This design comes from an exercise in tuning for a short achievable clock period and few clock cycles on the open sky130 flow, not from production work. The RTL was checked by simulation tests, not by an equivalence proof against the original design. The series may have gaps, and a smaller design here may also do less where the tests do not look. Power is estimated from default activity; no workload was simulated.

===== design.v =====
module cpu(clk,reset,s,load,in,out,N,V,Z,w);
  input clk, reset, s, load;
  input [15:0] in;
  output [15:0] out;
  output N, V, Z, w;
  wire [15:0] instruction_out;
  wire loada,loadb,loads,loadc,write,asel,bsel;
  wire [2:0] status;
  wire [1:0] op, ALUop, shift, vsel;
  wire [2:0] opcode, readnum, writenum, nsel;  
  wire [15:0] sximm5, sximm8; 
  wire [15:0] mdata = 16'b0;
  wire [7:0] PC = 8'b0;
  vDFFE #(16) instruct_reg(clk, load , in, instruction_out);  
  instruct_decoder decoder(   .instruction_out(instruction_out),
			        .nsel(nsel),
				.opcode(opcode),
				.op(op),
				.ALUop(ALUop),
				.sximm5(sximm5),
				.sximm8(sximm8),
				.shift(shift),
				.readnum(readnum),
				.writenum(writenum)
  );
  FSM state_machine(    .clk(clk),
			.reset(reset),
			.s(s),
			.w(w),
			.opcode(opcode),
			.op(op),
			.nsel(nsel),
			.loada(loada),
			.loadb(loadb),
			.loadc(loadc),
			.loads(loads),
			.vsel(vsel),
			.write(write),
			.asel(asel),
			.bsel(bsel)
  );
  datapath DP(          .clk(clk),
			.readnum(readnum),
			.writenum(writenum),
			.write(write),
			.vsel(vsel),
			.loada(loada),
			.loadb(loadb),
			.loadc(loadc),
			.loads(loads),
			.shift(shift),
			.ALUop(ALUop),
			.asel(asel),
			.bsel(bsel),
			.mdata(mdata),
			.status(status),
			.C(out),
			.sximm8(sximm8),
			.sximm5(sximm5),
			.PC(PC)
  );	
  assign N = status[0];
  assign V = status[1]; 
  assign Z = status[2];  
endmodule
module instruct_decoder( instruction_out, 
			 nsel, 
			 opcode,
			 op,
			 ALUop, 
			 sximm5, 
			 sximm8, 
			 shift,
			 readnum,
			 writenum );
  input [15:0] instruction_out;
  input [2:0] nsel;
  output [2:0] opcode;
  output reg [2:0] readnum, writenum;
  output [1:0] shift, ALUop, op;
  output [15:0] sximm5, sximm8;
  wire [2:0] Rn, Rd, Rm;
  wire [4:0] imm5;
  wire [7:0] imm8;
  setval retval(instruction_out,opcode,op,ALUop,imm5,imm8,shift,Rn,Rd,Rm);
  assign sximm5 = imm5[4] ? {11'b11111111111,imm5}:{11'b00000000000,imm5}; 
  assign sximm8 = imm8[7] ? {8'b11111111,imm8}:{8'b00000000,imm8};
  always @(*) 
    case(nsel)
      3'b001: {readnum,writenum} = {Rn,Rn};  
      3'b010: {readnum,writenum} = {Rd,Rd};  
      3'b100: {readnum,writenum} = {Rm,Rm};  
      default: {readnum,writenum} = 6'bx;  
    endcase
endmodule
module setval(instruction_out,opcode,op,ALUop,imm5,imm8,shift,Rn,Rd,Rm);
  input [15:0] instruction_out;
  output reg [2:0] opcode,Rn,Rd,Rm;
  output reg [1:0] op, ALUop, shift;
  output reg [4:0] imm5;
  output reg [7:0] imm8;
  always @(*) begin 
    casex(instruction_out)
	{5'b11010,11'bx}: {opcode,op,ALUop,Rn,imm8,imm5,Rd,shift,Rm} = {instruction_out[15:13],2'b10,2'b0,instruction_out[10:8],instruction_out[7:0],
						5'b0,3'b0,2'b0,3'b0}; 
	{8'b11000000,8'bx}: {opcode,op,ALUop,Rn,imm8,imm5,Rd,shift,Rm} = {instruction_out[15:13],2'b0,2'b0,3'b0,8'b0,5'b0, instruction_out[7:5],
						instruction_out[4:3],instruction_out[2:0]}; 
	{5'b10100,11'bx}: {opcode,op,ALUop,Rn,imm8,imm5,Rd,shift,Rm} = {instruction_out[15:13],2'b0,2'b0,instruction_out[10:8],
						8'b0,5'b0,instruction_out[7:5],instruction_out[4:3],instruction_out[2:0]}; 
	{5'b10101,11'bx}: {opcode,op,ALUop,Rn,imm8,imm5,Rd,shift,Rm} = {instruction_out[15:13],2'b01,2'b01,instruction_out[10:8],
						8'b0,5'b0,3'b0, instruction_out[4:3], instruction_out[2:0]}; 
 	{5'b10110,11'bx}: {opcode,op,ALUop,Rn,imm8,imm5,Rd,shift,Rm} = {instruction_out[15:13],2'b10,2'b10,instruction_out[10:8],
						8'b0,5'b0,instruction_out[7:5],instruction_out[4:3],instruction_out[2:0]}; 
	{5'b10111,11'bx}: {opcode,op,ALUop,Rn,imm8,imm5,Rd,shift,Rm} = {instruction_out[15:13],2'b11,2'b11,3'b0,
						8'b0,5'b0,instruction_out[7:5],instruction_out[4:3],instruction_out[2:0]}; 
	default: {opcode,op,ALUop,Rn,imm8,imm5,Rd,shift,Rm} = {3'bx,2'bx,2'bx,3'bx,8'bx,5'bx,3'bx,2'bx,3'bx};  
    endcase
end
endmodule
module datapath(clk, readnum, vsel, loada, loadb, shift, asel, bsel,
		ALUop, loadc, loads, writenum, write, mdata, 
		status, C, sximm8, PC, sximm5);
  input clk, loada, loadb, loadc, loads, asel, bsel, write;
  input [1:0] vsel;
  input [1:0] shift, ALUop; 
  input [2:0] writenum, readnum;  
  input [15:0] mdata, sximm8, sximm5;
  input [7:0] PC;
  output wire [2:0] status;
  output wire [15:0] C;
  reg [15:0] data_in;
  wire [15:0] muxa, muxb, aout, bout, bout_shift, data_out, ALUout;
  wire [2:0] status_out;
  always @(*)
    case(vsel)
      2'b00: data_in = C;
      2'b01: data_in = {8'b0,PC};
      2'b10: data_in = sximm8;
      2'b11: data_in = mdata;
    endcase
  regfile REGFILE( .clk(clk), 
           		.write(write),
			.writenum(writenum),
			.readnum(readnum),
			.data_in(data_in),
			.data_out(data_out)
  );
  vDFFE #(16) reg_a(clk, loada, data_out, aout);
  vDFFE #(16) reg_b(clk, loadb, data_out, bout); 
  vDFFE #(16) reg_c(clk, loadc, ALUout, C);
  vDFFE #(3) status_block(.clk(clk), .en(loads), .in(status_out), .out(status));
  shifter shift_b(shift, bout, bout_shift);
  assign muxa = asel ? 16'b0:aout;
  assign muxb = bsel ? sximm5:bout_shift;
  alu ALU( .ALUop(ALUop), .Ain(muxa), .Bin(muxb), .out(ALUout), .status(status_out));
endmodule 
module regfile(clk,write,writenum,readnum,data_in,data_out);
  input clk,write;
  input [2:0] writenum, readnum;
  input [15:0] data_in;
  output [15:0] data_out;
  wire [7:0] readout, writeout;
  wire [15:0] R7, R6, R5, R4, R3, R2, R1, R0;
  dec #(3,8) read_num(readnum, readout);
  dec #(3,8) write_num(writenum, writeout);
  vDFFE #(16) write_reg0(clk, (write & writeout[0]), data_in, R0);
  vDFFE #(16) write_reg1(clk, (write & writeout[1]), data_in, R1);
  vDFFE #(16) write_reg2(clk, (write & writeout[2]), data_in, R2);
  vDFFE #(16) write_reg3(clk, (write & writeout[3]), data_in, R3);
  vDFFE #(16) write_reg4(clk, (write & writeout[4]), data_in, R4);
  vDFFE #(16) write_reg5(clk, (write & writeout[5]), data_in, R5);
  vDFFE #(16) write_reg6(clk, (write & writeout[6]), data_in, R6);
  vDFFE #(16) write_reg7(clk, (write & writeout[7]), data_in, R7);
  mux8 #(16) read_mux(R7, R6, R5, R4, R3, R2, R1, R0, readout, data_out);
endmodule
module dec(a,b);
  parameter n = 2;
  parameter m = 4;
  input [n-1:0] a;
  output [m-1:0] b;
  wire[m-1:0] b = 1<<a;
endmodule 
module vDFFE(clk,en,in,out);
  parameter n = 3;
  input clk, en;
  input [n-1:0] in;
  output reg [n-1:0] out;
  wire [n-1:0] nextout;
  assign nextout = en ? in:out;
  always @(posedge clk)
    out <= nextout;
  endmodule 
module mux8(r7, r6, r5, r4, r3, r2, r1, r0, s, b);
  parameter k = 1;
  input [k-1:0] r7, r6, r5, r4, r3, r2, r1, r0;
  input [7:0] s;
  output [k-1:0] b;
  wire [k-1:0] b = ({k{s[0]}} & r0) |
		   ({k{s[1]}} & r1) |    
		   ({k{s[2]}} & r2) |
		   ({k{s[3]}} & r3) | 
		   ({k{s[4]}} & r4) |
		   ({k{s[5]}} & r5) |
		   ({k{s[6]}} & r6) |
		   ({k{s[7]}} & r7) ;
endmodule
module shifter(shift,bin,out);
input [15:0] bin;
input [1:0] shift;
output reg [15:0] out;  
  always @(*) begin
    case(shift) 
      2'b01: out = bin << 1;  
      2'b10: out = bin >> 1;  
      2'b11: out = $signed(bin) >>> 1;  
      default: out = bin;  
    endcase 
  end 
endmodule 
module alu(ALUop,Ain,Bin,out,status);
  input [1:0] ALUop; 
  input [15:0] Ain, Bin;
  output reg [15:0] out;
  output [2:0] status;
  wire ovf;
  wire [15:0] sout;
  Addsub #(16) a(Ain, Bin, 1'b1, sout, ovf);
  assign status[2] = ((out == 16'b0) ? 1'b1:1'b0);  
  assign status[1] = ovf;  
  assign status[0] = out[15];  
  always @(*) begin
    case (ALUop)
      2'b00: out = Ain + Bin;
      2'b01: out = Ain - Bin; 
      2'b10: out = Ain & Bin;
      2'b11: out = ~Bin;
      default: out = 16'bx;
    endcase	
  end
endmodule
module Addsub(a,b,sub,s,ovf);
  parameter n = 8;
  input [n-1:0] a, b;  
  input sub ;  
  output [n-1:0] s;
  output ovf;   
  wire c1, c2;
  assign ovf = c1 ^ c2;  
  Adder1 #(n-1) ai(a[n-2:0],b[n-2:0]^{n-1{sub}},sub,c1,s[n-2:0]);
  Adder1 #(1) as(a[n-1],b[n-1]^sub,c1,c2,s[n-1]);
endmodule 
module Adder1(a,b,cin,cout,s);
  parameter n = 8;
  input [n-1:0] a, b;
  input cin ;
  output [n-1:0] s;
  output cout;
  assign {cout, s} = a + b + cin;
endmodule
module FSM(clk, reset, s, w, opcode, op, nsel,loada,loadb,loadc,vsel,write,loads,asel,bsel);
  input clk, reset, s;
  input [2:0] opcode;
  input [1:0] op;
  output w;
  output reg [2:0] nsel;
  output reg loada,loadb,loadc,loads,write,asel,bsel;
  output reg [1:0] vsel;
  wire [2:0] state;
  reg load_s;
  reg [2:0] next_state;
  assign w = load_s ? 1'b0:1'b1;  
  assign state =  reset ? 3'b000:next_state;
  always @(posedge clk) begin
    casex({reset,w,s,opcode,op,state})
	11'b1xxxxxxxxxx: {load_s, nsel, next_state,loada,loadb,loadc,vsel,write,loads,asel,bsel} 
				<= {1'b0,3'b000,3'b000,1'b0,1'b0,1'b0,2'b00,1'b0,1'b0,1'b0,1'b0};  
	{8'bx10xxxxx,3'b000}: {load_s,nsel,next_state,loada,loadb,loadc,vsel,write,loads,asel,bsel}
				<= {1'b0,3'b000,3'b000,1'b0,1'b0,1'b0,2'b00,1'b0,1'b0,1'b0,1'b0};  
	{8'bx1111010,3'b000}: {load_s, nsel, next_state,loada,loadb,loadc,vsel,write,loads,asel,bsel} 
				<= {1'b1,3'b001,3'b001,1'b0,1'b0,1'b0,2'b10,1'b1,1'b0,1'b0,1'b0};  
	{8'b00x11010,3'b001}: {load_s, nsel, next_state,loada,loadb,loadc,vsel,write,loads,asel,bsel} 
				<= {1'b0,3'b000,3'b000,1'b0,1'b0,1'b0,2'b00,1'b0,1'b0,1'b0,1'b0};  
        {8'b01111000,3'b000}: {load_s, nsel, next_state,loada,loadb,loadc,vsel,write,loads,asel,bsel} 
				<= {1'b1,3'b100,3'b001,1'b0,1'b1,1'b0,2'b10,1'b0,1'b0,1'b0,1'b0};  
	{8'b00x11000,3'b001}: {load_s,nsel,next_state,loada,loadb,loadc,vsel,write,loads,asel,bsel}
				<= {1'b1,3'b000,3'b010,1'b0,1'b0,1'b1,2'b00,1'b0,1'b0,1'b1,1'b0};  
	{8'b00x11000,3'b010}: {load_s,nsel,next_state,loada,loadb,loadc,vsel,write,loads,asel,bsel}
				<= {1'b1,3'b010,3'b011,1'b0,1'b0,1'b0,2'b00,1'b1,1'b0,1'b0,1'b0};  
	{8'b00x11000,3'b011}: {load_s,nsel,next_state,loada,loadb,loadc,vsel,write,loads,asel,bsel}
				<= {1'b0,3'b000,3'b000,1'b0,1'b0,1'b0,2'b00,1'b0,1'b0,1'b0,1'b0};  
	{8'b01110100,3'b000}: {load_s,nsel,next_state,loada,loadb,loadc,vsel,write,loads,asel,bsel}
				<= {1'b1,3'b001,3'b001,1'b1,1'b0,1'b0,2'b10,1'b0,1'b0,1'b0,1'b0};  
	{8'b00x10100,3'b001}: {load_s,nsel,next_state,loada,loadb,loadc,vsel,write,loads,asel,bsel}
				<= {1'b1,3'b100,3'b010,1'b0,1'b1,1'b0,2'b10,1'b0,1'b0,1'b0,1'b0};  
	{8'b00x10100,3'b010}: {load_s,nsel,next_state,loada,loadb,loadc,vsel,write,loads,asel,bsel}
				<= {1'b1,3'b000,3'b011,1'b0,1'b0,1'b1,2'b00,1'b0,1'b0,1'b0,1'b0};  
	{8'b00x10100,3'b011}: {load_s,nsel,next_state,loada,loadb,loadc,vsel,write,loads,asel,bsel}
				<= {1'b1,3'b010,3'b100,1'b0,1'b0,1'b0,2'b00,1'b1,1'b0,1'b0,1'b0};  
	{8'b00x10100,3'b100}: {load_s,nsel,next_state,loada,loadb,loadc,vsel,write,loads,asel,bsel}
				<= {1'b0,3'b000,3'b000,1'b0,1'b0,1'b0,2'b00,1'b0,1'b0,1'b0,1'b0};  
	{8'b01110101,3'b000}: {load_s,nsel,next_state,loada,loadb,loadc,vsel,write,loads,asel,bsel}
				<= {1'b1,3'b001,3'b001,1'b1,1'b0,1'b0,2'b10,1'b0,1'b0,1'b0,1'b0};  
	{8'b00x10101,3'b001}: {load_s,nsel,next_state,loada,loadb,loadc,vsel,write,loads,asel,bsel}
				<= {1'b1,3'b100,3'b010,1'b0,1'b1,1'b0,2'b10,1'b0,1'b0,1'b0,1'b0};  
	{8'b00x10101,3'b010}: {load_s,nsel,next_state,loada,loadb,loadc,vsel,write,loads,asel,bsel}
				<= {1'b1,3'b000,3'b011,1'b0,1'b0,1'b0,2'b00,1'b0,1'b1,1'b0,1'b0};  
   	{8'b00x10101,3'b011}: {load_s,nsel,next_state,loada,loadb,loadc,vsel,write,loads,asel,bsel}
				<= {1'b0,3'b000,3'b000,1'b0,1'b0,1'b0,2'b00,1'b0,1'b0,1'b0,1'b0};  
	{8'b01110110,3'b000}: {load_s,nsel,next_state,loada,loadb,loadc,vsel,write,loads,asel,bsel}
				<= {1'b1,3'b001,3'b001,1'b1,1'b0,1'b0,2'b10,1'b0,1'b0,1'b0,1'b0};  
	{8'b00x10110,3'b001}: {load_s,nsel,next_state,loada,loadb,loadc,vsel,write,loads,asel,bsel}
				<= {1'b1,3'b100,3'b010,1'b0,1'b1,1'b0,2'b10,1'b0,1'b0,1'b0,1'b0};  
	{8'b00x10110,3'b010}: {load_s,nsel,next_state,loada,loadb,loadc,vsel,write,loads,asel,bsel}
				<= {1'b1,3'b000,3'b011,1'b0,1'b0,1'b1,2'b00,1'b0,1'b0,1'b0,1'b0};  
	{8'b00x10110,3'b011}: {load_s,nsel,next_state,loada,loadb,loadc,vsel,write,loads,asel,bsel}
				<= {1'b1,3'b010,3'b100,1'b0,1'b0,1'b0,2'b00,1'b1,1'b0,1'b0,1'b0};  
	{8'b00x10110,3'b100}: {load_s,nsel,next_state,loada,loadb,loadc,vsel,write,loads,asel,bsel}
				<= {1'b0,3'b000,3'b000,1'b0,1'b0,1'b0,2'b00,1'b0,1'b0,1'b0,1'b0};  
	{8'b01110111,3'b000}: {load_s,nsel,next_state,loada,loadb,loadc,vsel,write,loads,asel,bsel}
				<= {1'b1,3'b100,3'b001,1'b0,1'b1,1'b0,2'b10,1'b0,1'b0,1'b1,1'b0};  
	{8'b00x10111,3'b001}: {load_s,nsel,next_state,loada,loadb,loadc,vsel,write,loads,asel,bsel}
				<= {1'b1,3'b000,3'b010,1'b0,1'b0,1'b1,2'b00,1'b0,1'b0,1'b1,1'b0};  
	{8'b00x10111,3'b010}: {load_s,nsel,next_state,loada,loadb,loadc,vsel,write,loads,asel,bsel}
				<= {1'b1,3'b010,3'b011,1'b0,1'b0,1'b0,2'b00,1'b1,1'b0,1'b0,1'b0};  
	{8'b00x10111,3'b011}: {load_s,nsel,next_state,loada,loadb,loadc,vsel,write,loads,asel,bsel}
				<= {1'b0,3'b000,3'b000,1'b0,1'b0,1'b0,2'b00,1'b0,1'b0,1'b0,1'b0};  
	default: {load_s,nsel,next_state,loada,loadb,loadc,vsel,write,loads,asel,bsel}
				<= {1'b0,3'b000,3'b000,1'b0,1'b0,1'b0,2'b00,1'b0,1'b0,1'b0,1'b0};  
   endcase
  end
endmodule 

===== run.sh =====
#!/bin/bash
# synth_recipe.tcl (not shown) runs the flow's synth.tcl, then flattens the netlist and writes it again
# the make line also repeats each setting of config.mk as NAME=value (left out here)
make -C /OpenROAD-flow-scripts/flow DESIGN_CONFIG=/design/flow/config.mk WORK_HOME=/design/flow/orfs CLKGATE_MAP_FILE= SYNTH_SCRIPT=/design/flow/synth_recipe.tcl finish

===== config.mk =====
export PLATFORM = sky130hd
export DESIGN_NAME = cpu
export DESIGN_NICKNAME = cpu
export VERILOG_FILES = /design/flow/design.v
export SDC_FILE = /design/flow/constraint.sdc
export NUM_CORES = 4
export LEC_CHECK = 0
export CAP_MARGIN = 20
export CORE_MARGIN = 2
export CORE_UTILIZATION = 40
export SLEW_MARGIN = 20

===== constraint.sdc =====
create_clock -name core_clock -period 7.0 [get_ports {clk}]
set_input_delay 1.4000 -clock core_clock [delete_from_list [all_inputs] [get_ports {clk}]]
set_output_delay 1.4000 -clock core_clock [all_outputs]
set_load 0.01 [all_outputs]

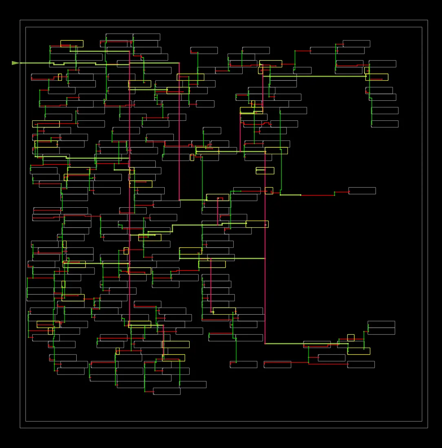
(run_1/clock_nets.png)
Clock Skew: 0.0100 ns
CTS sink cnt: 208
cts bufs inserted: 23
clk latency of the worst-skew pair: 0.52 ns
Clk. pwr: 1.24 mW

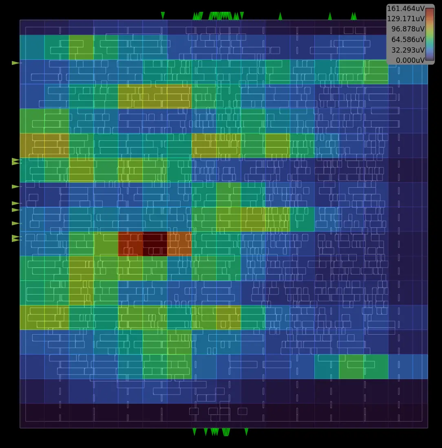
(run_1/ir_map.png)
switching power: 0.703 mW
Power, Total: 2.95 mW
PD cells: 246 nW/µm²
Int Power: 2.25 mW

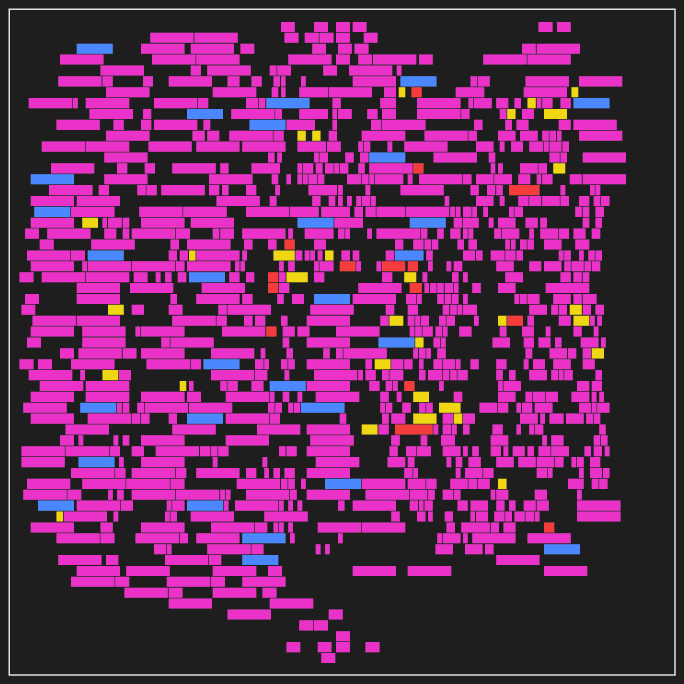
(run_1/sizing.png)
Scale: 4 px per µm.
Red marks x3 and x4, cells 15, most used buf_4. Yellow marks x2, cells 31, most used or2_2. Blue marks x6 and larger, cells 28, most used clkbuf_16. Magenta marks x1 and smaller, cells 857, most used edfxtp_1.
Plain + repair buffers: 47
post-route cell area: 12,000 µm²
area delta synth->final: 14.4%
worst setup margin: 1.42 ns

==> flow_summary.toml, run 1 <==
[power]
p_leak_nw = 4.28
power_combinational_mw = 0.317
seq_power_share_pct = 47.2
peakVddDrop_v = 0.000211
p_seq_mw = 1.39
switching_share_pct = 23.8

[floorplan]
tapcell.inserted = 335
num_rows = 59
die_area_um2 = 27600
start_util_pct = 40.6
die_h_um = 166
core-area_um2 = 25900

[logic_synthesis]
synthAdderAreaFrac_pct = 5.67
synth_top_cell_area_share_pct = 55.7
synth_area_leaders = "edfxtp_1 56%, ha_1 5.5%, o21ai_0 2.6%, dfxtp_1 2.5%, a22oi_1 2.2%"
synth_compound_area_share_pct = 16.0
synthArstFlopShare_pct = 0
synthMuxAreaShare_pct = 2.36
synth_ff_type = "edfxtp_1"
yosys.area_share.simple_pct = 12.4
synth_xor_area_share_pct = 2.16
synthTopCellsByCount = "195 x edfxtp_1, 55 x o21ai_0, 54 x nand2_1, 51 x nor2_1, 49 x inv_1"
synth_top_area_cell = "edfxtp_1"
postSynthAreaPerCell_um2 = 11.9
synth_top_family_by_area = "compound AO/OA/AOI/OAI gates"
syn_area_um2 = 10500
yosysMostFrequentCell = "edfxtp_1"
ys_seq_area_share_pct = 58.2

[finish]
mostFrequentLayoutCell = "edfxtp_1"
utilization_pct = 46.4
layout_common_cells = "195 x edfxtp_1, 55 x o21ai_0, 54 x nand2_1, 51 x nor2_1, 49 x inv_1"
multiInputGateArea_um2 = 4070
n_fill_cell = 2375
bufAreaShareNonClock_pct = 3.75
multi_input_area_share_pct = 33.8
multi_input_gates = 585
layout-drive-gt1-share_pct = 7.95
clkCellAreaFrac_pct = 6.52
nClkBuffers = 23
largest_cell_class = "registers"
design.seq.count = 208
diodes = 0

[setup_path]
path_depth = 17
cpPeakStageDelay_ns = 1.04
rrSetupSlack_ns = 1.42
startpoint = "instruct_reg.out[4]$_DFFE_PP_"
rr_worst_depth = 17
endpoint_kind = "flop"
required_ns = 7.34
path_cells = "inv_1 -> nor2_1 -> a22oi_1 -> ha_1 -> nand2_1 -> o21ai_0 -> fa_1 -> nor2b_1 -> o21ai_0 -> nor2b_1 -> xnor2_1 -> a2111oi_0 -> o221ai_1 -> nand4bb_1 -> nor4_1 -> nand4b_1 -> a211oi_1"
cp_num_buf_inv = 1
r2r-end = "DP.status_block.out[2]$_DFFE_PP_"
r2r-start = "instruct_reg.out[4]$_DFFE_PP_"
crit_path_end = "DP.status_block.out[2]$_DFFE_PP_"
slowest_stage = "edfxtp_1"

[grt]
grt_use_met1_pct = 27.7
gr-total-overflow = 0
grt_pass1_wl_um = 42000
antenna_found_initial = 0
grtUsageMet2_pct = 32.3
grt_pass1_vias = 7068
top_usage_layer = "met2"
met3_usage_pct = 2.45
grt_max_degree = 35

[hold_path]
min_path_cells = 2
worstHoldPathType = "flop to flop"
min_to = "state_machine.next_state[2]$_SDFF_PP0_"
min_from = "state_machine.next_state[0]$_SDFF_PP0_"

[timing]
whs_ns = 0.510
setup_viol = 0
relSlewSlack_pct = 29.1
finalCritPeriodShare_pct = 79.8
rsz0062_at_grt = "false"
drv_slew = 0
layout_min_cycle_time_ns = 5.58

[routing]
met2_length_um = 12800
route.detailed.drc = 0
top_layer_used = "met4"
drt-total-wl_um = 27400
wl_met1_um = 12500
wl_met3_um = 1300
drtPass1Iterations = 5
viasPerCell = 5.69
vias = 7198
wl_per_cell_um = 21.7
drtIter0Drc = 695
antenna_left = 0

[placement]
dp.cells = 1224
dp_hpwl_um = 19600
placed_area_um2 = 11200

[job]
max_cap_violations = 0

[cts]
post_cts_buffers = 0
cts_root_buf = "clkbuf_16"
clk_pin_slew_ns = 0.06
htreeDepth = 1

[run_status]
outcome = "complete, no violations"
Testbench counts for the RTL of run 1, summed over its fixed seeds: cycles 61,093.
## Run 2: what changed since run 1
==> design.v (replaced) <==
module cpu(clk,reset,s,load,in,out,N,V,Z,w);
  input clk, reset, s, load;
  input [15:0] in;
  output [15:0] out;
  output N, V, Z, w;
  reg [7:0] asel;    
  reg [7:0] bsel0;   
  reg [7:0] bsel1;   
  reg [7:0] bselr;   
  reg [7:0] bsel15;  
  reg [7:0] wsel;    
  reg       o_movi, o_mov, o_add, o_cmp, o_and, o_mvn, o_wc;
  reg [7:0] imm;
  reg [127:0] R;     
  reg [15:0] C;
  reg        Nr, Vr, Zr, wr;
  wire [4:0] opc = in[15:11];
  wire [2:0] rn = in[10:8], rd = in[7:5], rm = in[2:0];
  wire [1:0] sh = in[4:3];
  wire d_movi = opc == 5'b11010;
  wire d_mov  = opc == 5'b11000;
  wire d_add  = opc == 5'b10100;
  wire d_cmp  = opc == 5'b10101;
  wire d_and  = opc == 5'b10110;
  wire d_mvn  = opc == 5'b10111;
  wire d_wrd  = d_mov | d_add | d_and | d_mvn;
  integer j;
  always @(posedge clk) begin
    if (load) begin
      for (j = 0; j < 8; j = j + 1) begin
        asel[j]   <= rn == j;
        bsel0[j]  <= rm == j && sh == 2'b00;
        bsel1[j]  <= rm == j && sh == 2'b01;
        bselr[j]  <= rm == j && sh[1];
        bsel15[j] <= rm == j && (sh == 2'b00 || sh == 2'b11);
        wsel[j]   <= (d_movi && rn == j) || (d_wrd && rd == j);
      end
      o_movi <= d_movi;
      o_mov  <= d_mov;
      o_add  <= d_add;
      o_cmp  <= d_cmp;
      o_and  <= d_and;
      o_mvn  <= d_mvn;
      o_wc   <= d_wrd;
      imm    <= in[7:0];
    end
  end
  reg [15:0] A, B;
  integer k;
  always @(*) begin
    A = 16'b0;
    B = 16'b0;
    for (k = 0; k < 8; k = k + 1) begin
      A = A | ({16{asel[k]}} & R[16*k +: 16]);
      B = B | ({16{bsel1[k]}} & {R[16*k +: 15], 1'b0})
            | ({16{bselr[k]}} & {1'b0, R[16*k+1 +: 15]})
            | ({bsel15[k], {15{bsel0[k]}}} & R[16*k +: 16]);
    end
  end
  wire [15:0] sum  = A + B;
  wire [15:0] diff = A - B;
  wire [15:0] res  = ({16{o_add}} & sum)
                   | ({16{o_and}} & (A & B))
                   | ({16{o_mov}} & B)
                   | ({16{o_mvn}} & ~B)
                   | ({16{o_movi}} & {{8{imm[7]}}, imm});
  integer i;
  always @(posedge clk) begin
    for (i = 0; i < 8; i = i + 1)
      if (s && wsel[i]) R[16*i +: 16] <= res;
    if (s && o_wc) C <= res;
    if (s && o_cmp) begin
      Nr <= diff[15];
      Vr <= (A[15] ^ B[15]) & (diff[15] ^ A[15]);
      Zr <= A == B;
    end
    if (reset) wr <= 1'b1;
  end
  assign out = C;
  assign N = Nr;
  assign V = Vr;
  assign Z = Zr;
  assign w = wr;
endmodule
==> run 2 against run 1 <==
  * Maximum frequency up 17%
  * Hold slack better by 0.19 ns
  * Wire length grew 43%
  * Total power rose by 3.6%
  * Sequential power grew 12%
  * Count of clock-buffer cells in the layout increased by 6
  * Design area grew 3.5%
  * Area after synthesis is 4.1% higher
  * Core utilization is 0.077 points lower
  * Worst setup slack improved by 0.80 ns
  * Clock skew rose by 0.0036 ns
==> flow_summary.toml, run 2 <==
[run_status]
outcome = "complete, no violations"

[timing]
setup_viol = 0
whs_ns = 0.700
finalCritPeriodShare_pct = 68.3
rsz0062_at_grt = "false"
setup_slack_ns = 2.22
drv_slew = 0
relSlewSlack_pct = 22.5

[logic_synthesis]
postSynthAreaPerCell_um2 = 12.1
synth_top_area_cell = "edfxtp_1"
synth_xor_area_share_pct = 1.04
synthMuxAreaShare_pct = 1.20
yosysMostFrequentCell = "a22oi_1"
synth_area_leaders = "edfxtp_1 58%, a22oi_1 16%, ha_1 3.8%, nand4_1 3.6%, clkbuf_1 1.9%"
synth_top_family_by_area = "compound AO/OA/AOI/OAI gates"
synthAdderAreaFrac_pct = 3.96
synth_top_cell_area_share_pct = 57.6
syn_area_um2 = 10900
ys_seq_area_share_pct = 57.6
yosys.area_share.simple_pct = 11.4
synthTopCellsByCount = "236 x a22oi_1, 210 x edfxtp_1, 63 x nand4_1, 54 x clkbuf_1, 43 x nor2_1"
synth_edf_count = 210

[grt]
grtUsageMet2_pct = 40.7
grt_use_met1_pct = 35.7
antenna_found_initial = 0
grt_pass1_vias = 9067
grt_pass1_wl_um = 58100
gr-total-overflow = 0
grt_max_degree = 64

[finish]
largest_cell_class = "registers"
fin_area_um2 = 12400
layout_common_cells = "236 x a22oi_1, 210 x edfxtp_1, 63 x nand4_1, 43 x nor2_1, 36 x clkdlybuf4s50_1"
bufAreaShareNonClock_pct = 4.20
multiInputGateArea_um2 = 4330
n_fill_cell = 2468
syn_to_final_growth_pct = 13.8
n_all_buffers = 58
multi_input_gates = 615
layout-drive-gt1-share_pct = 6.83
design.seq.count = 210
clkCellAreaFrac_pct = 6.20
multi_input_area_share_pct = 34.8
top_regs = "R (128), C (16)"

[setup_path]
rr_worst_depth = 11
r2r-end = "R[78]$_DFFE_PP_"
cp_num_buf_inv = 0
startpoint = "bselr[7]$_DFFE_PP_"
required_ns = 7.21
crit_path_end = "R[78]$_DFFE_PP_"
rrSetupSlack_ns = 2.22
endpoint_kind = "flop"
slowest_stage = "edfxtp_1"
path_cells = "a22o_1 -> a221oi_1 -> nand4_1 -> ha_1 -> fa_1 -> a21o_1 -> nand4_1 -> nand3_1 -> o21ai_0 -> nor3_1 -> or4_1"
r2r-start = "bselr[7]$_DFFE_PP_"
path_depth = 11

[power]
pg_clk_mw = 1.24
seq_power_share_pct = 50.6
peakVddDrop_v = 0.000162
power_density_nw_per_um2 = 246
switching_share_pct = 26.1
p_leak_nw = 3.89
power_combinational_mw = 0.270

[placement]
placed_area_um2 = 11700
dp_hpwl_um = 24500

[floorplan]
num_rows = 60
die_h_um = 169
die_area_um2 = 28700
start_util_pct = 40.7
core-area_um2 = 26900
tapcell.inserted = 341

[routing]
met2_length_um = 16800
top_layer_used = "met4"
drtPass1Iterations = 12
wl_met3_um = 5070
antenna_left = 0
viasPerCell = 7.19
route.detailed.drc = 0
wl_met1_um = 14500

[cts]
cts_tree = "done"
post_cts_buffers = 0
cts_root_buf = "clkbuf_16"
numCtsBuffers = 24
clk_pin_slew_ns = 0.06

[hold_path]
min_from = "o_cmp$_DFFE_PP_"
min_to = "Vr$_DFFE_PP_"
worstHoldPathType = "flop to flop"
Testbench counts for the RTL of run 2, summed over its fixed seeds: cycles 24,128.
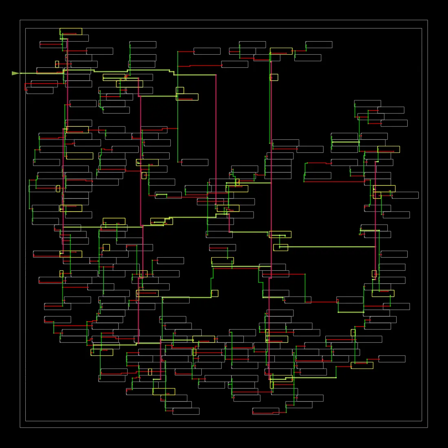
(run_2/clock_nets.png)
Clock Skew: 0.0136 ns
clkbuf count: 29
clk latency of the worst-skew pair: 0.54 ns

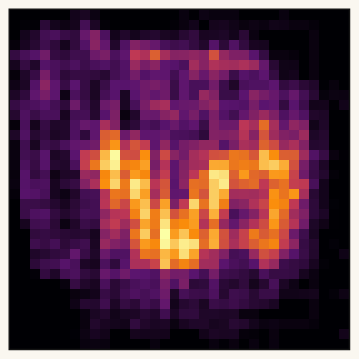
(run_2/route_heat.png)
Scale: 2 px per µm. The die is cut into 34 by 34 equal tiles; black is low, pale yellow is high, scaled to the fullest tile. Values are wire area over tile area, all layers added.
15% of the tiles are over half the peak. The mean over all tiles is 0.25. 20% of the tiles are nearly empty. The emptiest ninth of the die: south-west. The fullest tile reaches 1.1. The densest ninth of the die: center.
final WL: 39,300 µm
routed len/inst: 30.4 µm
DR vias: 9,286
GRT Util Overall: 27.0%

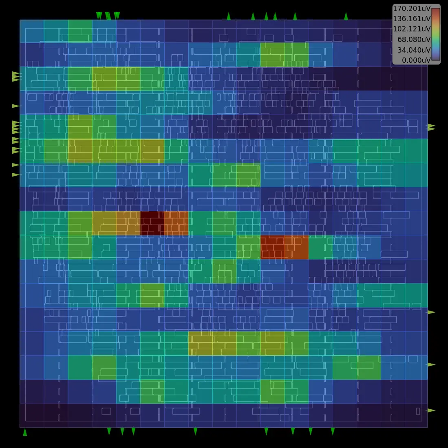
(run_2/ir_map.png)
switching power: 0.799 mW
Int Power: 2.26 mW
Power, Total: 3.06 mW

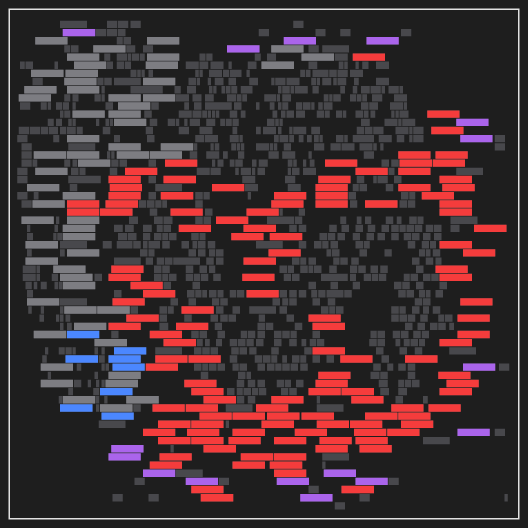
(run_2/ff_map.png)
Scale: 3 px per µm. Other sequential cells in the stronger gray, the rest of the logic in the fainter gray.
Purple marks C, sequential cells 16, where widely spread. Red marks R, sequential cells 128. Blue marks bselr, sequential cells 8.
Another 58 sequential cells are not colored.
sequential cell area: 6310 µm²
Post-Route Utilization: 46.3%
Seq. pwr: 1.55 mW
fraction of area in registers: 50.7%

## Run 3: files that changed since run 2, shown whole
==> design.v <==
module cpu(clk,reset,s,load,in,out,N,V,Z,w);
  input clk, reset, s, load;
  input [15:0] in;
  output [15:0] out;
  output N, V, Z, w;
  reg [7:0] ir_a;    
  reg [7:0] ir_b0;   
  reg [7:0] ir_b1;   
  reg [7:0] ir_br;   
  reg [7:0] ir_b15;  
  reg [7:0] wsel;    
  reg       o_movi, o_mov, o_add, o_cmp, o_and, o_mvn, o_wc;
  reg [7:0] imm;
  reg [127:0] R;     
  reg [15:0] A, B;   
  reg [15:0] C;
  reg        Nr, Vr, Zr;
  reg        wr, fresh, pend;
  wire [4:0] opc = in[15:11];
  wire [2:0] rn = in[10:8], rd = in[7:5], rm = in[2:0];
  wire [1:0] sh = in[4:3];
  wire d_movi = opc == 5'b11010;
  wire d_mov  = opc == 5'b11000;
  wire d_add  = opc == 5'b10100;
  wire d_cmp  = opc == 5'b10101;
  wire d_and  = opc == 5'b10110;
  wire d_mvn  = opc == 5'b10111;
  wire d_wrd  = d_mov | d_add | d_and | d_mvn;
  reg [7:0] d_a, d_b0, d_b1, d_br, d_b15;
  integer j;
  always @(*)
    for (j = 0; j < 8; j = j + 1) begin
      d_a[j]   = rn == j;
      d_b0[j]  = rm == j && sh == 2'b00;
      d_b1[j]  = rm == j && sh == 2'b01;
      d_br[j]  = rm == j && sh[1];
      d_b15[j] = rm == j && (sh == 2'b00 || sh == 2'b11);
    end
  always @(posedge clk)
    if (load) begin
      ir_a   <= d_a;
      ir_b0  <= d_b0;
      ir_b1  <= d_b1;
      ir_br  <= d_br;
      ir_b15 <= d_b15;
      for (j = 0; j < 8; j = j + 1)
        wsel[j] <= (d_movi && rn == j) || (d_wrd && rd == j);
      o_movi <= d_movi;
      o_mov  <= d_mov;
      o_add  <= d_add;
      o_cmp  <= d_cmp;
      o_and  <= d_and;
      o_mvn  <= d_mvn;
      o_wc   <= d_wrd;
      imm    <= in[7:0];
    end
  wire [7:0] sa   = load ? d_a   : ir_a;
  wire [7:0] sb0  = load ? d_b0  : ir_b0;
  wire [7:0] sb1  = load ? d_b1  : ir_b1;
  wire [7:0] sbr  = load ? d_br  : ir_br;
  wire [7:0] sb15 = load ? d_b15 : ir_b15;
  reg [15:0] An, Bn;
  integer k;
  always @(*) begin
    An = 16'b0;
    Bn = 16'b0;
    for (k = 0; k < 8; k = k + 1) begin
      An = An | ({16{sa[k]}} & R[16*k +: 16]);
      Bn = Bn | ({16{sb1[k]}} & {R[16*k +: 15], 1'b0})
              | ({16{sbr[k]}} & {1'b0, R[16*k+1 +: 15]})
              | ({sb15[k], {15{sb0[k]}}} & R[16*k +: 16]);
    end
  end
  always @(posedge clk) begin
    A <= An;
    B <= Bn;
  end
  wire [15:0] sum;
  wire        c15d;
  wire [15:0] cy;
  ks_add ADD(.a(A), .b(B), .cin(1'b0), .s(sum), .c15(), .c(cy));
  ks_add SUB(.a(A), .b(~B), .cin(1'b1), .s(), .c15(c15d), .c());
  wire        d15  = A[15] ^ ~B[15] ^ c15d;
  wire [15:0] other = ({16{o_and}} & (A & B))
                    | ({16{o_mov}} & B)
                    | ({16{o_mvn}} & ~B)
                    | ({16{o_movi}} & {{8{imm[7]}}, imm});
  wire [15:0] pab = A ^ B;
  wire [15:0] r0  = o_add ? pab : other;
  wire [15:0] r1  = o_add ? ~pab : other;
  wire [15:0] res = (cy & r1) | (~cy & r0);
  wire exec = (s & fresh) | pend;
  integer i;
  always @(posedge clk) begin
    for (i = 0; i < 8; i = i + 1)
      if (exec && wsel[i]) R[16*i +: 16] <= res;
    if (exec && o_wc) C <= res;
    if (exec && o_cmp) begin
      Nr <= d15;
      Vr <= (A[15] ^ B[15]) & (d15 ^ A[15]);
      Zr <= A == B;
    end
    fresh <= !exec;
    if (reset) begin
      pend <= 1'b0;
      wr   <= 1'b1;
    end else begin
      pend <= s & !fresh;
      wr   <= !(s & !fresh);
    end
  end
  assign out = C;
  assign N = Nr;
  assign V = Vr;
  assign Z = Zr;
  assign w = wr;
endmodule
module ks_add(a, b, cin, s, c15, c);
  input [15:0] a, b;
  input cin;
  output [15:0] s;
  output c15;
  output [15:0] c;
  wire [15:0] p = a ^ b;
  wire [15:0] g0 = a & b;
  wire [15:0] p0 = p;
  wire [15:0] g1, p1, g2, p2, g3, p3, g4, p4;
  wire [15:0] gi = {g0[15:1], g0[0] | (p0[0] & cin)};
  genvar i;
  generate
    for (i = 0; i < 16; i = i + 1) begin : L1
      if (i >= 1) begin
        assign g1[i] = gi[i] | (p0[i] & gi[i-1]);
        assign p1[i] = p0[i] & p0[i-1];
      end else begin
        assign g1[i] = gi[i];
        assign p1[i] = p0[i];
      end
    end
    for (i = 0; i < 16; i = i + 1) begin : L2
      if (i >= 2) begin
        assign g2[i] = g1[i] | (p1[i] & g1[i-2]);
        assign p2[i] = p1[i] & p1[i-2];
      end else begin
        assign g2[i] = g1[i];
        assign p2[i] = p1[i];
      end
    end
    for (i = 0; i < 16; i = i + 1) begin : L3
      if (i >= 4) begin
        assign g3[i] = g2[i] | (p2[i] & g2[i-4]);
        assign p3[i] = p2[i] & p2[i-4];
      end else begin
        assign g3[i] = g2[i];
        assign p3[i] = p2[i];
      end
    end
    for (i = 0; i < 16; i = i + 1) begin : L4
      if (i >= 8) begin
        assign g4[i] = g3[i] | (p3[i] & g3[i-8]);
        assign p4[i] = p3[i] & p3[i-8];
      end else begin
        assign g4[i] = g3[i];
        assign p4[i] = p3[i];
      end
    end
  endgenerate
  assign c = {g4[14:0], cin};
  assign s = p ^ c;
  assign c15 = c[15];
endmodule
==> config.mk <==
export PLATFORM = sky130hd
export DESIGN_NAME = cpu
export DESIGN_NICKNAME = cpu
export VERILOG_FILES = /design/flow/design.v
export SDC_FILE = /design/flow/constraint.sdc
export NUM_CORES = 4
export LEC_CHECK = 0
export CAP_MARGIN = 20
export CORE_MARGIN = 2
export CORE_UTILIZATION = 40
export SETUP_SLACK_MARGIN = 5
export SLEW_MARGIN = 20
==> run 3 against run 2 <==
  * Highest routed layer unchanged
  * Flip-flop and latch count increased by 35
  * First-iteration DRC count increased by 67%
  * Still clean
  * Synthesized cell count increased by 40%
  * Design area up 63%
  * Wire length up 99%
  * Die area up 23%
  * Hold slack worse by 0.24 ns
  * Worst setup slack better by 2.0 ns
  * Clock skew increased by 0.011 ns
  * Area after synthesis up 23%
==> flow_summary.toml, run 3 <==
[timing]
drv_slew = 0
relSlewSlack_pct = 17.0
whs_ns = 0.464
rsz0062_at_grt = "true"
finalCritPeriodShare_pct = 39.1
setup_slack_ns = 4.26
setup_viol = 0

[logic_synthesis]
synth_compound_area_share_pct = 29.7
synthMuxAreaShare_pct = 1.80
synth_xor_area_share_pct = 0.844
synth_top_cell_area_share_pct = 37.8
syn_area_um2 = 13500
synthAdderAreaFrac_pct = 3.06
synth_area_leaders = "edfxtp_1 38%, a22oi_1 15%, dfxtp_1 11%, ha_1 3.1%, nand4_1 2.6%"
synth_top_family_by_area = "compound AO/OA/AOI/OAI gates"
yosysMostFrequentCell = "a22oi_1"
ys_seq_area_share_pct = 49.0
synth_edf_count = 170
synthTopCellsByCount = "276 x a22oi_1, 170 x edfxtp_1, 75 x dfxtp_1, 63 x nand2_1, 57 x clkbuf_1"
postSynthAreaPerCell_um2 = 10.7
synth_top_area_cell = "edfxtp_1"

[cts]
clk_pin_slew_ns = 0.06
cts_root_buf = "clkbuf_16"
htreeDepth = 1
numCtsBuffers = 27
clk_latency_ns = 0.57
cts.sinks = 245
post_cts_buffers = 184

[grt]
grtUsageMet2_pct = 61.5
grt_pass1_vias = 14700
antenna_found_initial = 3
gr-total-overflow = 0
met3_usage_pct = 17.8
grt_pass1_wl_um = 108000
grt_use_met1_pct = 52.7
top_usage_layer = "met2"

[finish]
clkCellAreaFrac_pct = 4.51
multi_input_area_share_pct = 41.2
largest_cell_class = "multi-input combinational cells"
n_fill_cell = 2615
multiInputGateArea_um2 = 8350
multi_input_gates = 904
utilization_pct = 60.8
n_all_buffers = 324
mostFrequentLayoutCell = "a22oi_1"
seq_area_um2 = 6660

[power]
p_seq_mw = 2.30
power_combinational_mw = 1.84
pg_clk_mw = 1.51
p_leak_nw = 7.32
intPower_mw = 3.64
seq_power_share_pct = 40.7
switching_share_pct = 35.6

[setup_path]
cpPeakStageDelay_ns = 0.53
slowest_stage = "or4_4"
required_ns = 7.43
cp_num_buf_inv = 1
r2r-start = "A[1]$_DFF_P_"
path_cells = "buf_16 -> or3b_4 -> nor2_4 -> a21o_4 -> a22o_1 -> a221o_1 -> or4_4"
rr_worst_depth = 10

[routing]
wl_met1_um = 27500
met2_length_um = 31500
top_layer_used = "met4"
wl_met3_um = 11900
drt-total-wl_um = 78100
drtPass1Iterations = 10

[hold_path]
worstHoldPathType = "flop to flop"
min_path_cells = 2

[floorplan]
tapcell.inserted = 448
die_h_um = 188
core-area_um2 = 33400
die_area_um2 = 35200
start_util_pct = 40.4

[placement]
placed_area_um2 = 15200

[job]
max_cap_violations = 0

[run_status]
outcome = "complete, no violations"
Testbench counts for the RTL of run 3, summed over its fixed seeds: cycles 24,128.
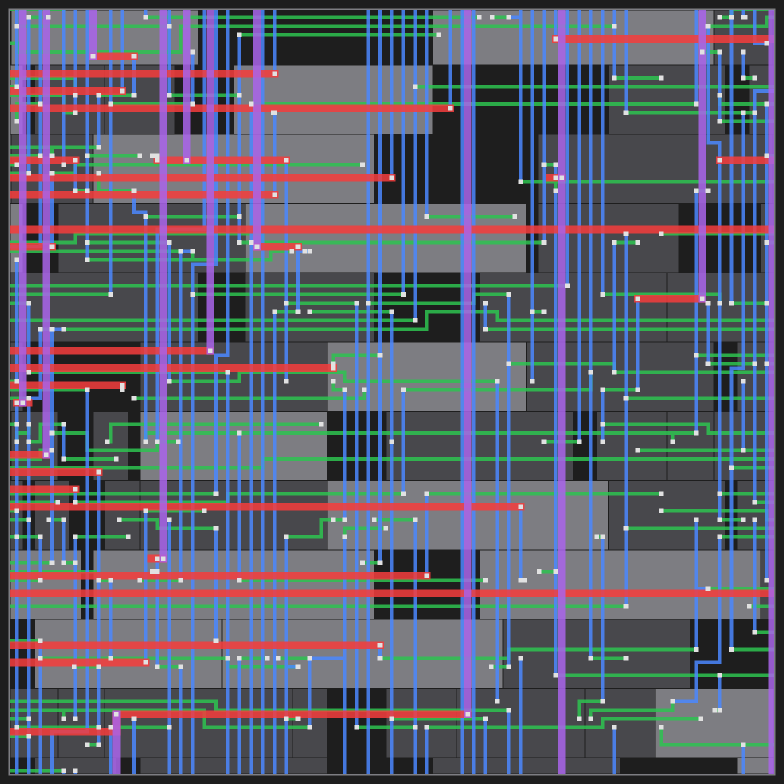
(run_3/closeup.png)
Region (126, 32) to (156, 62) µm. Cells in gray, sequential cells in the stronger gray; small squares are vias.
Purple marks M4. Green marks M1. Red marks M3. Blue marks M2.
Most frequent: buf_12 (8), edfxtp_1 (7), buf_4 (5). Sequential cells in the window: 12. 45 logic cells have their middle in the window. Netlist names of flops here include R (3), imm (2), ir_b15 (2).

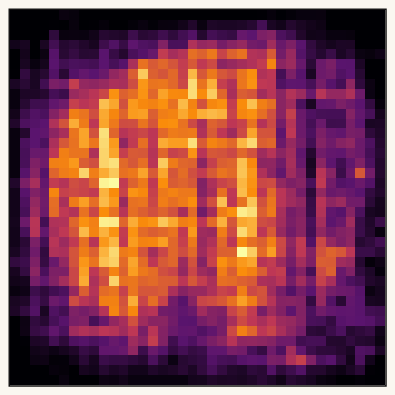
(run_3/route_heat.png)
Scale: 2 px per µm. The die is cut into 38 by 38 equal tiles; black is low, pale yellow is high, scaled to the fullest tile. Values are wire area over tile area, all layers added.
The mean over all tiles is 0.41. 33% of the tiles are over half the peak. 7.7% of the tiles are nearly empty.
GRT Util Overall: 42.7%
routed len/inst: 38.9 µm
DR vias: 15,400

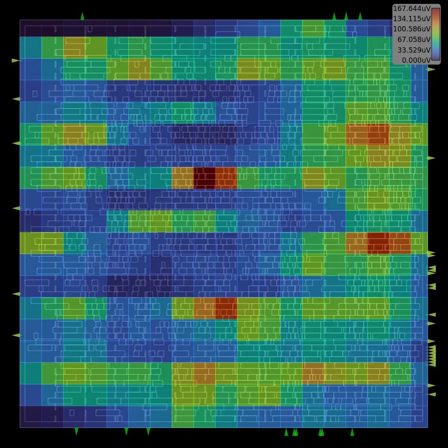
(run_3/ir_map.png)
PD cells: 279 nW/µm²
Power, Total: 5.65 mW
switching power: 2.01 mW

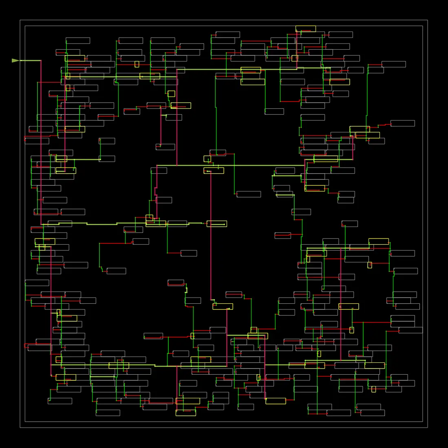
(run_3/clock_nets.png)
Clock Skew: 0.0244 ns
FFs & Latches: 245

==> run_3/class_map.png <==
Scale: 3 px per µm.
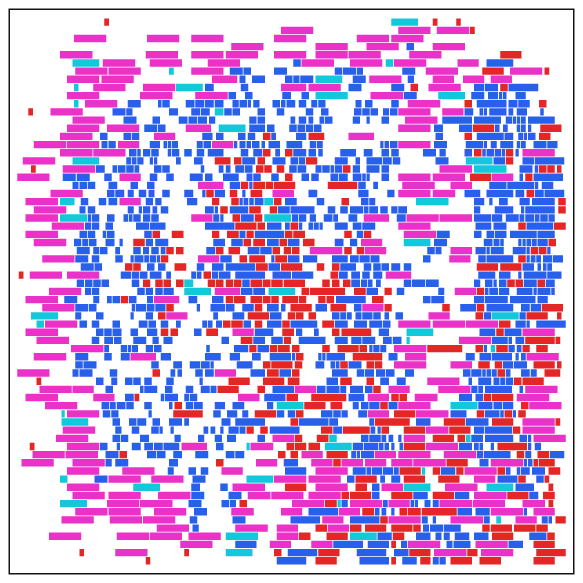

--- run 4 (changed files replaced; the others as in run 3) ---
==> design.v <==
module cpu(clk,reset,s,load,in,out,N,V,Z,w);
  input clk, reset, s, load;
  input [15:0] in;
  output [15:0] out;
  output N, V, Z, w;
  reg [7:0] ir_a;    
  reg [7:0] ir_b0;   
  reg [7:0] ir_b1;   
  reg [7:0] ir_br;   
  reg [7:0] ir_b15;  
  reg [7:0] wsel;    
  reg [5:0] op;      
  reg       o_wc;    
  reg [7:0] imm;
  reg [127:0] R;     
  reg [15:0] A, B;   
  reg [15:0] P, G, GS;  
  reg [15:0] C;
  reg        Nr, Vr, Zr;
  reg        wr, fresh, pend;
  wire [7:0] d_a, d_b0, d_b1, d_br, d_b15, d_wsel;
  wire [5:0] d_op;
  wire       d_wc;
  decode DEC(.in(in), .a(d_a), .b0(d_b0), .b1(d_b1), .br(d_br), .b15(d_b15),
             .wsel(d_wsel), .op(d_op), .wc(d_wc));
  always @(posedge clk)
    if (load) begin
      ir_a   <= d_a;
      ir_b0  <= d_b0;
      ir_b1  <= d_b1;
      ir_br  <= d_br;
      ir_b15 <= d_b15;
      wsel   <= d_wsel;
      op     <= d_op;
      o_wc   <= d_wc;
      imm    <= in[7:0];
    end
  wire [15:0] An, Bn, Pn, Gn, GSn;
  opread RD(.rn(in[10:8]), .rm(in[2:0]), .sh(in[4:3]), .load(load),
            .ir_a(ir_a), .ir_b0(ir_b0), .ir_b1(ir_b1), .ir_br(ir_br),
            .ir_b15(ir_b15), .R(R), .A(An), .B(Bn), .P(Pn), .G(Gn), .GS(GSn));
  always @(posedge clk) begin
    A  <= An;
    B  <= Bn;
    P  <= Pn;
    G  <= Gn;
    GS <= GSn;
  end
  wire [15:0] res;
  wire        n, v, z;
  alu ALU(.A(A), .B(B), .P(P), .G(G), .GS(GS), .op(op), .imm(imm), .res(res), .n(n), .v(v), .z(z));
  wire exec = (s & fresh) | pend;
  integer i;
  always @(posedge clk) begin
    for (i = 0; i < 8; i = i + 1)
      if (exec && wsel[i]) R[16*i +: 16] <= res;
    if (exec && o_wc) C <= res;
    if (exec && op[3]) begin
      Nr <= n;
      Vr <= v;
      Zr <= z;
    end
    fresh <= !exec;
    if (reset) begin
      pend <= 1'b0;
      wr   <= 1'b1;
    end else begin
      pend <= s & !fresh;
      wr   <= !(s & !fresh);
    end
  end
  assign out = C;
  assign N = Nr;
  assign V = Vr;
  assign Z = Zr;
  assign w = wr;
endmodule
module decode(in, a, b0, b1, br, b15, wsel, op, wc);
  input [15:0] in;
  output reg [7:0] a, b0, b1, br, b15, wsel;
  output [5:0] op;
  output wc;
  wire [4:0] opc = in[15:11];
  wire [2:0] rn = in[10:8], rd = in[7:5], rm = in[2:0];
  wire [1:0] sh = in[4:3];
  wire d_movi = opc == 5'b11010;
  wire d_mov  = opc == 5'b11000;
  wire d_add  = opc == 5'b10100;
  wire d_cmp  = opc == 5'b10101;
  wire d_and  = opc == 5'b10110;
  wire d_mvn  = opc == 5'b10111;
  assign wc = d_mov | d_add | d_and | d_mvn;
  assign op = {d_mvn, d_and, d_cmp, d_add, d_mov, d_movi};
  integer j;
  always @(*)
    for (j = 0; j < 8; j = j + 1) begin
      a[j]    = rn == j;
      b0[j]   = rm == j && sh == 2'b00;
      b1[j]   = rm == j && sh == 2'b01;
      br[j]   = rm == j && sh[1];
      b15[j]  = rm == j && (sh == 2'b00 || sh == 2'b11);
      wsel[j] = (d_movi && rn == j) || (wc && rd == j);
    end
endmodule
module opread(rn, rm, sh, load, ir_a, ir_b0, ir_b1, ir_br, ir_b15, R, A, B,
              P, G, GS);
  input [2:0] rn, rm;
  input [1:0] sh;
  input load;
  input [7:0] ir_a, ir_b0, ir_b1, ir_br, ir_b15;
  input [127:0] R;
  output [15:0] A, B;
  output [15:0] P, G, GS;   
  wire [15:0] xa = R[16*rn +: 16];
  wire [15:0] xb = R[16*rm +: 16];
  reg  [15:0] ain, bin, air, bir;
  integer k;
  always @(*) begin
    ain = xa;
    case (sh)
      2'b00: bin = xb;
      2'b01: bin = {xb[14:0], 1'b0};
      2'b10: bin = {1'b0, xb[15:1]};
      default: bin = {xb[15], xb[15:1]};
    endcase
    air = 16'b0;
    bir = 16'b0;
    for (k = 0; k < 8; k = k + 1) begin
      air = air | ({16{ir_a[k]}} & R[16*k +: 16]);
      bir = bir | ({16{ir_b1[k]}} & {R[16*k +: 15], 1'b0})
                | ({16{ir_br[k]}} & {1'b0, R[16*k+1 +: 15]})
                | ({ir_b15[k], {15{ir_b0[k]}}} & R[16*k +: 16]);
    end
  end
  assign A = load ? ain : air;
  assign B = load ? bin : bir;
  assign P  = A ^ B;
  assign G  = A & B;
  assign GS = A & ~B;
endmodule
module alu(A, B, P, G, GS, op, imm, res, n, v, z);
  input [15:0] A, B, P, G, GS;
  input [5:0] op;    
  input [7:0] imm;
  output [15:0] res;
  output n, v, z;
  wire [15:0] cy;    
  wire [15:0] cd;    
  ks_carries ADD(.p(P), .g(G), .cin(1'b0), .c(cy));
  ks_carries SUB(.p(~P), .g(GS), .cin(1'b1), .c(cd));
  wire o_movi = op[0], o_mov = op[1], o_add = op[2], o_and = op[4], o_mvn = op[5];
  wire [15:0] other = ({16{o_and}} & G)
                    | ({16{o_mov}} & B)
                    | ({16{o_mvn}} & ~B)
                    | ({16{o_movi}} & {{8{imm[7]}}, imm});
  wire [15:0] r0 = o_add ? P : other;
  wire [15:0] r1 = o_add ? ~P : other;
  assign res = (cy & r1) | (~cy & r0);
  wire d15 = ~P[15] ^ cd[15];
  assign n = d15;
  assign v = (A[15] ^ B[15]) & (d15 ^ A[15]);
  assign z = ~|P;
endmodule
module ks_carries(p, g, cin, c);
  input [15:0] p, g;
  input cin;
  output [15:0] c;
  wire [15:0] g0 = {g[15:1], g[0] | (p[0] & cin)};
  wire [15:0] g1, p1, g2, p2, g3, p3, g4, p4;
  genvar i;
  generate
    for (i = 0; i < 16; i = i + 1) begin : L1
      if (i >= 1) begin
        assign g1[i] = g0[i] | (p[i] & g0[i-1]);
        assign p1[i] = p[i] & p[i-1];
      end else begin
        assign g1[i] = g0[i];
        assign p1[i] = p[i];
      end
    end
    for (i = 0; i < 16; i = i + 1) begin : L2
      if (i >= 2) begin
        assign g2[i] = g1[i] | (p1[i] & g1[i-2]);
        assign p2[i] = p1[i] & p1[i-2];
      end else begin
        assign g2[i] = g1[i];
        assign p2[i] = p1[i];
      end
    end
    for (i = 0; i < 16; i = i + 1) begin : L3
      if (i >= 4) begin
        assign g3[i] = g2[i] | (p2[i] & g2[i-4]);
        assign p3[i] = p2[i] & p2[i-4];
      end else begin
        assign g3[i] = g2[i];
        assign p3[i] = p2[i];
      end
    end
    for (i = 0; i < 16; i = i + 1) begin : L4
      if (i >= 8) begin
        assign g4[i] = g3[i] | (p3[i] & g3[i-8]);
        assign p4[i] = p3[i] & p3[i-8];
      end else begin
        assign g4[i] = g3[i];
        assign p4[i] = p3[i];
      end
    end
  endgenerate
  assign c = {g4[14:0], cin};
endmodule
==> config.mk <==
export PLATFORM = sky130hd
export DESIGN_NAME = cpu
export DESIGN_NICKNAME = cpu
export VERILOG_FILES = /design/flow/design.v
export SDC_FILE = /design/flow/constraint.sdc
export NUM_CORES = 4
export LEC_CHECK = 0
export CAP_MARGIN = 20
export CORE_MARGIN = 2
export CORE_UTILIZATION = 40
export SETUP_SLACK_MARGIN = 5
export SLEW_MARGIN = 20
export SYNTH_HIERARCHICAL = 1
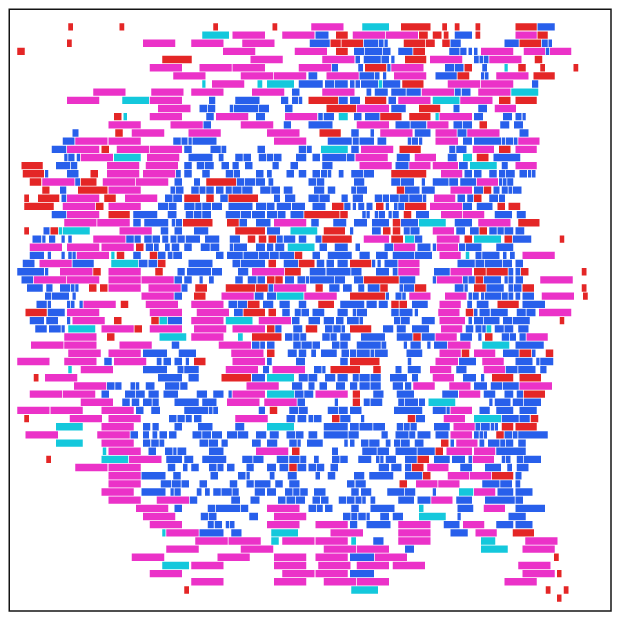
(run_4/class_map.png)
Scale: 3 px per µm.
Blue marks remaining logic cells, cells 931, share of their area 44%. Red marks remaining buffers and delay cells, cells 194, share of their area 12%. Cyan marks clock drivers and dummy loads, cells 56, share of their area 4.9%. Magenta marks registers, cells 277, share of their area 39%.
core area: 37,800 µm²
post-route cell area: 20,200 µm²

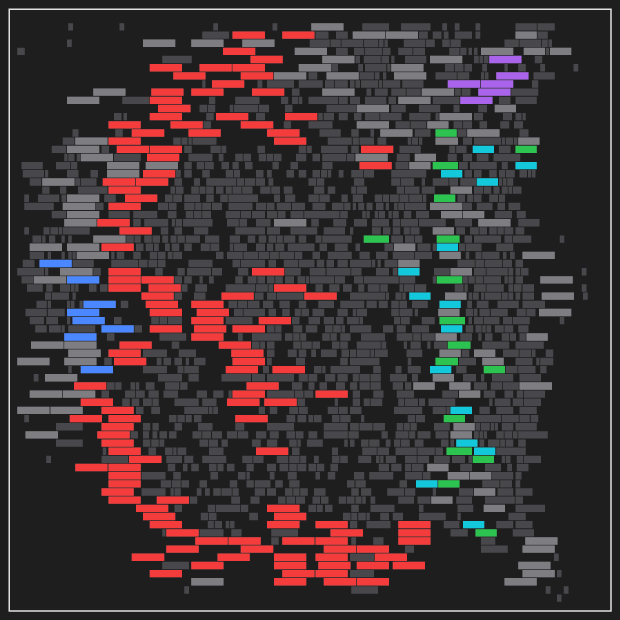
(run_4/ff_map.png)
Scale: 3 px per µm. Other sequential cells in the stronger gray, the rest of the logic in the fainter gray.
Purple marks op, sequential cells 6, where north-east. Green marks P, sequential cells 16. Blue marks ir_b1, sequential cells 8, where west. Cyan marks GS, sequential cells 15. Red marks R, sequential cells 128.
Another 104 sequential cells are not colored.
fraction of area in registers: 37.9%
Post-Route Utilization: 53.6%
Seq. pwr: 2.36 mW
sequential cell area: 7670 µm²

==> run 4 against run 3 <==
  * Sequential power increased by 3%
  * Area after synthesis increased by 14%
  * Clock power about the same
  * Die area increased by 14%
  * Design area decreased by 0.25%
  * Total power decreased by 6.5%
  * Core utilization decreased by 7.2 points
  * Synthesized cell count increased by 2.6%
  * Count of clock-buffer cells in the layout increased by 13
  * Critical endpoint is now P[5]$_DFF_P_
==> flow_summary.toml, run 4 <==
[run_status]
outcome = "complete, no violations"

[power]
switching_share_pct = 32.3
totalPowerFinal_mw = 5.29
pg_clk_mw = 1.54

[setup_path]
r2r-start = "ir_b0[6]$_DFFE_PP_"
rr_worst_depth = 6
endpoint_kind = "flop"
slowest_stage = "a32o_2"
path_depth = 10
rrSetupSlack_ns = 4.42

[timing]
skew_ns = 0.0181
finalCritPeriodShare_pct = 38.2
layout_min_cycle_time_ns = 2.67
relSlewSlack_pct = 20.0
setup_viol = 0
drv_slew = 0

[routing]
met2_length_um = 25600
viasPerCell = 7.10
drtPass1Iterations = 12
route.detailed.drc = 0
drtIter0Drc = 2603
wl_met1_um = 22400
top_layer_used = "met5"

[hold_path]
min_to = "wr$_SDFF_PP1_"
worstHoldPathType = "flop to flop"

[finish]
syn_to_final_growth_pct = 31.6
clkCellAreaFrac_pct = 4.75
bufAreaShareNonClock_pct = 11.8
mostFrequentLayoutCell = "edfxtp_1"
n_all_buffers = 194
design.seq.count = 277
multiInputGateArea_um2 = 8410
layout-drive-gt1-share_pct = 36.0
diodes = 1
n_fill_cell = 3095
multi_input_area_share_pct = 41.6

[placement]
dp_hpwl_um = 35900
dp.cells = 1776

[job]
max_cap_violations = 0

[cts]
cts_root_buf = "clkbuf_16"
numCtsBuffers = 30
clk_pin_slew_ns = 0.06
post_cts_buffers = 98

[floorplan]
tapcell.inserted = 511
num_rows = 71
start_util_pct = 40.7

[grt]
grt_pass1_wl_um = 91000
met3_usage_pct = 13.2
grt_max_degree = 45
Testbench counts for the RTL of run 4, summed over its fixed seeds: cycles 24,128.
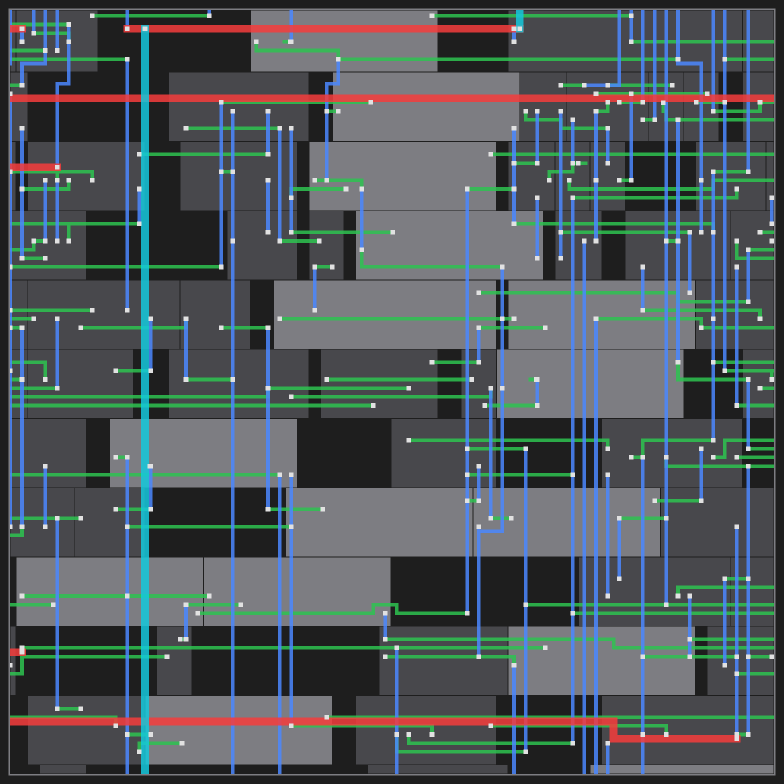
(run_4/closeup.png)
Region (135, 35) to (165, 65) µm. Cells in gray, sequential cells in the stronger gray; small squares are vias.
Blue marks M2. Cyan marks M4. Red marks M3. Green marks M1.
Most frequent: dfxtp_1 (13), inv_1 (6), buf_4 (4). 51 logic cells have their middle in the window. Netlist names of flops here include B (4), P (4), GS (3). Sequential cells in the window: 14.

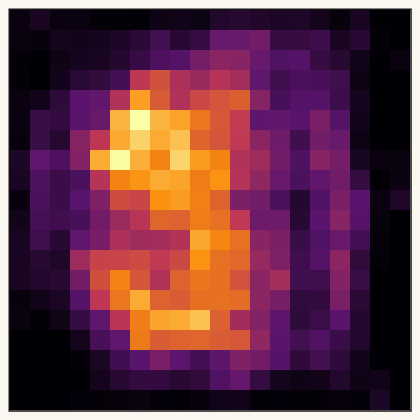
(run_4/route_heat.png)
Scale: 2 px per µm. The die is cut into 20 by 20 equal tiles; black is low, pale yellow is high, scaled to the fullest tile. Values are wire area over tile area, all layers added.
20% of the tiles are over half the peak. 16% of the tiles are nearly empty. The densest ninth of the die: center. The fullest tile reaches 1.1. The mean over all tiles is 0.29.
final WL: 62,800 µm
DR vias: 14,000
GRT Util Overall: 30.0%
routed len/inst: 31.9 µm

--- run 5 (changed files replaced; the others as in run 4) ---
==> design.v <==
module cpu(clk,reset,s,load,in,out,N,V,Z,w);
  input clk, reset, s, load;
  input [15:0] in;
  output [15:0] out;
  output N, V, Z, w;
  reg [7:0] ir_a;    
  reg [7:0] ir_m;    
  reg [3:0] ir_sh;   
  reg [7:0] wsel;    
  reg [5:0] op;      
  reg       o_wc;    
  reg [7:0] imm;
  reg [127:0] R;     
  reg [15:0] A, B;   
  reg [15:0] P, G, GS;  
  reg [15:0] C;
  reg        Nr, Vr, Zr;
  reg        wr, fresh, pend;
  wire [7:0] d_a, d_m, d_wsel;
  wire [3:0] d_sh;
  wire [5:0] d_op;
  wire       d_wc;
  decode DEC(.in(in), .a(d_a), .m(d_m), .sh(d_sh),
             .wsel(d_wsel), .op(d_op), .wc(d_wc));
  always @(posedge clk)
    if (load) begin
      ir_a   <= d_a;
      ir_m   <= d_m;
      ir_sh  <= d_sh;
      wsel   <= d_wsel;
      op     <= d_op;
      o_wc   <= d_wc;
      imm    <= in[7:0];
    end
  wire [15:0] An, Bn, Pn, Gn, GSn;
  opread RD(.rn(in[10:8]), .rm(in[2:0]), .sh(in[4:3]), .load(load),
            .ir_a(ir_a), .ir_m(ir_m), .ir_sh(ir_sh), .R(R), .A(An), .B(Bn), .P(Pn), .G(Gn), .GS(GSn));
  always @(posedge clk) begin
    A  <= An;
    B  <= Bn;
    P  <= Pn;
    G  <= Gn;
    GS <= GSn;
  end
  wire [15:0] res;
  wire        n, v, z;
  alu ALU(.A(A), .B(B), .P(P), .G(G), .GS(GS), .op(op), .imm(imm), .res(res), .n(n), .v(v), .z(z));
  wire exec = (s & fresh) | pend;
  integer i;
  always @(posedge clk) begin
    for (i = 0; i < 8; i = i + 1)
      if (exec && wsel[i]) R[16*i +: 16] <= res;
    if (exec && o_wc) C <= res;
    if (exec && op[3]) begin
      Nr <= n;
      Vr <= v;
      Zr <= z;
    end
    fresh <= !exec;
    if (reset) begin
      pend <= 1'b0;
      wr   <= 1'b1;
    end else begin
      pend <= s & !fresh;
      wr   <= !(s & !fresh);
    end
  end
  assign out = C;
  assign N = Nr;
  assign V = Vr;
  assign Z = Zr;
  assign w = wr;
endmodule
module decode(in, a, m, sh, wsel, op, wc);
  input [15:0] in;
  output reg [7:0] a, m, wsel;
  output reg [3:0] sh;
  output [5:0] op;
  output wc;
  wire [4:0] opc = in[15:11];
  wire [2:0] rn = in[10:8], rd = in[7:5], rm = in[2:0];
  wire d_movi = opc == 5'b11010;
  wire d_mov  = opc == 5'b11000;
  wire d_add  = opc == 5'b10100;
  wire d_cmp  = opc == 5'b10101;
  wire d_and  = opc == 5'b10110;
  wire d_mvn  = opc == 5'b10111;
  assign wc = d_mov | d_add | d_and | d_mvn;
  assign op = {d_mvn, d_and, d_cmp, d_add, d_mov, d_movi};
  integer j;
  always @(*)
    for (j = 0; j < 8; j = j + 1) begin
      a[j]    = rn == j;
      m[j]    = rm == j;
      if (j < 4) sh[j] = in[4:3] == j;
      wsel[j] = (d_movi && rn == j) || (wc && rd == j);
    end
endmodule
module opread(rn, rm, sh, load, ir_a, ir_m, ir_sh, R, A, B, P, G, GS);
  input [2:0] rn, rm;
  input [1:0] sh;
  input load;
  input [7:0] ir_a, ir_m;
  input [3:0] ir_sh;        
  input [127:0] R;
  output [15:0] A, B;
  output [15:0] P, G, GS;   
  wire [15:0] X;            
  genvar q;
  generate
    for (q = 0; q < 4; q = q + 1) begin : NIB
      wire [7:0] sa, sm;
      wire [3:0] ss;
      seldec SD(.rn(rn), .rm(rm), .sh(sh), .load(load), .ir_a(ir_a),
                .ir_m(ir_m), .ir_sh(ir_sh), .sa(sa), .sm(sm), .ss(ss));
      rdmux #(q) MX(.sa(sa), .sm(sm), .R(R), .A(A[4*q +: 4]), .X(X[4*q +: 4]));
      shmux #(q) SM(.ss(ss), .X(X), .B(B[4*q +: 4]));
    end
  endgenerate
  pxor PX(.a(A), .b(B), .p(P));
  pand PA(.a(A), .b(B), .g(G));
  pand PS(.a(A), .b(~B), .g(GS));
endmodule
module seldec(rn, rm, sh, load, ir_a, ir_m, ir_sh, sa, sm, ss);
  input [2:0] rn, rm;
  input [1:0] sh;
  input load;
  input [7:0] ir_a, ir_m;
  input [3:0] ir_sh;
  output reg [7:0] sa, sm;
  output reg [3:0] ss;
  integer k;
  always @(*) begin
    for (k = 0; k < 8; k = k + 1) begin
      sa[k] = load ? rn == k : ir_a[k];
      sm[k] = load ? rm == k : ir_m[k];
    end
    for (k = 0; k < 4; k = k + 1)
      ss[k] = load ? sh == k : ir_sh[k];
  end
endmodule
module rdmux(sa, sm, R, A, X);
  parameter Q = 0;
  input [7:0] sa, sm;
  input [127:0] R;
  output reg [3:0] A, X;
  integer k, i;
  always @(*) begin
    A = 4'b0;
    X = 4'b0;
    for (i = 0; i < 4; i = i + 1)
      for (k = 0; k < 8; k = k + 1) begin
        A[i] = A[i] | (sa[k] & R[16*k + 4*Q + i]);
        X[i] = X[i] | (sm[k] & R[16*k + 4*Q + i]);
      end
  end
endmodule
module shmux(ss, X, B);
  parameter Q = 0;
  input [3:0] ss;    
  input [15:0] X;
  output reg [3:0] B;
  integer i, b;
  always @(*)
    for (i = 0; i < 4; i = i + 1) begin
      b = 4*Q + i;
      B[i] = (ss[0] & X[b])
           | (ss[1] & (b > 0 ? X[b > 0 ? b - 1 : 0] : 1'b0))
           | ((ss[2] | ss[3]) & (b < 15 ? X[b < 15 ? b + 1 : 15] : 1'b0))
           | (ss[3] & (b == 15 ? X[15] : 1'b0));
    end
endmodule
module pxor(a, b, p);
  input [15:0] a, b;
  output [15:0] p;
  assign p = a ^ b;
endmodule
module pand(a, b, g);
  input [15:0] a, b;
  output [15:0] g;
  assign g = a & b;
endmodule
module alu(A, B, P, G, GS, op, imm, res, n, v, z);
  input [15:0] A, B, P, G, GS;
  input [5:0] op;    
  input [7:0] imm;
  output [15:0] res;
  output n, v, z;
  wire [15:0] cy;    
  wire [15:0] cd;    
  ks_carries ADD(.p(P), .g(G), .cin(1'b0), .c(cy));
  ks_carries SUB(.p(~P), .g(GS), .cin(1'b1), .c(cd));
  wire o_movi = op[0], o_mov = op[1], o_add = op[2], o_and = op[4], o_mvn = op[5];
  wire [15:0] other = ({16{o_and}} & G)
                    | ({16{o_mov}} & B)
                    | ({16{o_mvn}} & ~B)
                    | ({16{o_movi}} & {{8{imm[7]}}, imm});
  wire [15:0] r0 = o_add ? P : other;
  wire [15:0] r1 = o_add ? ~P : other;
  assign res = (cy & r1) | (~cy & r0);
  wire d15 = ~P[15] ^ cd[15];
  assign n = d15;
  assign v = (A[15] ^ B[15]) & (d15 ^ A[15]);
  assign z = ~|P;
endmodule
module ks_carries(p, g, cin, c);
  input [15:0] p, g;
  input cin;
  output [15:0] c;
  wire [15:0] g0 = {g[15:1], g[0] | (p[0] & cin)};
  wire [15:0] g1, p1, g2, p2, g3, p3, g4, p4;
  genvar i;
  generate
    for (i = 0; i < 16; i = i + 1) begin : L1
      if (i >= 1) begin
        assign g1[i] = g0[i] | (p[i] & g0[i-1]);
        assign p1[i] = p[i] & p[i-1];
      end else begin
        assign g1[i] = g0[i];
        assign p1[i] = p[i];
      end
    end
    for (i = 0; i < 16; i = i + 1) begin : L2
      if (i >= 2) begin
        assign g2[i] = g1[i] | (p1[i] & g1[i-2]);
        assign p2[i] = p1[i] & p1[i-2];
      end else begin
        assign g2[i] = g1[i];
        assign p2[i] = p1[i];
      end
    end
    for (i = 0; i < 16; i = i + 1) begin : L3
      if (i >= 4) begin
        assign g3[i] = g2[i] | (p2[i] & g2[i-4]);
        assign p3[i] = p2[i] & p2[i-4];
      end else begin
        assign g3[i] = g2[i];
        assign p3[i] = p2[i];
      end
    end
    for (i = 0; i < 16; i = i + 1) begin : L4
      if (i >= 8) begin
        assign g4[i] = g3[i] | (p3[i] & g3[i-8]);
        assign p4[i] = p3[i] & p3[i-8];
      end else begin
        assign g4[i] = g3[i];
        assign p4[i] = p3[i];
      end
    end
  endgenerate
  assign c = {g4[14:0], cin};
endmodule
==> run 5 against run 4 <==
  * Total power shrank 1.7%
  * Sequential share of layout area grew 4.4 points
  * Synthesized cell count shrank 21%
  * Critical endpoint is now P[9]$_DFF_P_
  * Count of clock-buffer cells in the layout shrank 2
  * Sequential power shrank 5%
  * Area after synthesis shrank 22%
  * Combinational power grew 5%
  * Via count shrank 32%
  * First-iteration DRC count shrank 56%
  * Hold slack lost 0.011 ns
  * Clock skew is essentially flat
==> flow_summary.toml, run 5 <==
[run_status]
outcome = "complete, no violations"

[routing]
drtPass1Iterations = 6
wl_met3_um = 3180
route.detailed.drc = 0
met2_length_um = 17600
top_layer_used = "met4"
wl_met1_um = 16500
antenna_left = 0

[setup_path]
slowest_stage = "nand4_1"
rr_worst_depth = 8
required_ns = 7.42
r2r-end = "C[15]$_DFFE_PP_"
endpoint_kind = "flop"
crit_path_end = "P[9]$_DFF_P_"
startpoint = "load"
cpPeakStageDelay_ns = 0.30
rrSetupSlack_ns = 4.80
path_depth = 10
r2r-start = "P[2]$_DFF_P_"

[finish]
n_fill_cell = 2292
bufAreaShareNonClock_pct = 11.4
seq_share_pct = 42.3
multiInputGateArea_um2 = 5890
syn_to_final_growth_pct = 38.4
seq_area_um2 = 7070
layout-drive-gt1-share_pct = 36.6
multi_input_gates = 629
diodes = 0
design.seq.count = 257
largest_cell_class = "registers"
nClkBuffers = 41
mostFrequentLayoutCell = "edfxtp_1"
multi_input_area_share_pct = 35.2

[power]
power_combinational_mw = 1.46
seq_power_share_pct = 43.3
p_seq_mw = 2.25
peakVddDrop_v = 0.000198
switching_share_pct = 31.2
pg_clk_mw = 1.49

[cts]
cts_root_buf = "clkbuf_16"
htreeDepth = 1
numCtsBuffers = 27
cts_tree = "done"
cts.sinks = 257
post_cts_buffers = 53

[timing]
rsz0062_at_grt = "true"
whs_ns = 0.514
skew_ns = 0.0182
relSlewSlack_pct = 56.5
layout_min_cycle_time_ns = 2.56
finalCritPeriodShare_pct = 36.6
setup_slack_ns = 4.44
setup_viol = 0
drv_slew = 0

[hold_path]
min_path_cells = 2
worstHoldPathType = "flop to flop"
min_from = "fresh$_DFF_P_"

[grt]
met3_usage_pct = 4.54
gr-total-overflow = 0
grt_use_met1_pct = 34.2
grt_max_degree = 50
top_usage_layer = "met2"
grt_pass1_wl_um = 57100
grtUsageMet2_pct = 37.4
grt_pass1_vias = 9145

[floorplan]
die_h_um = 178
num_rows = 63
start_util_pct = 40.6
die_area_um2 = 31600

[logic_synthesis]
syn_area_um2 = 12100
postSynthAreaPerCell_um2 = 11.8

[placement]
dp.cells = 1431

[job]
max_cap_violations = 0
Testbench counts for the RTL of run 5, summed over its fixed seeds: cycles 24,128.
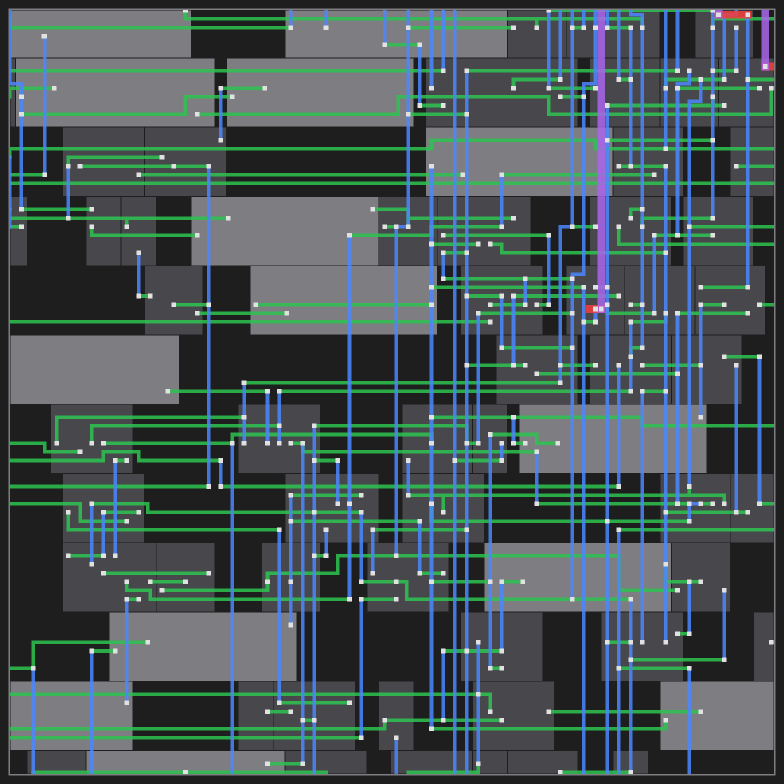
(run_5/closeup.png)
Region (118, 29) to (148, 59) µm. Cells in gray, sequential cells in the stronger gray; small squares are vias.
Purple marks M4. Red marks M3. Blue marks M2. Green marks M1.
58 logic cells have their middle in the window. Netlist names of flops here include B (5), P (4), G (2). Most frequent: dfxtp_1 (9), nor2b_1 (5). Sequential cells in the window: 13.

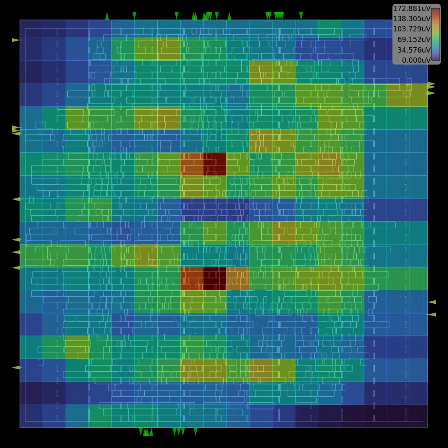
(run_5/ir_map.png)
Power, Total: 5.20 mW
switching power: 1.62 mW
Int Power: 3.58 mW

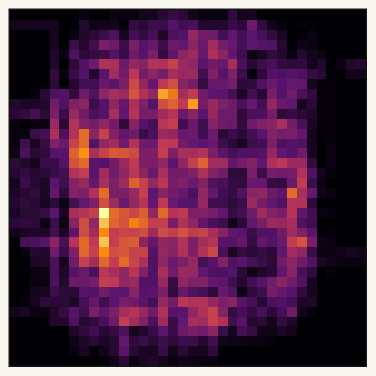
(run_5/route_heat.png)
Scale: 2 px per µm. The die is cut into 36 by 36 equal tiles; black is low, pale yellow is high, scaled to the fullest tile. Values are wire area over tile area, all layers added.
22% of the tiles are nearly empty. 7.1% of the tiles are over half the peak. The mean over all tiles is 0.20.
final WL: 38,500 µm
DR vias: 9,519
routed len/inst: 24.5 µm
GRT Util Overall: 24.2%

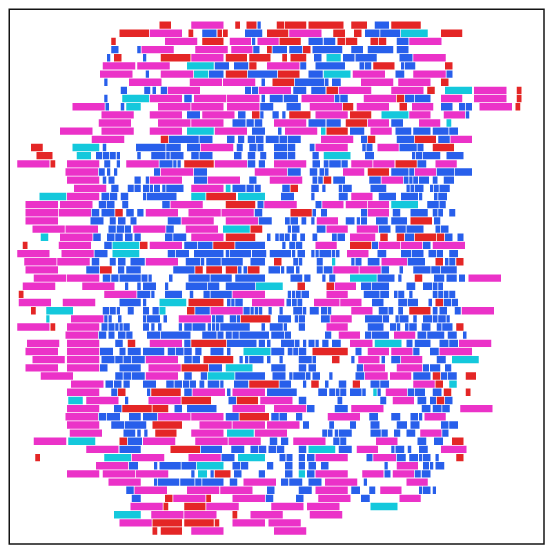
(run_5/class_map.png)
Scale: 3 px per µm.
Red marks remaining buffers and delay cells, cells 138, share of their area 12%. Magenta marks registers, cells 257, share of their area 44%. Blue marks remaining logic cells, cells 738, share of their area 39%. Cyan marks clock drivers and dummy loads, cells 49, share of their area 5.8%.
post-route cell area: 16,700 µm²
core area: 29,700 µm²
Post-Route Utilization: 56.3%

==> run_5/ff_map.png <==
Scale: 3 px per µm. Other sequential cells in the stronger gray, the rest of the logic in the fainter gray.
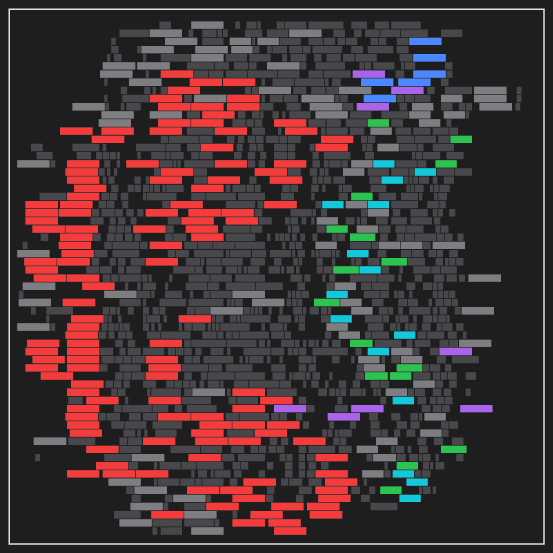

## Run 6: what changed since run 5
--- a/design.v
+++ b/design.v
@@ -14,3 +14,2 @@
   reg [15:0] A, B;   
-  reg [15:0] P, G, GS;  
   reg [15:0] C;
@@ -34,11 +33,8 @@
     end
-  wire [15:0] An, Bn, Pn, Gn, GSn;
+  wire [15:0] An, Bn;
   opread RD(.rn(in[10:8]), .rm(in[2:0]), .sh(in[4:3]), .load(load),
-            .ir_a(ir_a), .ir_m(ir_m), .ir_sh(ir_sh), .R(R), .A(An), .B(Bn), .P(Pn), .G(Gn), .GS(GSn));
+            .ir_a(ir_a), .ir_m(ir_m), .ir_sh(ir_sh), .R(R), .A(An), .B(Bn));
   always @(posedge clk) begin
-    A  <= An;
-    B  <= Bn;
-    P  <= Pn;
-    G  <= Gn;
-    GS <= GSn;
+    A <= An;
+    B <= Bn;
   end
@@ -46,3 +42,3 @@
   wire        n, v, z;
-  alu ALU(.A(A), .B(B), .P(P), .G(G), .GS(GS), .op(op), .imm(imm), .res(res), .n(n), .v(v), .z(z));
+  alu ALU(.A(A), .B(B), .op(op), .imm(imm), .res(res), .n(n), .v(v), .z(z));
   wire exec = (s & fresh) | pend;
@@ -98,3 +94,3 @@
 endmodule
-module opread(rn, rm, sh, load, ir_a, ir_m, ir_sh, R, A, B, P, G, GS);
+module opread(rn, rm, sh, load, ir_a, ir_m, ir_sh, R, A, B);
   input [2:0] rn, rm;
@@ -106,3 +102,2 @@
   output [15:0] A, B;
-  output [15:0] P, G, GS;   
   wire [15:0] X;            
@@ -119,5 +114,2 @@
   endgenerate
-  pxor PX(.a(A), .b(B), .p(P));
-  pand PA(.a(A), .b(B), .g(G));
-  pand PS(.a(A), .b(~B), .g(GS));
 endmodule
@@ -182,4 +174,4 @@
 endmodule
-module alu(A, B, P, G, GS, op, imm, res, n, v, z);
-  input [15:0] A, B, P, G, GS;
+module alu(A, B, op, imm, res, n, v, z);
+  input [15:0] A, B;
   input [5:0] op;    
@@ -188,2 +180,6 @@
   output n, v, z;
+  wire [15:0] P, G, GS;     
+  pxor PX(.a(A), .b(B), .p(P));
+  pand PA(.a(A), .b(B), .g(G));
+  pand PS(.a(A), .b(~B), .g(GS));
   wire [15:0] cy;    
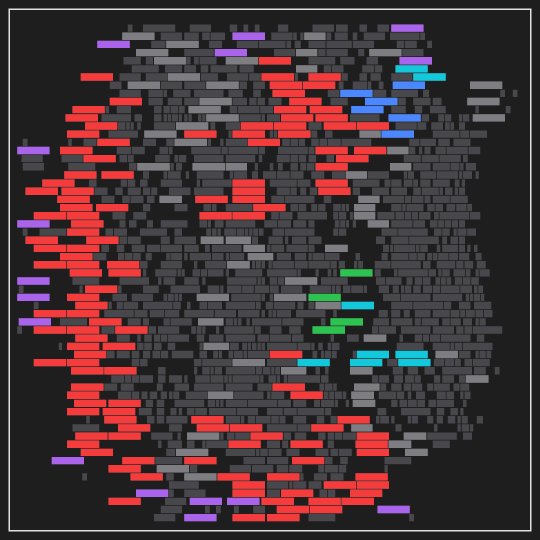
(run_6/ff_map.png)
Scale: 3 px per µm. Other sequential cells in the stronger gray, the rest of the logic in the fainter gray.
fraction of area in registers: 37.9%
sequential cell area: 6450 µm²
Seq. pwr: 1.96 mW
Post-Route Utilization: 60.9%

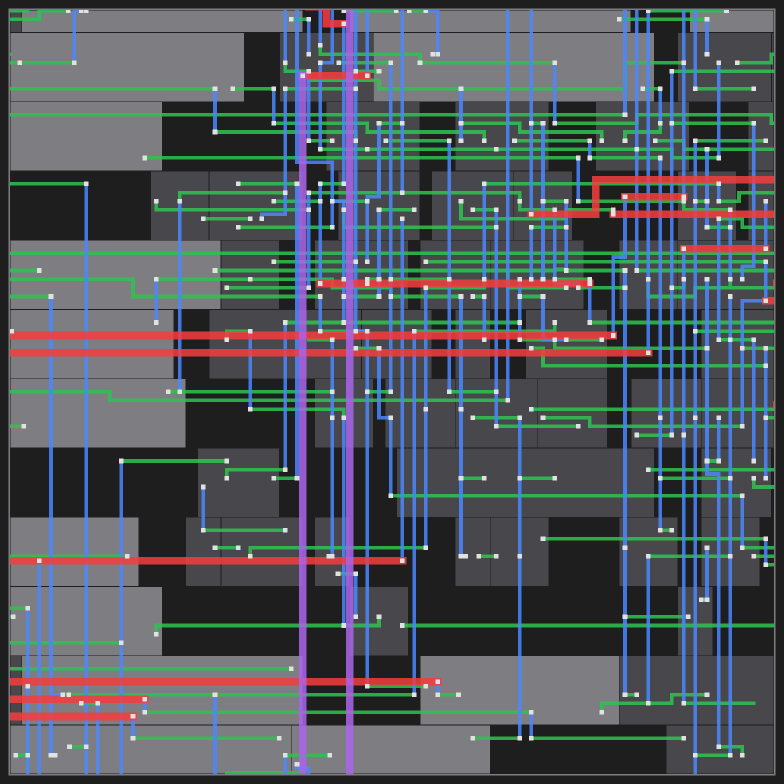
(run_6/closeup.png)
Region (115, 28) to (145, 58) µm. Cells in gray, sequential cells in the stronger gray; small squares are vias.
Blue marks M2. Green marks M1. Red marks M3. Purple marks M4.
Most frequent: and2_1 (6), dfxtp_2 (5), a22o_2 (5). Netlist names of flops here include B (4), A (3), R (2). Sequential cells in the window: 11. 52 logic cells have their middle in the window.

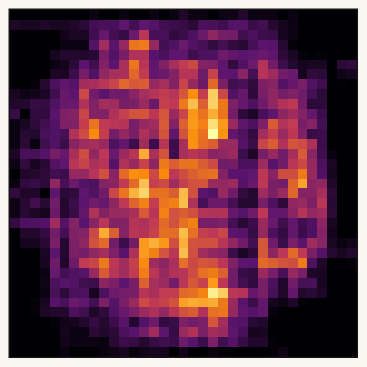
(run_6/route_heat.png)
Scale: 2 px per µm. The die is cut into 35 by 35 equal tiles; black is low, pale yellow is high, scaled to the fullest tile. Values are wire area over tile area, all layers added.
The fullest tile reaches 0.87. 17% of the tiles are over half the peak. The mean over all tiles is 0.23. 19% of the tiles are nearly empty. The densest ninth of the die: center.
final WL: 41,600 µm
routed len/inst: 26.8 µm
GRT Util Overall: 26.1%

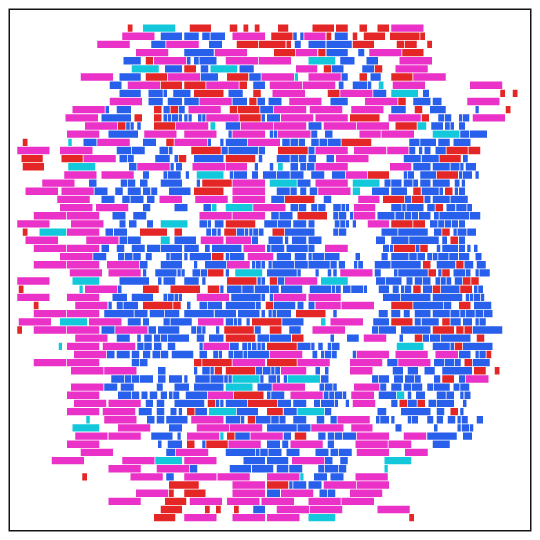
(run_6/class_map.png)
Scale: 3 px per µm.
Red marks remaining buffers and delay cells, cells 168, share of their area 14%. Magenta marks registers, cells 225, share of their area 39%. Blue marks remaining logic cells, cells 740, share of their area 43%. Cyan marks clock drivers and dummy loads, cells 44, share of their area 4.7%.
core area: 28,000 µm²
Rows: 61
post-route cell area: 17,000 µm²

==> run 6 against run 5 <==
  * Still clean on timing, DRC and antenna
  * Sequential share of layout area shrank 4.5 points
  * Clock skew shrank 0.0080 ns
  * Total power shrank 1.2%
  * Critical path depth shrank 1
  * Maximum frequency grew 3.9%
  * Synthesized cell count shrank 2.9%
  * Non-clock buffer count grew 30
  * Count of clock-buffer cells in the layout shrank 14
  * Flip-flop and latch count shrank 32
  * First-iteration DRC count grew 13%
  * Combinational power grew 32%
  * Global-route usage grew 2.0 points
  * Critical path type is now flop to flop
  * Critical endpoint is now R[61]$_DFFE_PP_
  * Highest routed layer unchanged
==> flow_summary.toml, run 6 <==
[run_status]
outcome = "complete, no violations"

[cts]
cts_tree = "done"
cts_root_buf = "clkbuf_16"
clk_latency_ns = 0.53
numCtsBuffers = 24
cts.sinks = 225
post_cts_buffers = 78
htreeDepth = 1

[routing]
wl_met1_um = 17100
wl_met3_um = 3780
vias = 9868
drtIter0Drc = 1294
route.detailed.drc = 0
met2_length_um = 18600

[setup_path]
required_ns = 7.28
r2r-end = "R[61]$_DFFE_PP_"
rr_worst_depth = 9
path_depth = 9
endpoint_kind = "flop"
startpoint = "B[2]$_DFF_P_"
slowest_stage = "o41a_1"
cp_num_buf_inv = 1
r2r-start = "B[2]$_DFF_P_"
crit_path_end = "R[61]$_DFFE_PP_"
cpPeakStageDelay_ns = 0.42
rrSetupSlack_ns = 4.54
path_cells = "xor2_4 -> a21o_1 -> a21oi_2 -> nand2_2 -> a41o_1 -> o41a_1 -> xnor2_2 -> a21oi_4 -> buf_12"

[finish]
n_all_buffers = 168
diodes = 0
bufAreaShareNonClock_pct = 13.5
multiInputGateArea_um2 = 6630
layout-drive-gt1-share_pct = 44.5
layout_common_cells = "190 x edfxtp_1, 106 x inv_1, 83 x a22oi_1, 59 x a22oi_2, 57 x buf_4"
n_fill_cell = 2057
design.seq.count = 225
clkCellAreaFrac_pct = 4.54
mostFrequentLayoutCell = "edfxtp_1"
multi_input_area_share_pct = 38.9
largest_cell_class = "multi-input combinational cells"
syn_to_final_growth_pct = 48.7
multi_input_gates = 630

[grt]
grt_max_degree = 57
grt_pass1_wl_um = 59400
grtUsageMet2_pct = 40.0
top_usage_layer = "met2"
antenna_found_initial = 1

[power]
power_combinational_mw = 1.92
p_leak_nw = 6.21
seq_power_share_pct = 38.2
pg_clk_mw = 1.26
switching_share_pct = 33.7
peakVddDrop_v = 0.000207
totalPowerFinal_mw = 5.14
p_switching_mw = 1.73
power_density_nw_per_um2 = 301
intPower_mw = 3.40

[hold_path]
min_to = "wr$_SDFF_PP1_"
min_from = "fresh$_DFF_P_"
worstHoldPathType = "flop to flop"

[timing]
drv_slew = 0
finalCritPeriodShare_pct = 35.2
skew_ns = 0.0102
relSlewSlack_pct = 50.3
setup_viol = 0
setup_slack_ns = 4.54
layout_min_cycle_time_ns = 2.46
rsz0062_at_grt = "true"

[floorplan]
start_util_pct = 40.9
tapcell.inserted = 378
die_area_um2 = 30000

[placement]
dp_hpwl_um = 23300
dp.cells = 1387
placed_area_um2 = 12700

[logic_synthesis]
postSynthAreaPerCell_um2 = 11.5

[job]
max_cap_violations = 0
Testbench counts for the RTL of run 6, summed over its fixed seeds: cycles 24,128.
## Run 7: what changed since run 6
--- a/design.v
+++ b/design.v
@@ -206,43 +206,42 @@
   wire [15:0] g0 = {g[15:1], g[0] | (p[0] & cin)};
-  wire [15:0] g1, p1, g2, p2, g3, p3, g4, p4;
+  wire [15:0] g1n, p1n, g2, p2, g3n, p3n, g4, p4;
+  ks_level_n #(1) L1(.g(g0), .p(p), .gn(g1n), .pn(p1n));
+  ks_level_p #(2) L2(.gn(g1n), .pn(p1n), .g(g2), .p(p2));
+  ks_level_n #(4) L3(.g(g2), .p(p2), .gn(g3n), .pn(p3n));
+  ks_level_p #(8) L4(.gn(g3n), .pn(p3n), .g(g4), .p(p4));
+  assign c = {g4[14:0], cin};
+endmodule
+module ks_level_n(g, p, gn, pn);
+  parameter D = 1;
+  input [15:0] g, p;
+  output [15:0] gn, pn;
   genvar i;
   generate
-    for (i = 0; i < 16; i = i + 1) begin : L1
-      if (i >= 1) begin
-        assign g1[i] = g0[i] | (p[i] & g0[i-1]);
-        assign p1[i] = p[i] & p[i-1];
+    for (i = 0; i < 16; i = i + 1) begin : B
+      if (i >= D) begin
+        assign gn[i] = ~(g[i] | (p[i] & g[i-D]));
+        assign pn[i] = ~(p[i] & p[i-D]);
       end else begin
-        assign g1[i] = g0[i];
-        assign p1[i] = p[i];
+        assign gn[i] = ~g[i];
+        assign pn[i] = ~p[i];
       end
     end
-    for (i = 0; i < 16; i = i + 1) begin : L2
-      if (i >= 2) begin
-        assign g2[i] = g1[i] | (p1[i] & g1[i-2]);
-        assign p2[i] = p1[i] & p1[i-2];
+  endgenerate
+endmodule
+module ks_level_p(gn, pn, g, p);
+  parameter D = 2;
+  input [15:0] gn, pn;
+  output [15:0] g, p;
+  genvar i;
+  generate
+    for (i = 0; i < 16; i = i + 1) begin : B
+      if (i >= D) begin
+        assign g[i] = ~(gn[i] & (pn[i] | gn[i-D]));
+        assign p[i] = ~(pn[i] | pn[i-D]);
       end else begin
-        assign g2[i] = g1[i];
-        assign p2[i] = p1[i];
+        assign g[i] = ~gn[i];
+        assign p[i] = ~pn[i];
       end
     end
-    for (i = 0; i < 16; i = i + 1) begin : L3
-      if (i >= 4) begin
-        assign g3[i] = g2[i] | (p2[i] & g2[i-4]);
-        assign p3[i] = p2[i] & p2[i-4];
-      end else begin
-        assign g3[i] = g2[i];
-        assign p3[i] = p2[i];
-      end
-    end
-    for (i = 0; i < 16; i = i + 1) begin : L4
-      if (i >= 8) begin
-        assign g4[i] = g3[i] | (p3[i] & g3[i-8]);
-        assign p4[i] = p3[i] & p3[i-8];
-      end else begin
-        assign g4[i] = g3[i];
-        assign p4[i] = p3[i];
-      end
-    end
   endgenerate
-  assign c = {g4[14:0], cin};
-endmodule
+endmodule
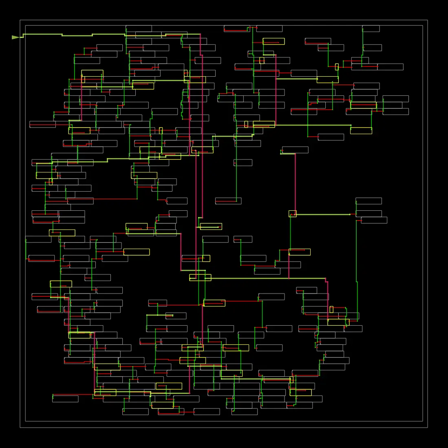
(run_7/clock_nets.png)
Clock Skew: 0.0250 ns
Clk. pwr: 1.49 mW

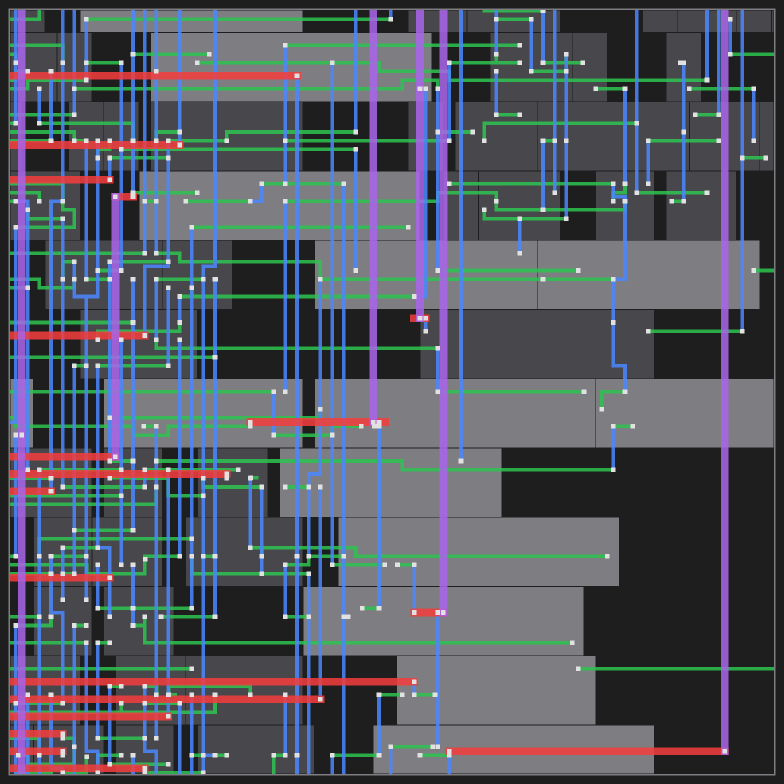
(run_7/closeup.png)
Region (115, 28) to (145, 58) µm. Cells in gray, sequential cells in the stronger gray; small squares are vias.
Purple marks M4. Red marks M3. Blue marks M2. Green marks M1.
Netlist names of flops here include R (6), A (4), B (2). 47 logic cells have their middle in the window. Sequential cells in the window: 12. Most frequent: edfxtp_1 (6), a22oi_1 (6), a22oi_2 (6).

==> run 7 against run 6 <==
  * Still clean on timing, DRC and antenna
  * Area after synthesis rose by 0.43%
  * Worst setup slack improved by 0.022 ns
  * Wire length grew 2.2%
  * Synthesized cell count up 4.8%
  * Global-route usage decreased by 0.36 points
  * Maximum frequency is 0.89% higher
  * Core utilization rose by 0.14 points
  * Flip-flop and latch count unchanged
  * Clock power increased by 18%
  * Sequential power barely moved
  * Critical endpoint is now out[8]
==> flow_summary.toml, run 7 <==
[run_status]
outcome = "complete, no violations"

[power]
p_leak_nw = 6.18
seq_power_share_pct = 37.3
peakVddDrop_v = 0.000185

[timing]
setup_slack_ns = 4.56
setup_viol = 0
layout_min_cycle_time_ns = 2.44
relSlewSlack_pct = 44.0

[routing]
met2_length_um = 19300
wl_per_cell_um = 26.6
route.detailed.drc = 0
wl_met1_um = 16800
antenna_left = 0
drtPass1Iterations = 5
drtIter0Drc = 1330
drt-total-wl_um = 42500
viasPerCell = 6.20
top_layer_used = "met4"

[hold_path]
min_to = "A[11]$_DFF_P_"
worstHoldPathType = "flop to flop"

[finish]
clkCellAreaFrac_pct = 5.27
multi_input_gates = 665
n_all_buffers = 159
multiInputGateArea_um2 = 6920
syn_to_final_growth_pct = 51.2
n_fill_cell = 2116
bufAreaShareNonClock_pct = 12.3
design.seq.count = 225
nClkBuffers = 28

[setup_path]
cp_num_buf_inv = 1
crit_path_end = "out[8]"
path_depth = 1
startpoint = "C[8]$_DFFE_PP_"
slowest_stage = "edfxtp_1"

[grt]
grt.total_usage_pct = 25.8
met3_usage_pct = 3.49
antenna_found_initial = 0
top_usage_layer = "met2"

[floorplan]
tapcell.inserted = 384
num_rows = 62
start_util_pct = 40.3

[placement]
dp_hpwl_um = 24500

[cts]
htreeDepth = 1
cts_root_buf = "clkbuf_16"
post_cts_buffers = 65
clk_pin_slew_ns = 0.07
Testbench counts for the RTL of run 7, summed over its fixed seeds: cycles 24,128.
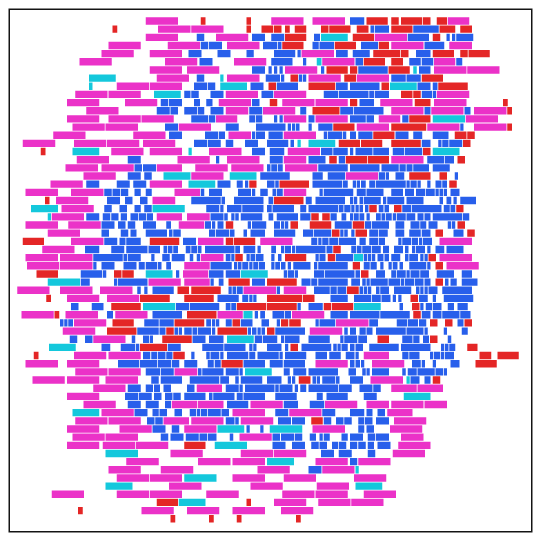
(run_7/class_map.png)
Scale: 3 px per µm.
Cyan marks clock drivers and dummy loads, cells 44, share of their area 5.4%. Red marks remaining buffers and delay cells, cells 159, share of their area 13%. Magenta marks registers, cells 225, share of their area 38%. Blue marks remaining logic cells, cells 790, share of their area 44%.
fraction of area in registers: 37.3%
Post-Route Utilization: 61.0%
core area: 28,500 µm²

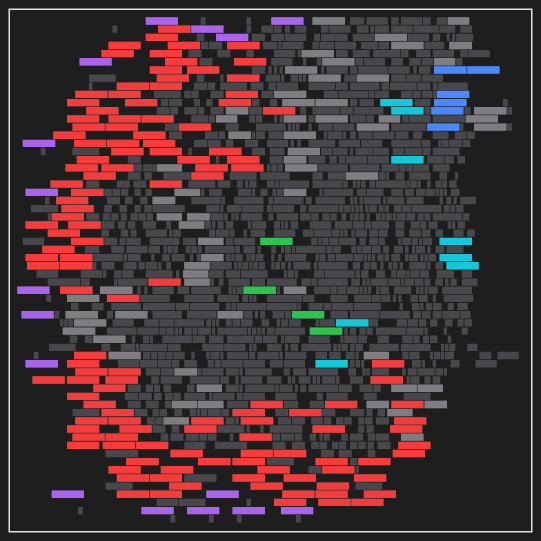
(run_7/ff_map.png)
Scale: 3 px per µm. Other sequential cells in the stronger gray, the rest of the logic in the fainter gray.
Green marks ir_sh, sequential cells 4, where center. Blue marks op, sequential cells 6, where north-east. Purple marks C, sequential cells 16. Cyan marks imm, sequential cells 8. Red marks R, sequential cells 128.
sequential cell area: 6490 µm²
Seq. pwr: 1.98 mW

## Run 8: what changed since run 7
--- a/design.v
+++ b/design.v
@@ -102,2 +102,10 @@
   output [15:0] A, B;
+  wire [7:0] dan, dmn;      
+  wire [3:0] dsn;
+  wire [7:0] fl;            
+  invs #(8) IV(.a({sh, rm, rn}), .y(fl));
+  decn DN(.t({sh, rm, rn}), .f(fl), .an(dan), .mn(dmn), .sn(dsn));
+  wire [7:0] iran = ~ir_a, irmn = ~ir_m;
+  wire [3:0] irsn = ~ir_sh;
+  wire loadn = ~load;
   wire [15:0] X;            
@@ -108,4 +116,4 @@
       wire [3:0] ss;
-      seldec SD(.rn(rn), .rm(rm), .sh(sh), .load(load), .ir_a(ir_a),
-                .ir_m(ir_m), .ir_sh(ir_sh), .sa(sa), .sm(sm), .ss(ss));
+      selmx SD(.load(load), .loadn(loadn), .dan(dan), .dmn(dmn), .dsn(dsn),
+               .iran(iran), .irmn(irmn), .irsn(irsn), .sa(sa), .sm(sm), .ss(ss));
       rdmux #(q) MX(.sa(sa), .sm(sm), .R(R), .A(A[4*q +: 4]), .X(X[4*q +: 4]));
@@ -115,10 +123,12 @@
 endmodule
-module seldec(rn, rm, sh, load, ir_a, ir_m, ir_sh, sa, sm, ss);
-  input [2:0] rn, rm;
-  input [1:0] sh;
-  input load;
-  input [7:0] ir_a, ir_m;
-  input [3:0] ir_sh;
-  output reg [7:0] sa, sm;
-  output reg [3:0] ss;
+module invs(a, y);
+  parameter W = 1;
+  input [W-1:0] a;
+  output [W-1:0] y;
+  assign y = ~a;
+endmodule
+module decn(t, f, an, mn, sn);
+  input [7:0] t, f;
+  output reg [7:0] an, mn;
+  output reg [3:0] sn;
   integer k;
@@ -126,8 +136,18 @@
     for (k = 0; k < 8; k = k + 1) begin
-      sa[k] = load ? rn == k : ir_a[k];
-      sm[k] = load ? rm == k : ir_m[k];
+      an[k] = ~((k & 1 ? t[0] : f[0]) & (k & 2 ? t[1] : f[1]) & (k & 4 ? t[2] : f[2]));
+      mn[k] = ~((k & 1 ? t[3] : f[3]) & (k & 2 ? t[4] : f[4]) & (k & 4 ? t[5] : f[5]));
     end
     for (k = 0; k < 4; k = k + 1)
-      ss[k] = load ? sh == k : ir_sh[k];
-  end
+      sn[k] = ~((k & 1 ? t[6] : f[6]) & (k & 2 ? t[7] : f[7]));
+  end
+endmodule
+module selmx(load, loadn, dan, dmn, dsn, iran, irmn, irsn, sa, sm, ss);
+  input load, loadn;
+  input [7:0] dan, dmn, iran, irmn;
+  input [3:0] dsn, irsn;
+  output [7:0] sa, sm;
+  output [3:0] ss;
+  assign sa = ~(({8{load}} & dan) | ({8{loadn}} & iran));
+  assign sm = ~(({8{load}} & dmn) | ({8{loadn}} & irmn));
+  assign ss = ~(({4{load}} & dsn) | ({4{loadn}} & irsn));
 endmodule
==> run 8 against run 7 <==
  * Count of clock-buffer cells in the layout decreased by 1
  * Core utilization is 1.4 points lower
  * Worst setup slack worse by 0.092 ns
  * Flip-flop and latch count unchanged
  * Sequential power decreased by 12%
  * Critical path type is now input pin to flop
  * First-iteration DRC count decreased by 6.4%
  * Largest power group unchanged
  * Synthesized cell count decreased by 9.1%
  * Via count decreased by 5.3%
  * Sequential share of layout area up 2.9 points
  * Total power down 20%
==> flow_summary.toml, run 8 <==
[routing]
wl_met1_um = 16500
drtPass1Iterations = 6
wl_met3_um = 3270
viasPerCell = 6.42
antenna_left = 0
drtIter0Drc = 1245

[hold_path]
min_from = "fresh$_DFF_P_"
worstHoldPathType = "flop to flop"

[finish]
syn_to_final_growth_pct = 45.7
multi_input_gates = 611
mostFrequentLayoutCell = "edfxtp_1"
n_all_buffers = 160
bufAreaShareNonClock_pct = 12.7
n_fill_cell = 2007
nClkBuffers = 27
largest_cell_class = "registers"

[grt]
top_usage_layer = "met2"
grt_use_met1_pct = 36.1
grt_pass1_wl_um = 55600
met3_usage_pct = 4.09

[timing]
setup_viol = 0
finalCritPeriodShare_pct = 36.2
whs_ns = 0.520

[logic_synthesis]
syn_area_um2 = 11000

[job]
max_cap_violations = 0

[floorplan]
core-area_um2 = 27000
die_h_um = 170

[setup_path]
rr_worst_depth = 8
cp_num_buf_inv = 3
cpPeakStageDelay_ns = 0.27
endpoint_kind = "flop"

[cts]
clk_pin_slew_ns = 0.07
cts_root_buf = "clkbuf_16"
post_cts_buffers = 68

[placement]
dp.cells = 1296

[run_status]
outcome = "complete, no violations"

[power]
p_leak_nw = 5.54
p_seq_mw = 1.75
power_density_nw_per_um2 = 264
power_combinational_mw = 1.18
seq_power_share_pct = 41.1
Testbench counts for the RTL of run 8, summed over its fixed seeds: cycles 24,128.
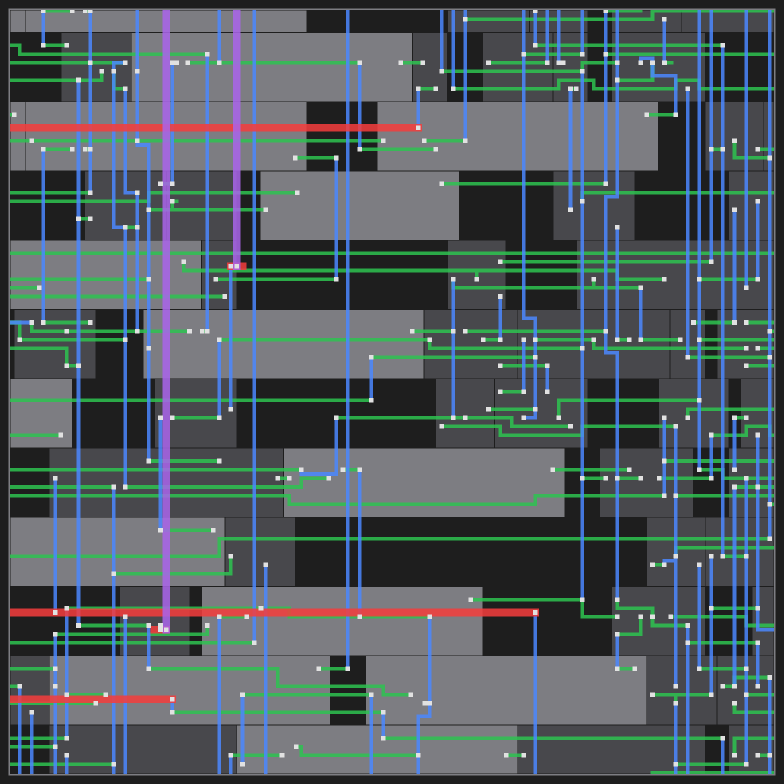
(run_8/closeup.png)
Region (113, 28) to (143, 58) µm. Cells in gray, sequential cells in the stronger gray; small squares are vias.
Red marks M3. Blue marks M2. Purple marks M4. Green marks M1.
Sequential cells in the window: 12. Netlist names of flops here include imm (6), A (2), ir_m (2). Most frequent: edfxtp_1 (10), buf_4 (5). 46 logic cells have their middle in the window.

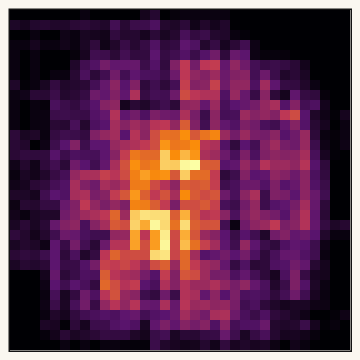
(run_8/route_heat.png)
Scale: 2 px per µm. The die is cut into 34 by 34 equal tiles; black is low, pale yellow is high, scaled to the fullest tile. Values are wire area over tile area, all layers added.
final WL: 39,800 µm
routed len/inst: 27.2 µm
DR vias: 9,406

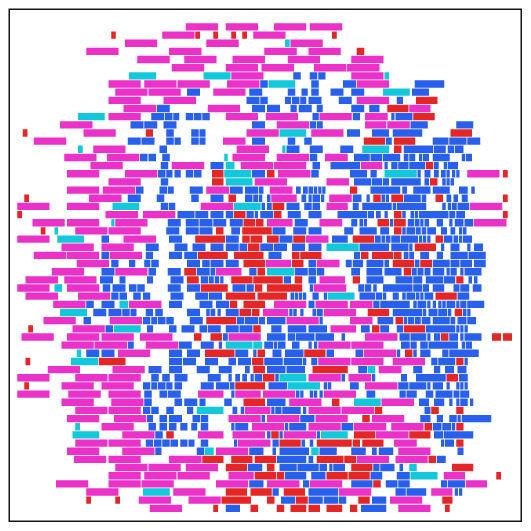
(run_8/class_map.png)
Scale: 3 px per µm.
Cyan marks clock drivers and dummy loads, cells 45, share of their area 5.2%. Blue marks remaining logic cells, cells 692, share of their area 40%. Magenta marks registers, cells 225, share of their area 41%. Red marks remaining buffers and delay cells, cells 160, share of their area 13%.
Post-Route Utilization: 59.6%
post-route cell area: 16,100 µm²
Rows: 60
fraction of area in registers: 40.2%

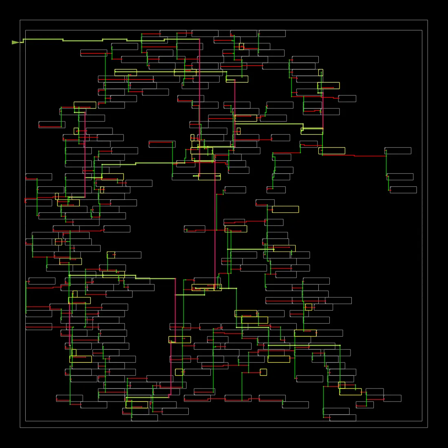
(run_8/clock_nets.png)
FFs & Latches: 225
cts bufs inserted: 25
Clock Skew: 0.0320 ns
Clk. pwr: 1.32 mW
CTS sink cnt: 225

## Run 9: large edit since run 8, in outline
design.v: 267 -> 282 lines; modules unchanged: 7
  cpu: edited, 69 -> 72 lines
  opread: edited, 29 -> 28 lines
  decl: new, 15 lines
  irsel: new, 10 lines
  pxor: edited, 5 -> 5 lines
  pand: edited, 5 -> 5 lines
  pandn: new, 5 lines
  por2: new, 5 lines
  alu: edited, 27 -> 29 lines
  removed: decn, selmx
==> module cpu as of run 9 <==
module cpu(clk,reset,s,load,in,out,N,V,Z,w);
  input clk, reset, s, load;
  input [15:0] in;
  output [15:0] out;
  output N, V, Z, w;
  reg [7:0] ir_a;    
  reg [7:0] ir_m;    
  reg [3:0] ir_sh;   
  reg [7:0] wsel;    
  reg [5:0] op;      
  reg       o_wc;    
  reg [7:0] imm;
  reg [127:0] R;     
  reg [15:0] Ax, Bx, Ay, By;
  reg [15:0] C;
  reg        Nr, Vr, Zr;
  reg        wr, fresh, pend;
  wire [7:0] d_a, d_m, d_wsel;
  wire [3:0] d_sh;
  wire [5:0] d_op;
  wire       d_wc;
  decode DEC(.in(in), .a(d_a), .m(d_m), .sh(d_sh),
             .wsel(d_wsel), .op(d_op), .wc(d_wc));
  always @(posedge clk)
    if (load) begin
      ir_a   <= d_a;
      ir_m   <= d_m;
      ir_sh  <= d_sh;
      wsel   <= d_wsel;
      op     <= d_op;
      o_wc   <= d_wc;
      imm    <= in[7:0];
    end
  wire [15:0] Axn, Bxn, Ayn, Byn;
  opread RD(.rn(in[10:8]), .rm(in[2:0]), .sh(in[4:3]), .load(load),
            .ir_a(ir_a), .ir_m(ir_m), .ir_sh(ir_sh), .R(R),
            .Ax(Axn), .Bx(Bxn), .Ay(Ayn), .By(Byn));
  always @(posedge clk) begin
    Ax <= Axn;
    Bx <= Bxn;
    Ay <= Ayn;
    By <= Byn;
  end
  wire [15:0] res;
  wire        n, v, z;
  alu ALU(.Ax(Ax), .Bx(Bx), .Ay(Ay), .By(By), .op(op), .imm(imm), .res(res), .n(n), .v(v), .z(z));
  wire exec = (s & fresh) | pend;
  integer i;
  always @(posedge clk) begin
    for (i = 0; i < 8; i = i + 1)
      if (exec && wsel[i]) R[16*i +: 16] <= res;
    if (exec && o_wc) C <= res;
    if (exec && op[3]) begin
      Nr <= n;
      Vr <= v;
      Zr <= z;
    end
    fresh <= !exec;
    if (reset) begin
      pend <= 1'b0;
      wr   <= 1'b1;
    end else begin
      pend <= s & !fresh;
      wr   <= !(s & !fresh);
    end
  end
  assign out = C;
  assign N = Nr;
  assign V = Vr;
  assign Z = Zr;
  assign w = wr;
endmodule
==> module pxor as of run 9 <==
module pxor(ax, ay, bx, by, p);
  input [15:0] ax, ay, bx, by;
  output [15:0] p;
  assign p = (ax | ay) ^ (bx | by);
endmodule
==> module alu as of run 9 <==
module alu(Ax, Bx, Ay, By, op, imm, res, n, v, z);
  input [15:0] Ax, Bx, Ay, By;
  input [5:0] op;    
  input [7:0] imm;
  output [15:0] res;
  output n, v, z;
  wire [15:0] A, B, P, G, GS;     
  por2 OA(.a(Ax), .b(Ay), .y(A));
  por2 OB(.a(Bx), .b(By), .y(B));
  pxor PX(.ax(Ax), .ay(Ay), .bx(Bx), .by(By), .p(P));
  pand PA(.ax(Ax), .ay(Ay), .bx(Bx), .by(By), .g(G));
  pandn PS(.ax(Ax), .ay(Ay), .bx(Bx), .by(By), .g(GS));
  wire [15:0] cy;    
  wire [15:0] cd;    
  ks_carries ADD(.p(P), .g(G), .cin(1'b0), .c(cy));
  ks_carries SUB(.p(~P), .g(GS), .cin(1'b1), .c(cd));
  wire o_movi = op[0], o_mov = op[1], o_add = op[2], o_and = op[4], o_mvn = op[5];
  wire [15:0] other = ({16{o_and}} & G)
                    | ({16{o_mov}} & B)
                    | ({16{o_mvn}} & ~B)
                    | ({16{o_movi}} & {{8{imm[7]}}, imm});
  wire [15:0] r0 = o_add ? P : other;
  wire [15:0] r1 = o_add ? ~P : other;
  assign res = (cy & r1) | (~cy & r0);
  wire d15 = ~P[15] ^ cd[15];
  assign n = d15;
  assign v = (A[15] ^ B[15]) & (d15 ^ A[15]);
  assign z = ~|P;
endmodule
==> module opread as of run 9 <==
module opread(rn, rm, sh, load, ir_a, ir_m, ir_sh, R, Ax, Bx, Ay, By);
  input [2:0] rn, rm;
  input [1:0] sh;
  input load;
  input [7:0] ir_a, ir_m;
  input [3:0] ir_sh;        
  input [127:0] R;
  output [15:0] Ax, Bx, Ay, By;
  wire [7:0] sax, smx;      
  wire [3:0] ssx;
  wire [7:0] fl;            
  invs #(8) IV(.a({sh, rm, rn}), .y(fl));
  decl DL(.load(load), .t({sh, rm, rn}), .f(fl), .a(sax), .m(smx), .s(ssx));
  wire [7:0] say, smy;      
  wire [3:0] ssy;           
  irsel IS(.load(load), .ir_a(ir_a), .ir_m(ir_m), .ir_sh(ir_sh), .a(say),
           .m(smy), .s(ssy));
  wire [15:0] Xx, Xy;       
  genvar q;
  generate
    for (q = 0; q < 4; q = q + 1) begin : NIB
      rdmux #(q) MXX(.sa(sax), .sm(smx), .R(R), .A(Ax[4*q +: 4]), .X(Xx[4*q +: 4]));
      shmux #(q) SMX(.ss(ssx), .X(Xx), .B(Bx[4*q +: 4]));
      rdmux #(q) MXY(.sa(say), .sm(smy), .R(R), .A(Ay[4*q +: 4]), .X(Xy[4*q +: 4]));
      shmux #(q) SMY(.ss(ssy), .X(Xy), .B(By[4*q +: 4]));
    end
  endgenerate
endmodule
==> module pandn as of run 9 <==
module pandn(ax, ay, bx, by, g);
  input [15:0] ax, ay, bx, by;
  output [15:0] g;
  assign g = (ax | ay) & ~(bx | by);
endmodule
==> module por2 as of run 9 <==
module por2(a, b, y);
  input [15:0] a, b;
  output [15:0] y;
  assign y = a | b;
endmodule
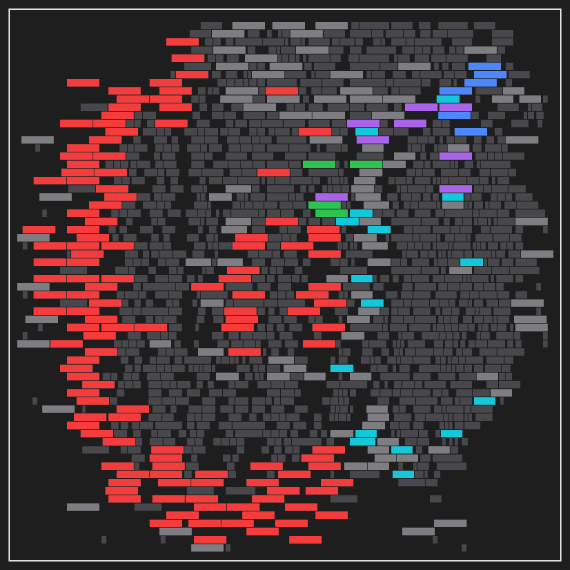
(run_9/ff_map.png)
Scale: 3 px per µm. Other sequential cells in the stronger gray, the rest of the logic in the fainter gray.
Blue marks op, sequential cells 6, where north-east. Green marks ir_sh, sequential cells 4. Red marks R, sequential cells 128. Purple marks imm, sequential cells 8, where north-east. Cyan marks Ay, sequential cells 16.
Another 95 sequential cells are not colored.
Post-Route Utilization: 59.7%
Seq. pwr: 2.19 mW
fraction of area in registers: 37.7%

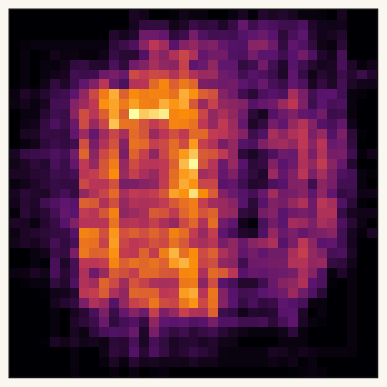
(run_9/route_heat.png)
Scale: 2 px per µm. The die is cut into 37 by 37 equal tiles; black is low, pale yellow is high, scaled to the fullest tile. Values are wire area over tile area, all layers added.
The fullest tile reaches 1.1. 17% of the tiles are nearly empty. 18% of the tiles are over half the peak. The densest ninth of the die: center. The emptiest ninth of the die: south-east.
DR vias: 12,400
GRT Util Overall: 29.4%

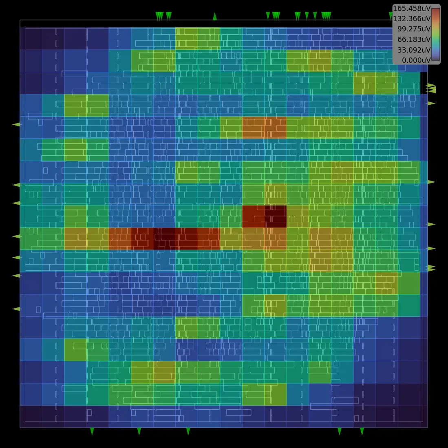
(run_9/ir_map.png)
Power, Total: 5.53 mW
Int Power: 3.62 mW
PD cells: 293 nW/µm²

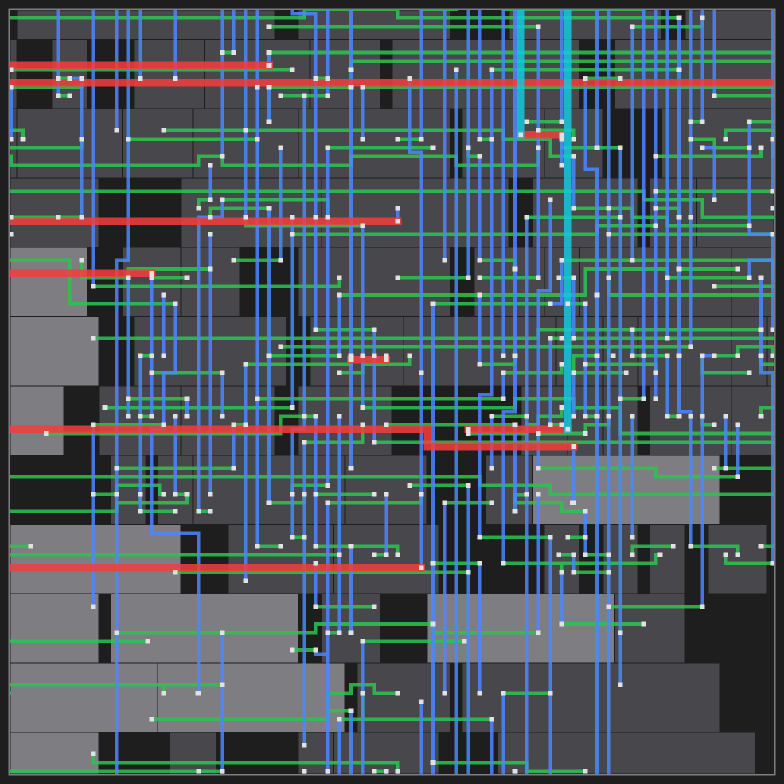
(run_9/closeup.png)
Region (123, 31) to (153, 61) µm. Cells in gray, sequential cells in the stronger gray; small squares are vias.
Blue marks M2. Green marks M1. Cyan marks M4. Red marks M3.
Netlist names of flops here include Ax (2), Ay (2). Most frequent: dfxtp_1 (6), nor2_1 (6). 65 logic cells have their middle in the window. Sequential cells in the window: 6.

==> run 9 against run 8 <==
  * Design area is 17% higher
  * Critical path depth is 8 lower
  * Total power is 30% higher
  * Sequential share of layout area is 2.5 points lower
  * Core utilization is 0.10 points higher
  * Combinational power is 63% higher
  * Count of clock-buffer cells in the layout is 4 higher
==> flow_summary.toml, run 9 <==
[logic_synthesis]
syn_area_um2 = 12900
syn_inst = 1138
postSynthAreaPerCell_um2 = 11.3

[power]
power_combinational_mw = 1.92
p_switching_mw = 1.90
seq_power_share_pct = 39.6
switching_share_pct = 34.4
p_leak_nw = 6.34
peakVddDrop_v = 0.000213
pg_clk_mw = 1.42

[routing]
drtPass1Iterations = 8
met2_length_um = 23100
drt-total-wl_um = 53600
wl_met1_um = 19900
wl_per_cell_um = 30.2
viasPerCell = 6.97
top_layer_used = "met5"
drtIter0Drc = 2074
antenna_left = 0
wl_met3_um = 6610

[placement]
placed_area_um2 = 13800
dp_hpwl_um = 28800

[finish]
bufAreaShareNonClock_pct = 12.8
multiInputGateArea_um2 = 7800
n_fill_cell = 2288
largest_cell_class = "multi-input combinational cells"
fin_nets = 1375
diodes = 0
multi_input_area_share_pct = 41.3
multi_input_gates = 835
clkCellAreaFrac_pct = 4.59
nClkBuffers = 31
design.seq.count = 257
fin_cells = 1775
seq_area_um2 = 7120
mostFrequentLayoutCell = "edfxtp_1"
syn_to_final_growth_pct = 46.7

[cts]
numCtsBuffers = 27
cts_tree = "done"
cts_root_buf = "clkbuf_16"
htreeDepth = 1
cts.sinks = 257
clk_pin_slew_ns = 0.06
clk_latency_ns = 0.55
post_cts_buffers = 99

[setup_path]
worstPathArrival_ns = 1.07
cp_num_buf_inv = 1
rr_worst_depth = 12
rrSetupSlack_ns = 4.72
cpPeakStageDelay_ns = 0.37
path_depth = 1
r2r-end = "C[9]$_DFFE_PP_"
required_ns = 5.60
slowest_stage = "edfxtp_1"
endpoint_kind = "primary output"
path_cells = "buf_2"
startpoint = "C[9]$_DFFE_PP_"
crit_path_end = "out[9]"

[timing]
layout_min_cycle_time_ns = 2.47
skew_ns = 0.0242
rsz0062_at_grt = "true"
relSlewSlack_pct = 50.7
whs_ns = 0.463
finalCritPeriodShare_pct = 35.3
drv_slew = 0
setup_viol = 0

[grt]
gr-total-overflow = 0
grt_max_degree = 41
grt_pass1_wl_um = 73200
grt_use_met1_pct = 38.2
antenna_found_initial = 2
grt_pass1_vias = 11500
met3_usage_pct = 7.78
grtUsageMet2_pct = 44.6
top_usage_layer = "met2"

[job]
max_cap_violations = 0

[hold_path]
min_to = "fresh$_DFF_P_"
min_from = "pend$_SDFF_PP0_"

[run_status]
outcome = "complete, no violations"

[floorplan]
num_rows = 65
tapcell.inserted = 402
core-area_um2 = 31600
die_area_um2 = 33600
start_util_pct = 40.7
die_h_um = 183
io_pins = 40
Testbench counts for the RTL of run 9, summed over its fixed seeds: cycles 24,128.

-- static timing again, ports no longer ideal --
How much do the figures lean on ideal ports? The routed layouts below were timed once more, with nothing changed but the port constraints. Step 1 sets driving cells, clkbuf_16 on the clock port and buf_2 on the other inputs (assumed; they add their load-dependent delay and slew). Step 2, shift: input delay + t, output delay - t, t = (earliest + latest rising clock arrival at the registers) / 2. This alone moves slack from input paths to output paths. Slacks: ideal ports / drivers / drivers and shift; pairs: ideal ports / drivers.
run	shift t [ns]	setup slack, ns	latest minus earliest clock arrival (ns)	worst register clock-pin slew, ns	pins driven straight from the clock port
run 1	0.566	1.417 / 1.417 / 1.417	0.010 / 0.010	0.06 / 0.06	1
run 2	0.579	2.221 / 2.221 / 2.221	0.014 / 0.013	0.07 / 0.07	1
run 3	0.615	4.263 / 4.158 / 3.543	0.025 / 0.025	0.07 / 0.07	1
run 4	0.623	4.329 / 4.271 / 3.647	0.019 / 0.019	0.07 / 0.07	1
run 5	0.587	4.439 / 4.161 / 3.574	0.019 / 0.019	0.07 / 0.07	1
run 6	0.571	4.536 / 4.287 / 3.716	0.011 / 0.010	0.07 / 0.07	1
run 7	0.577	4.558 / 4.349 / 3.773	0.025 / 0.025	0.07 / 0.07	1
run 8	0.570	4.466 / 4.440 / 3.871	0.032 / 0.033	0.07 / 0.07	1
run 9	0.596	4.532 / 4.453 / 3.857	0.024 / 0.024	0.07 / 0.07	1
After both steps setup and hold are still met in every run listed. For run 5, which loses most, drivers alone change the setup slack by -0.278 ns; drivers and shift together by -0.865 ns.
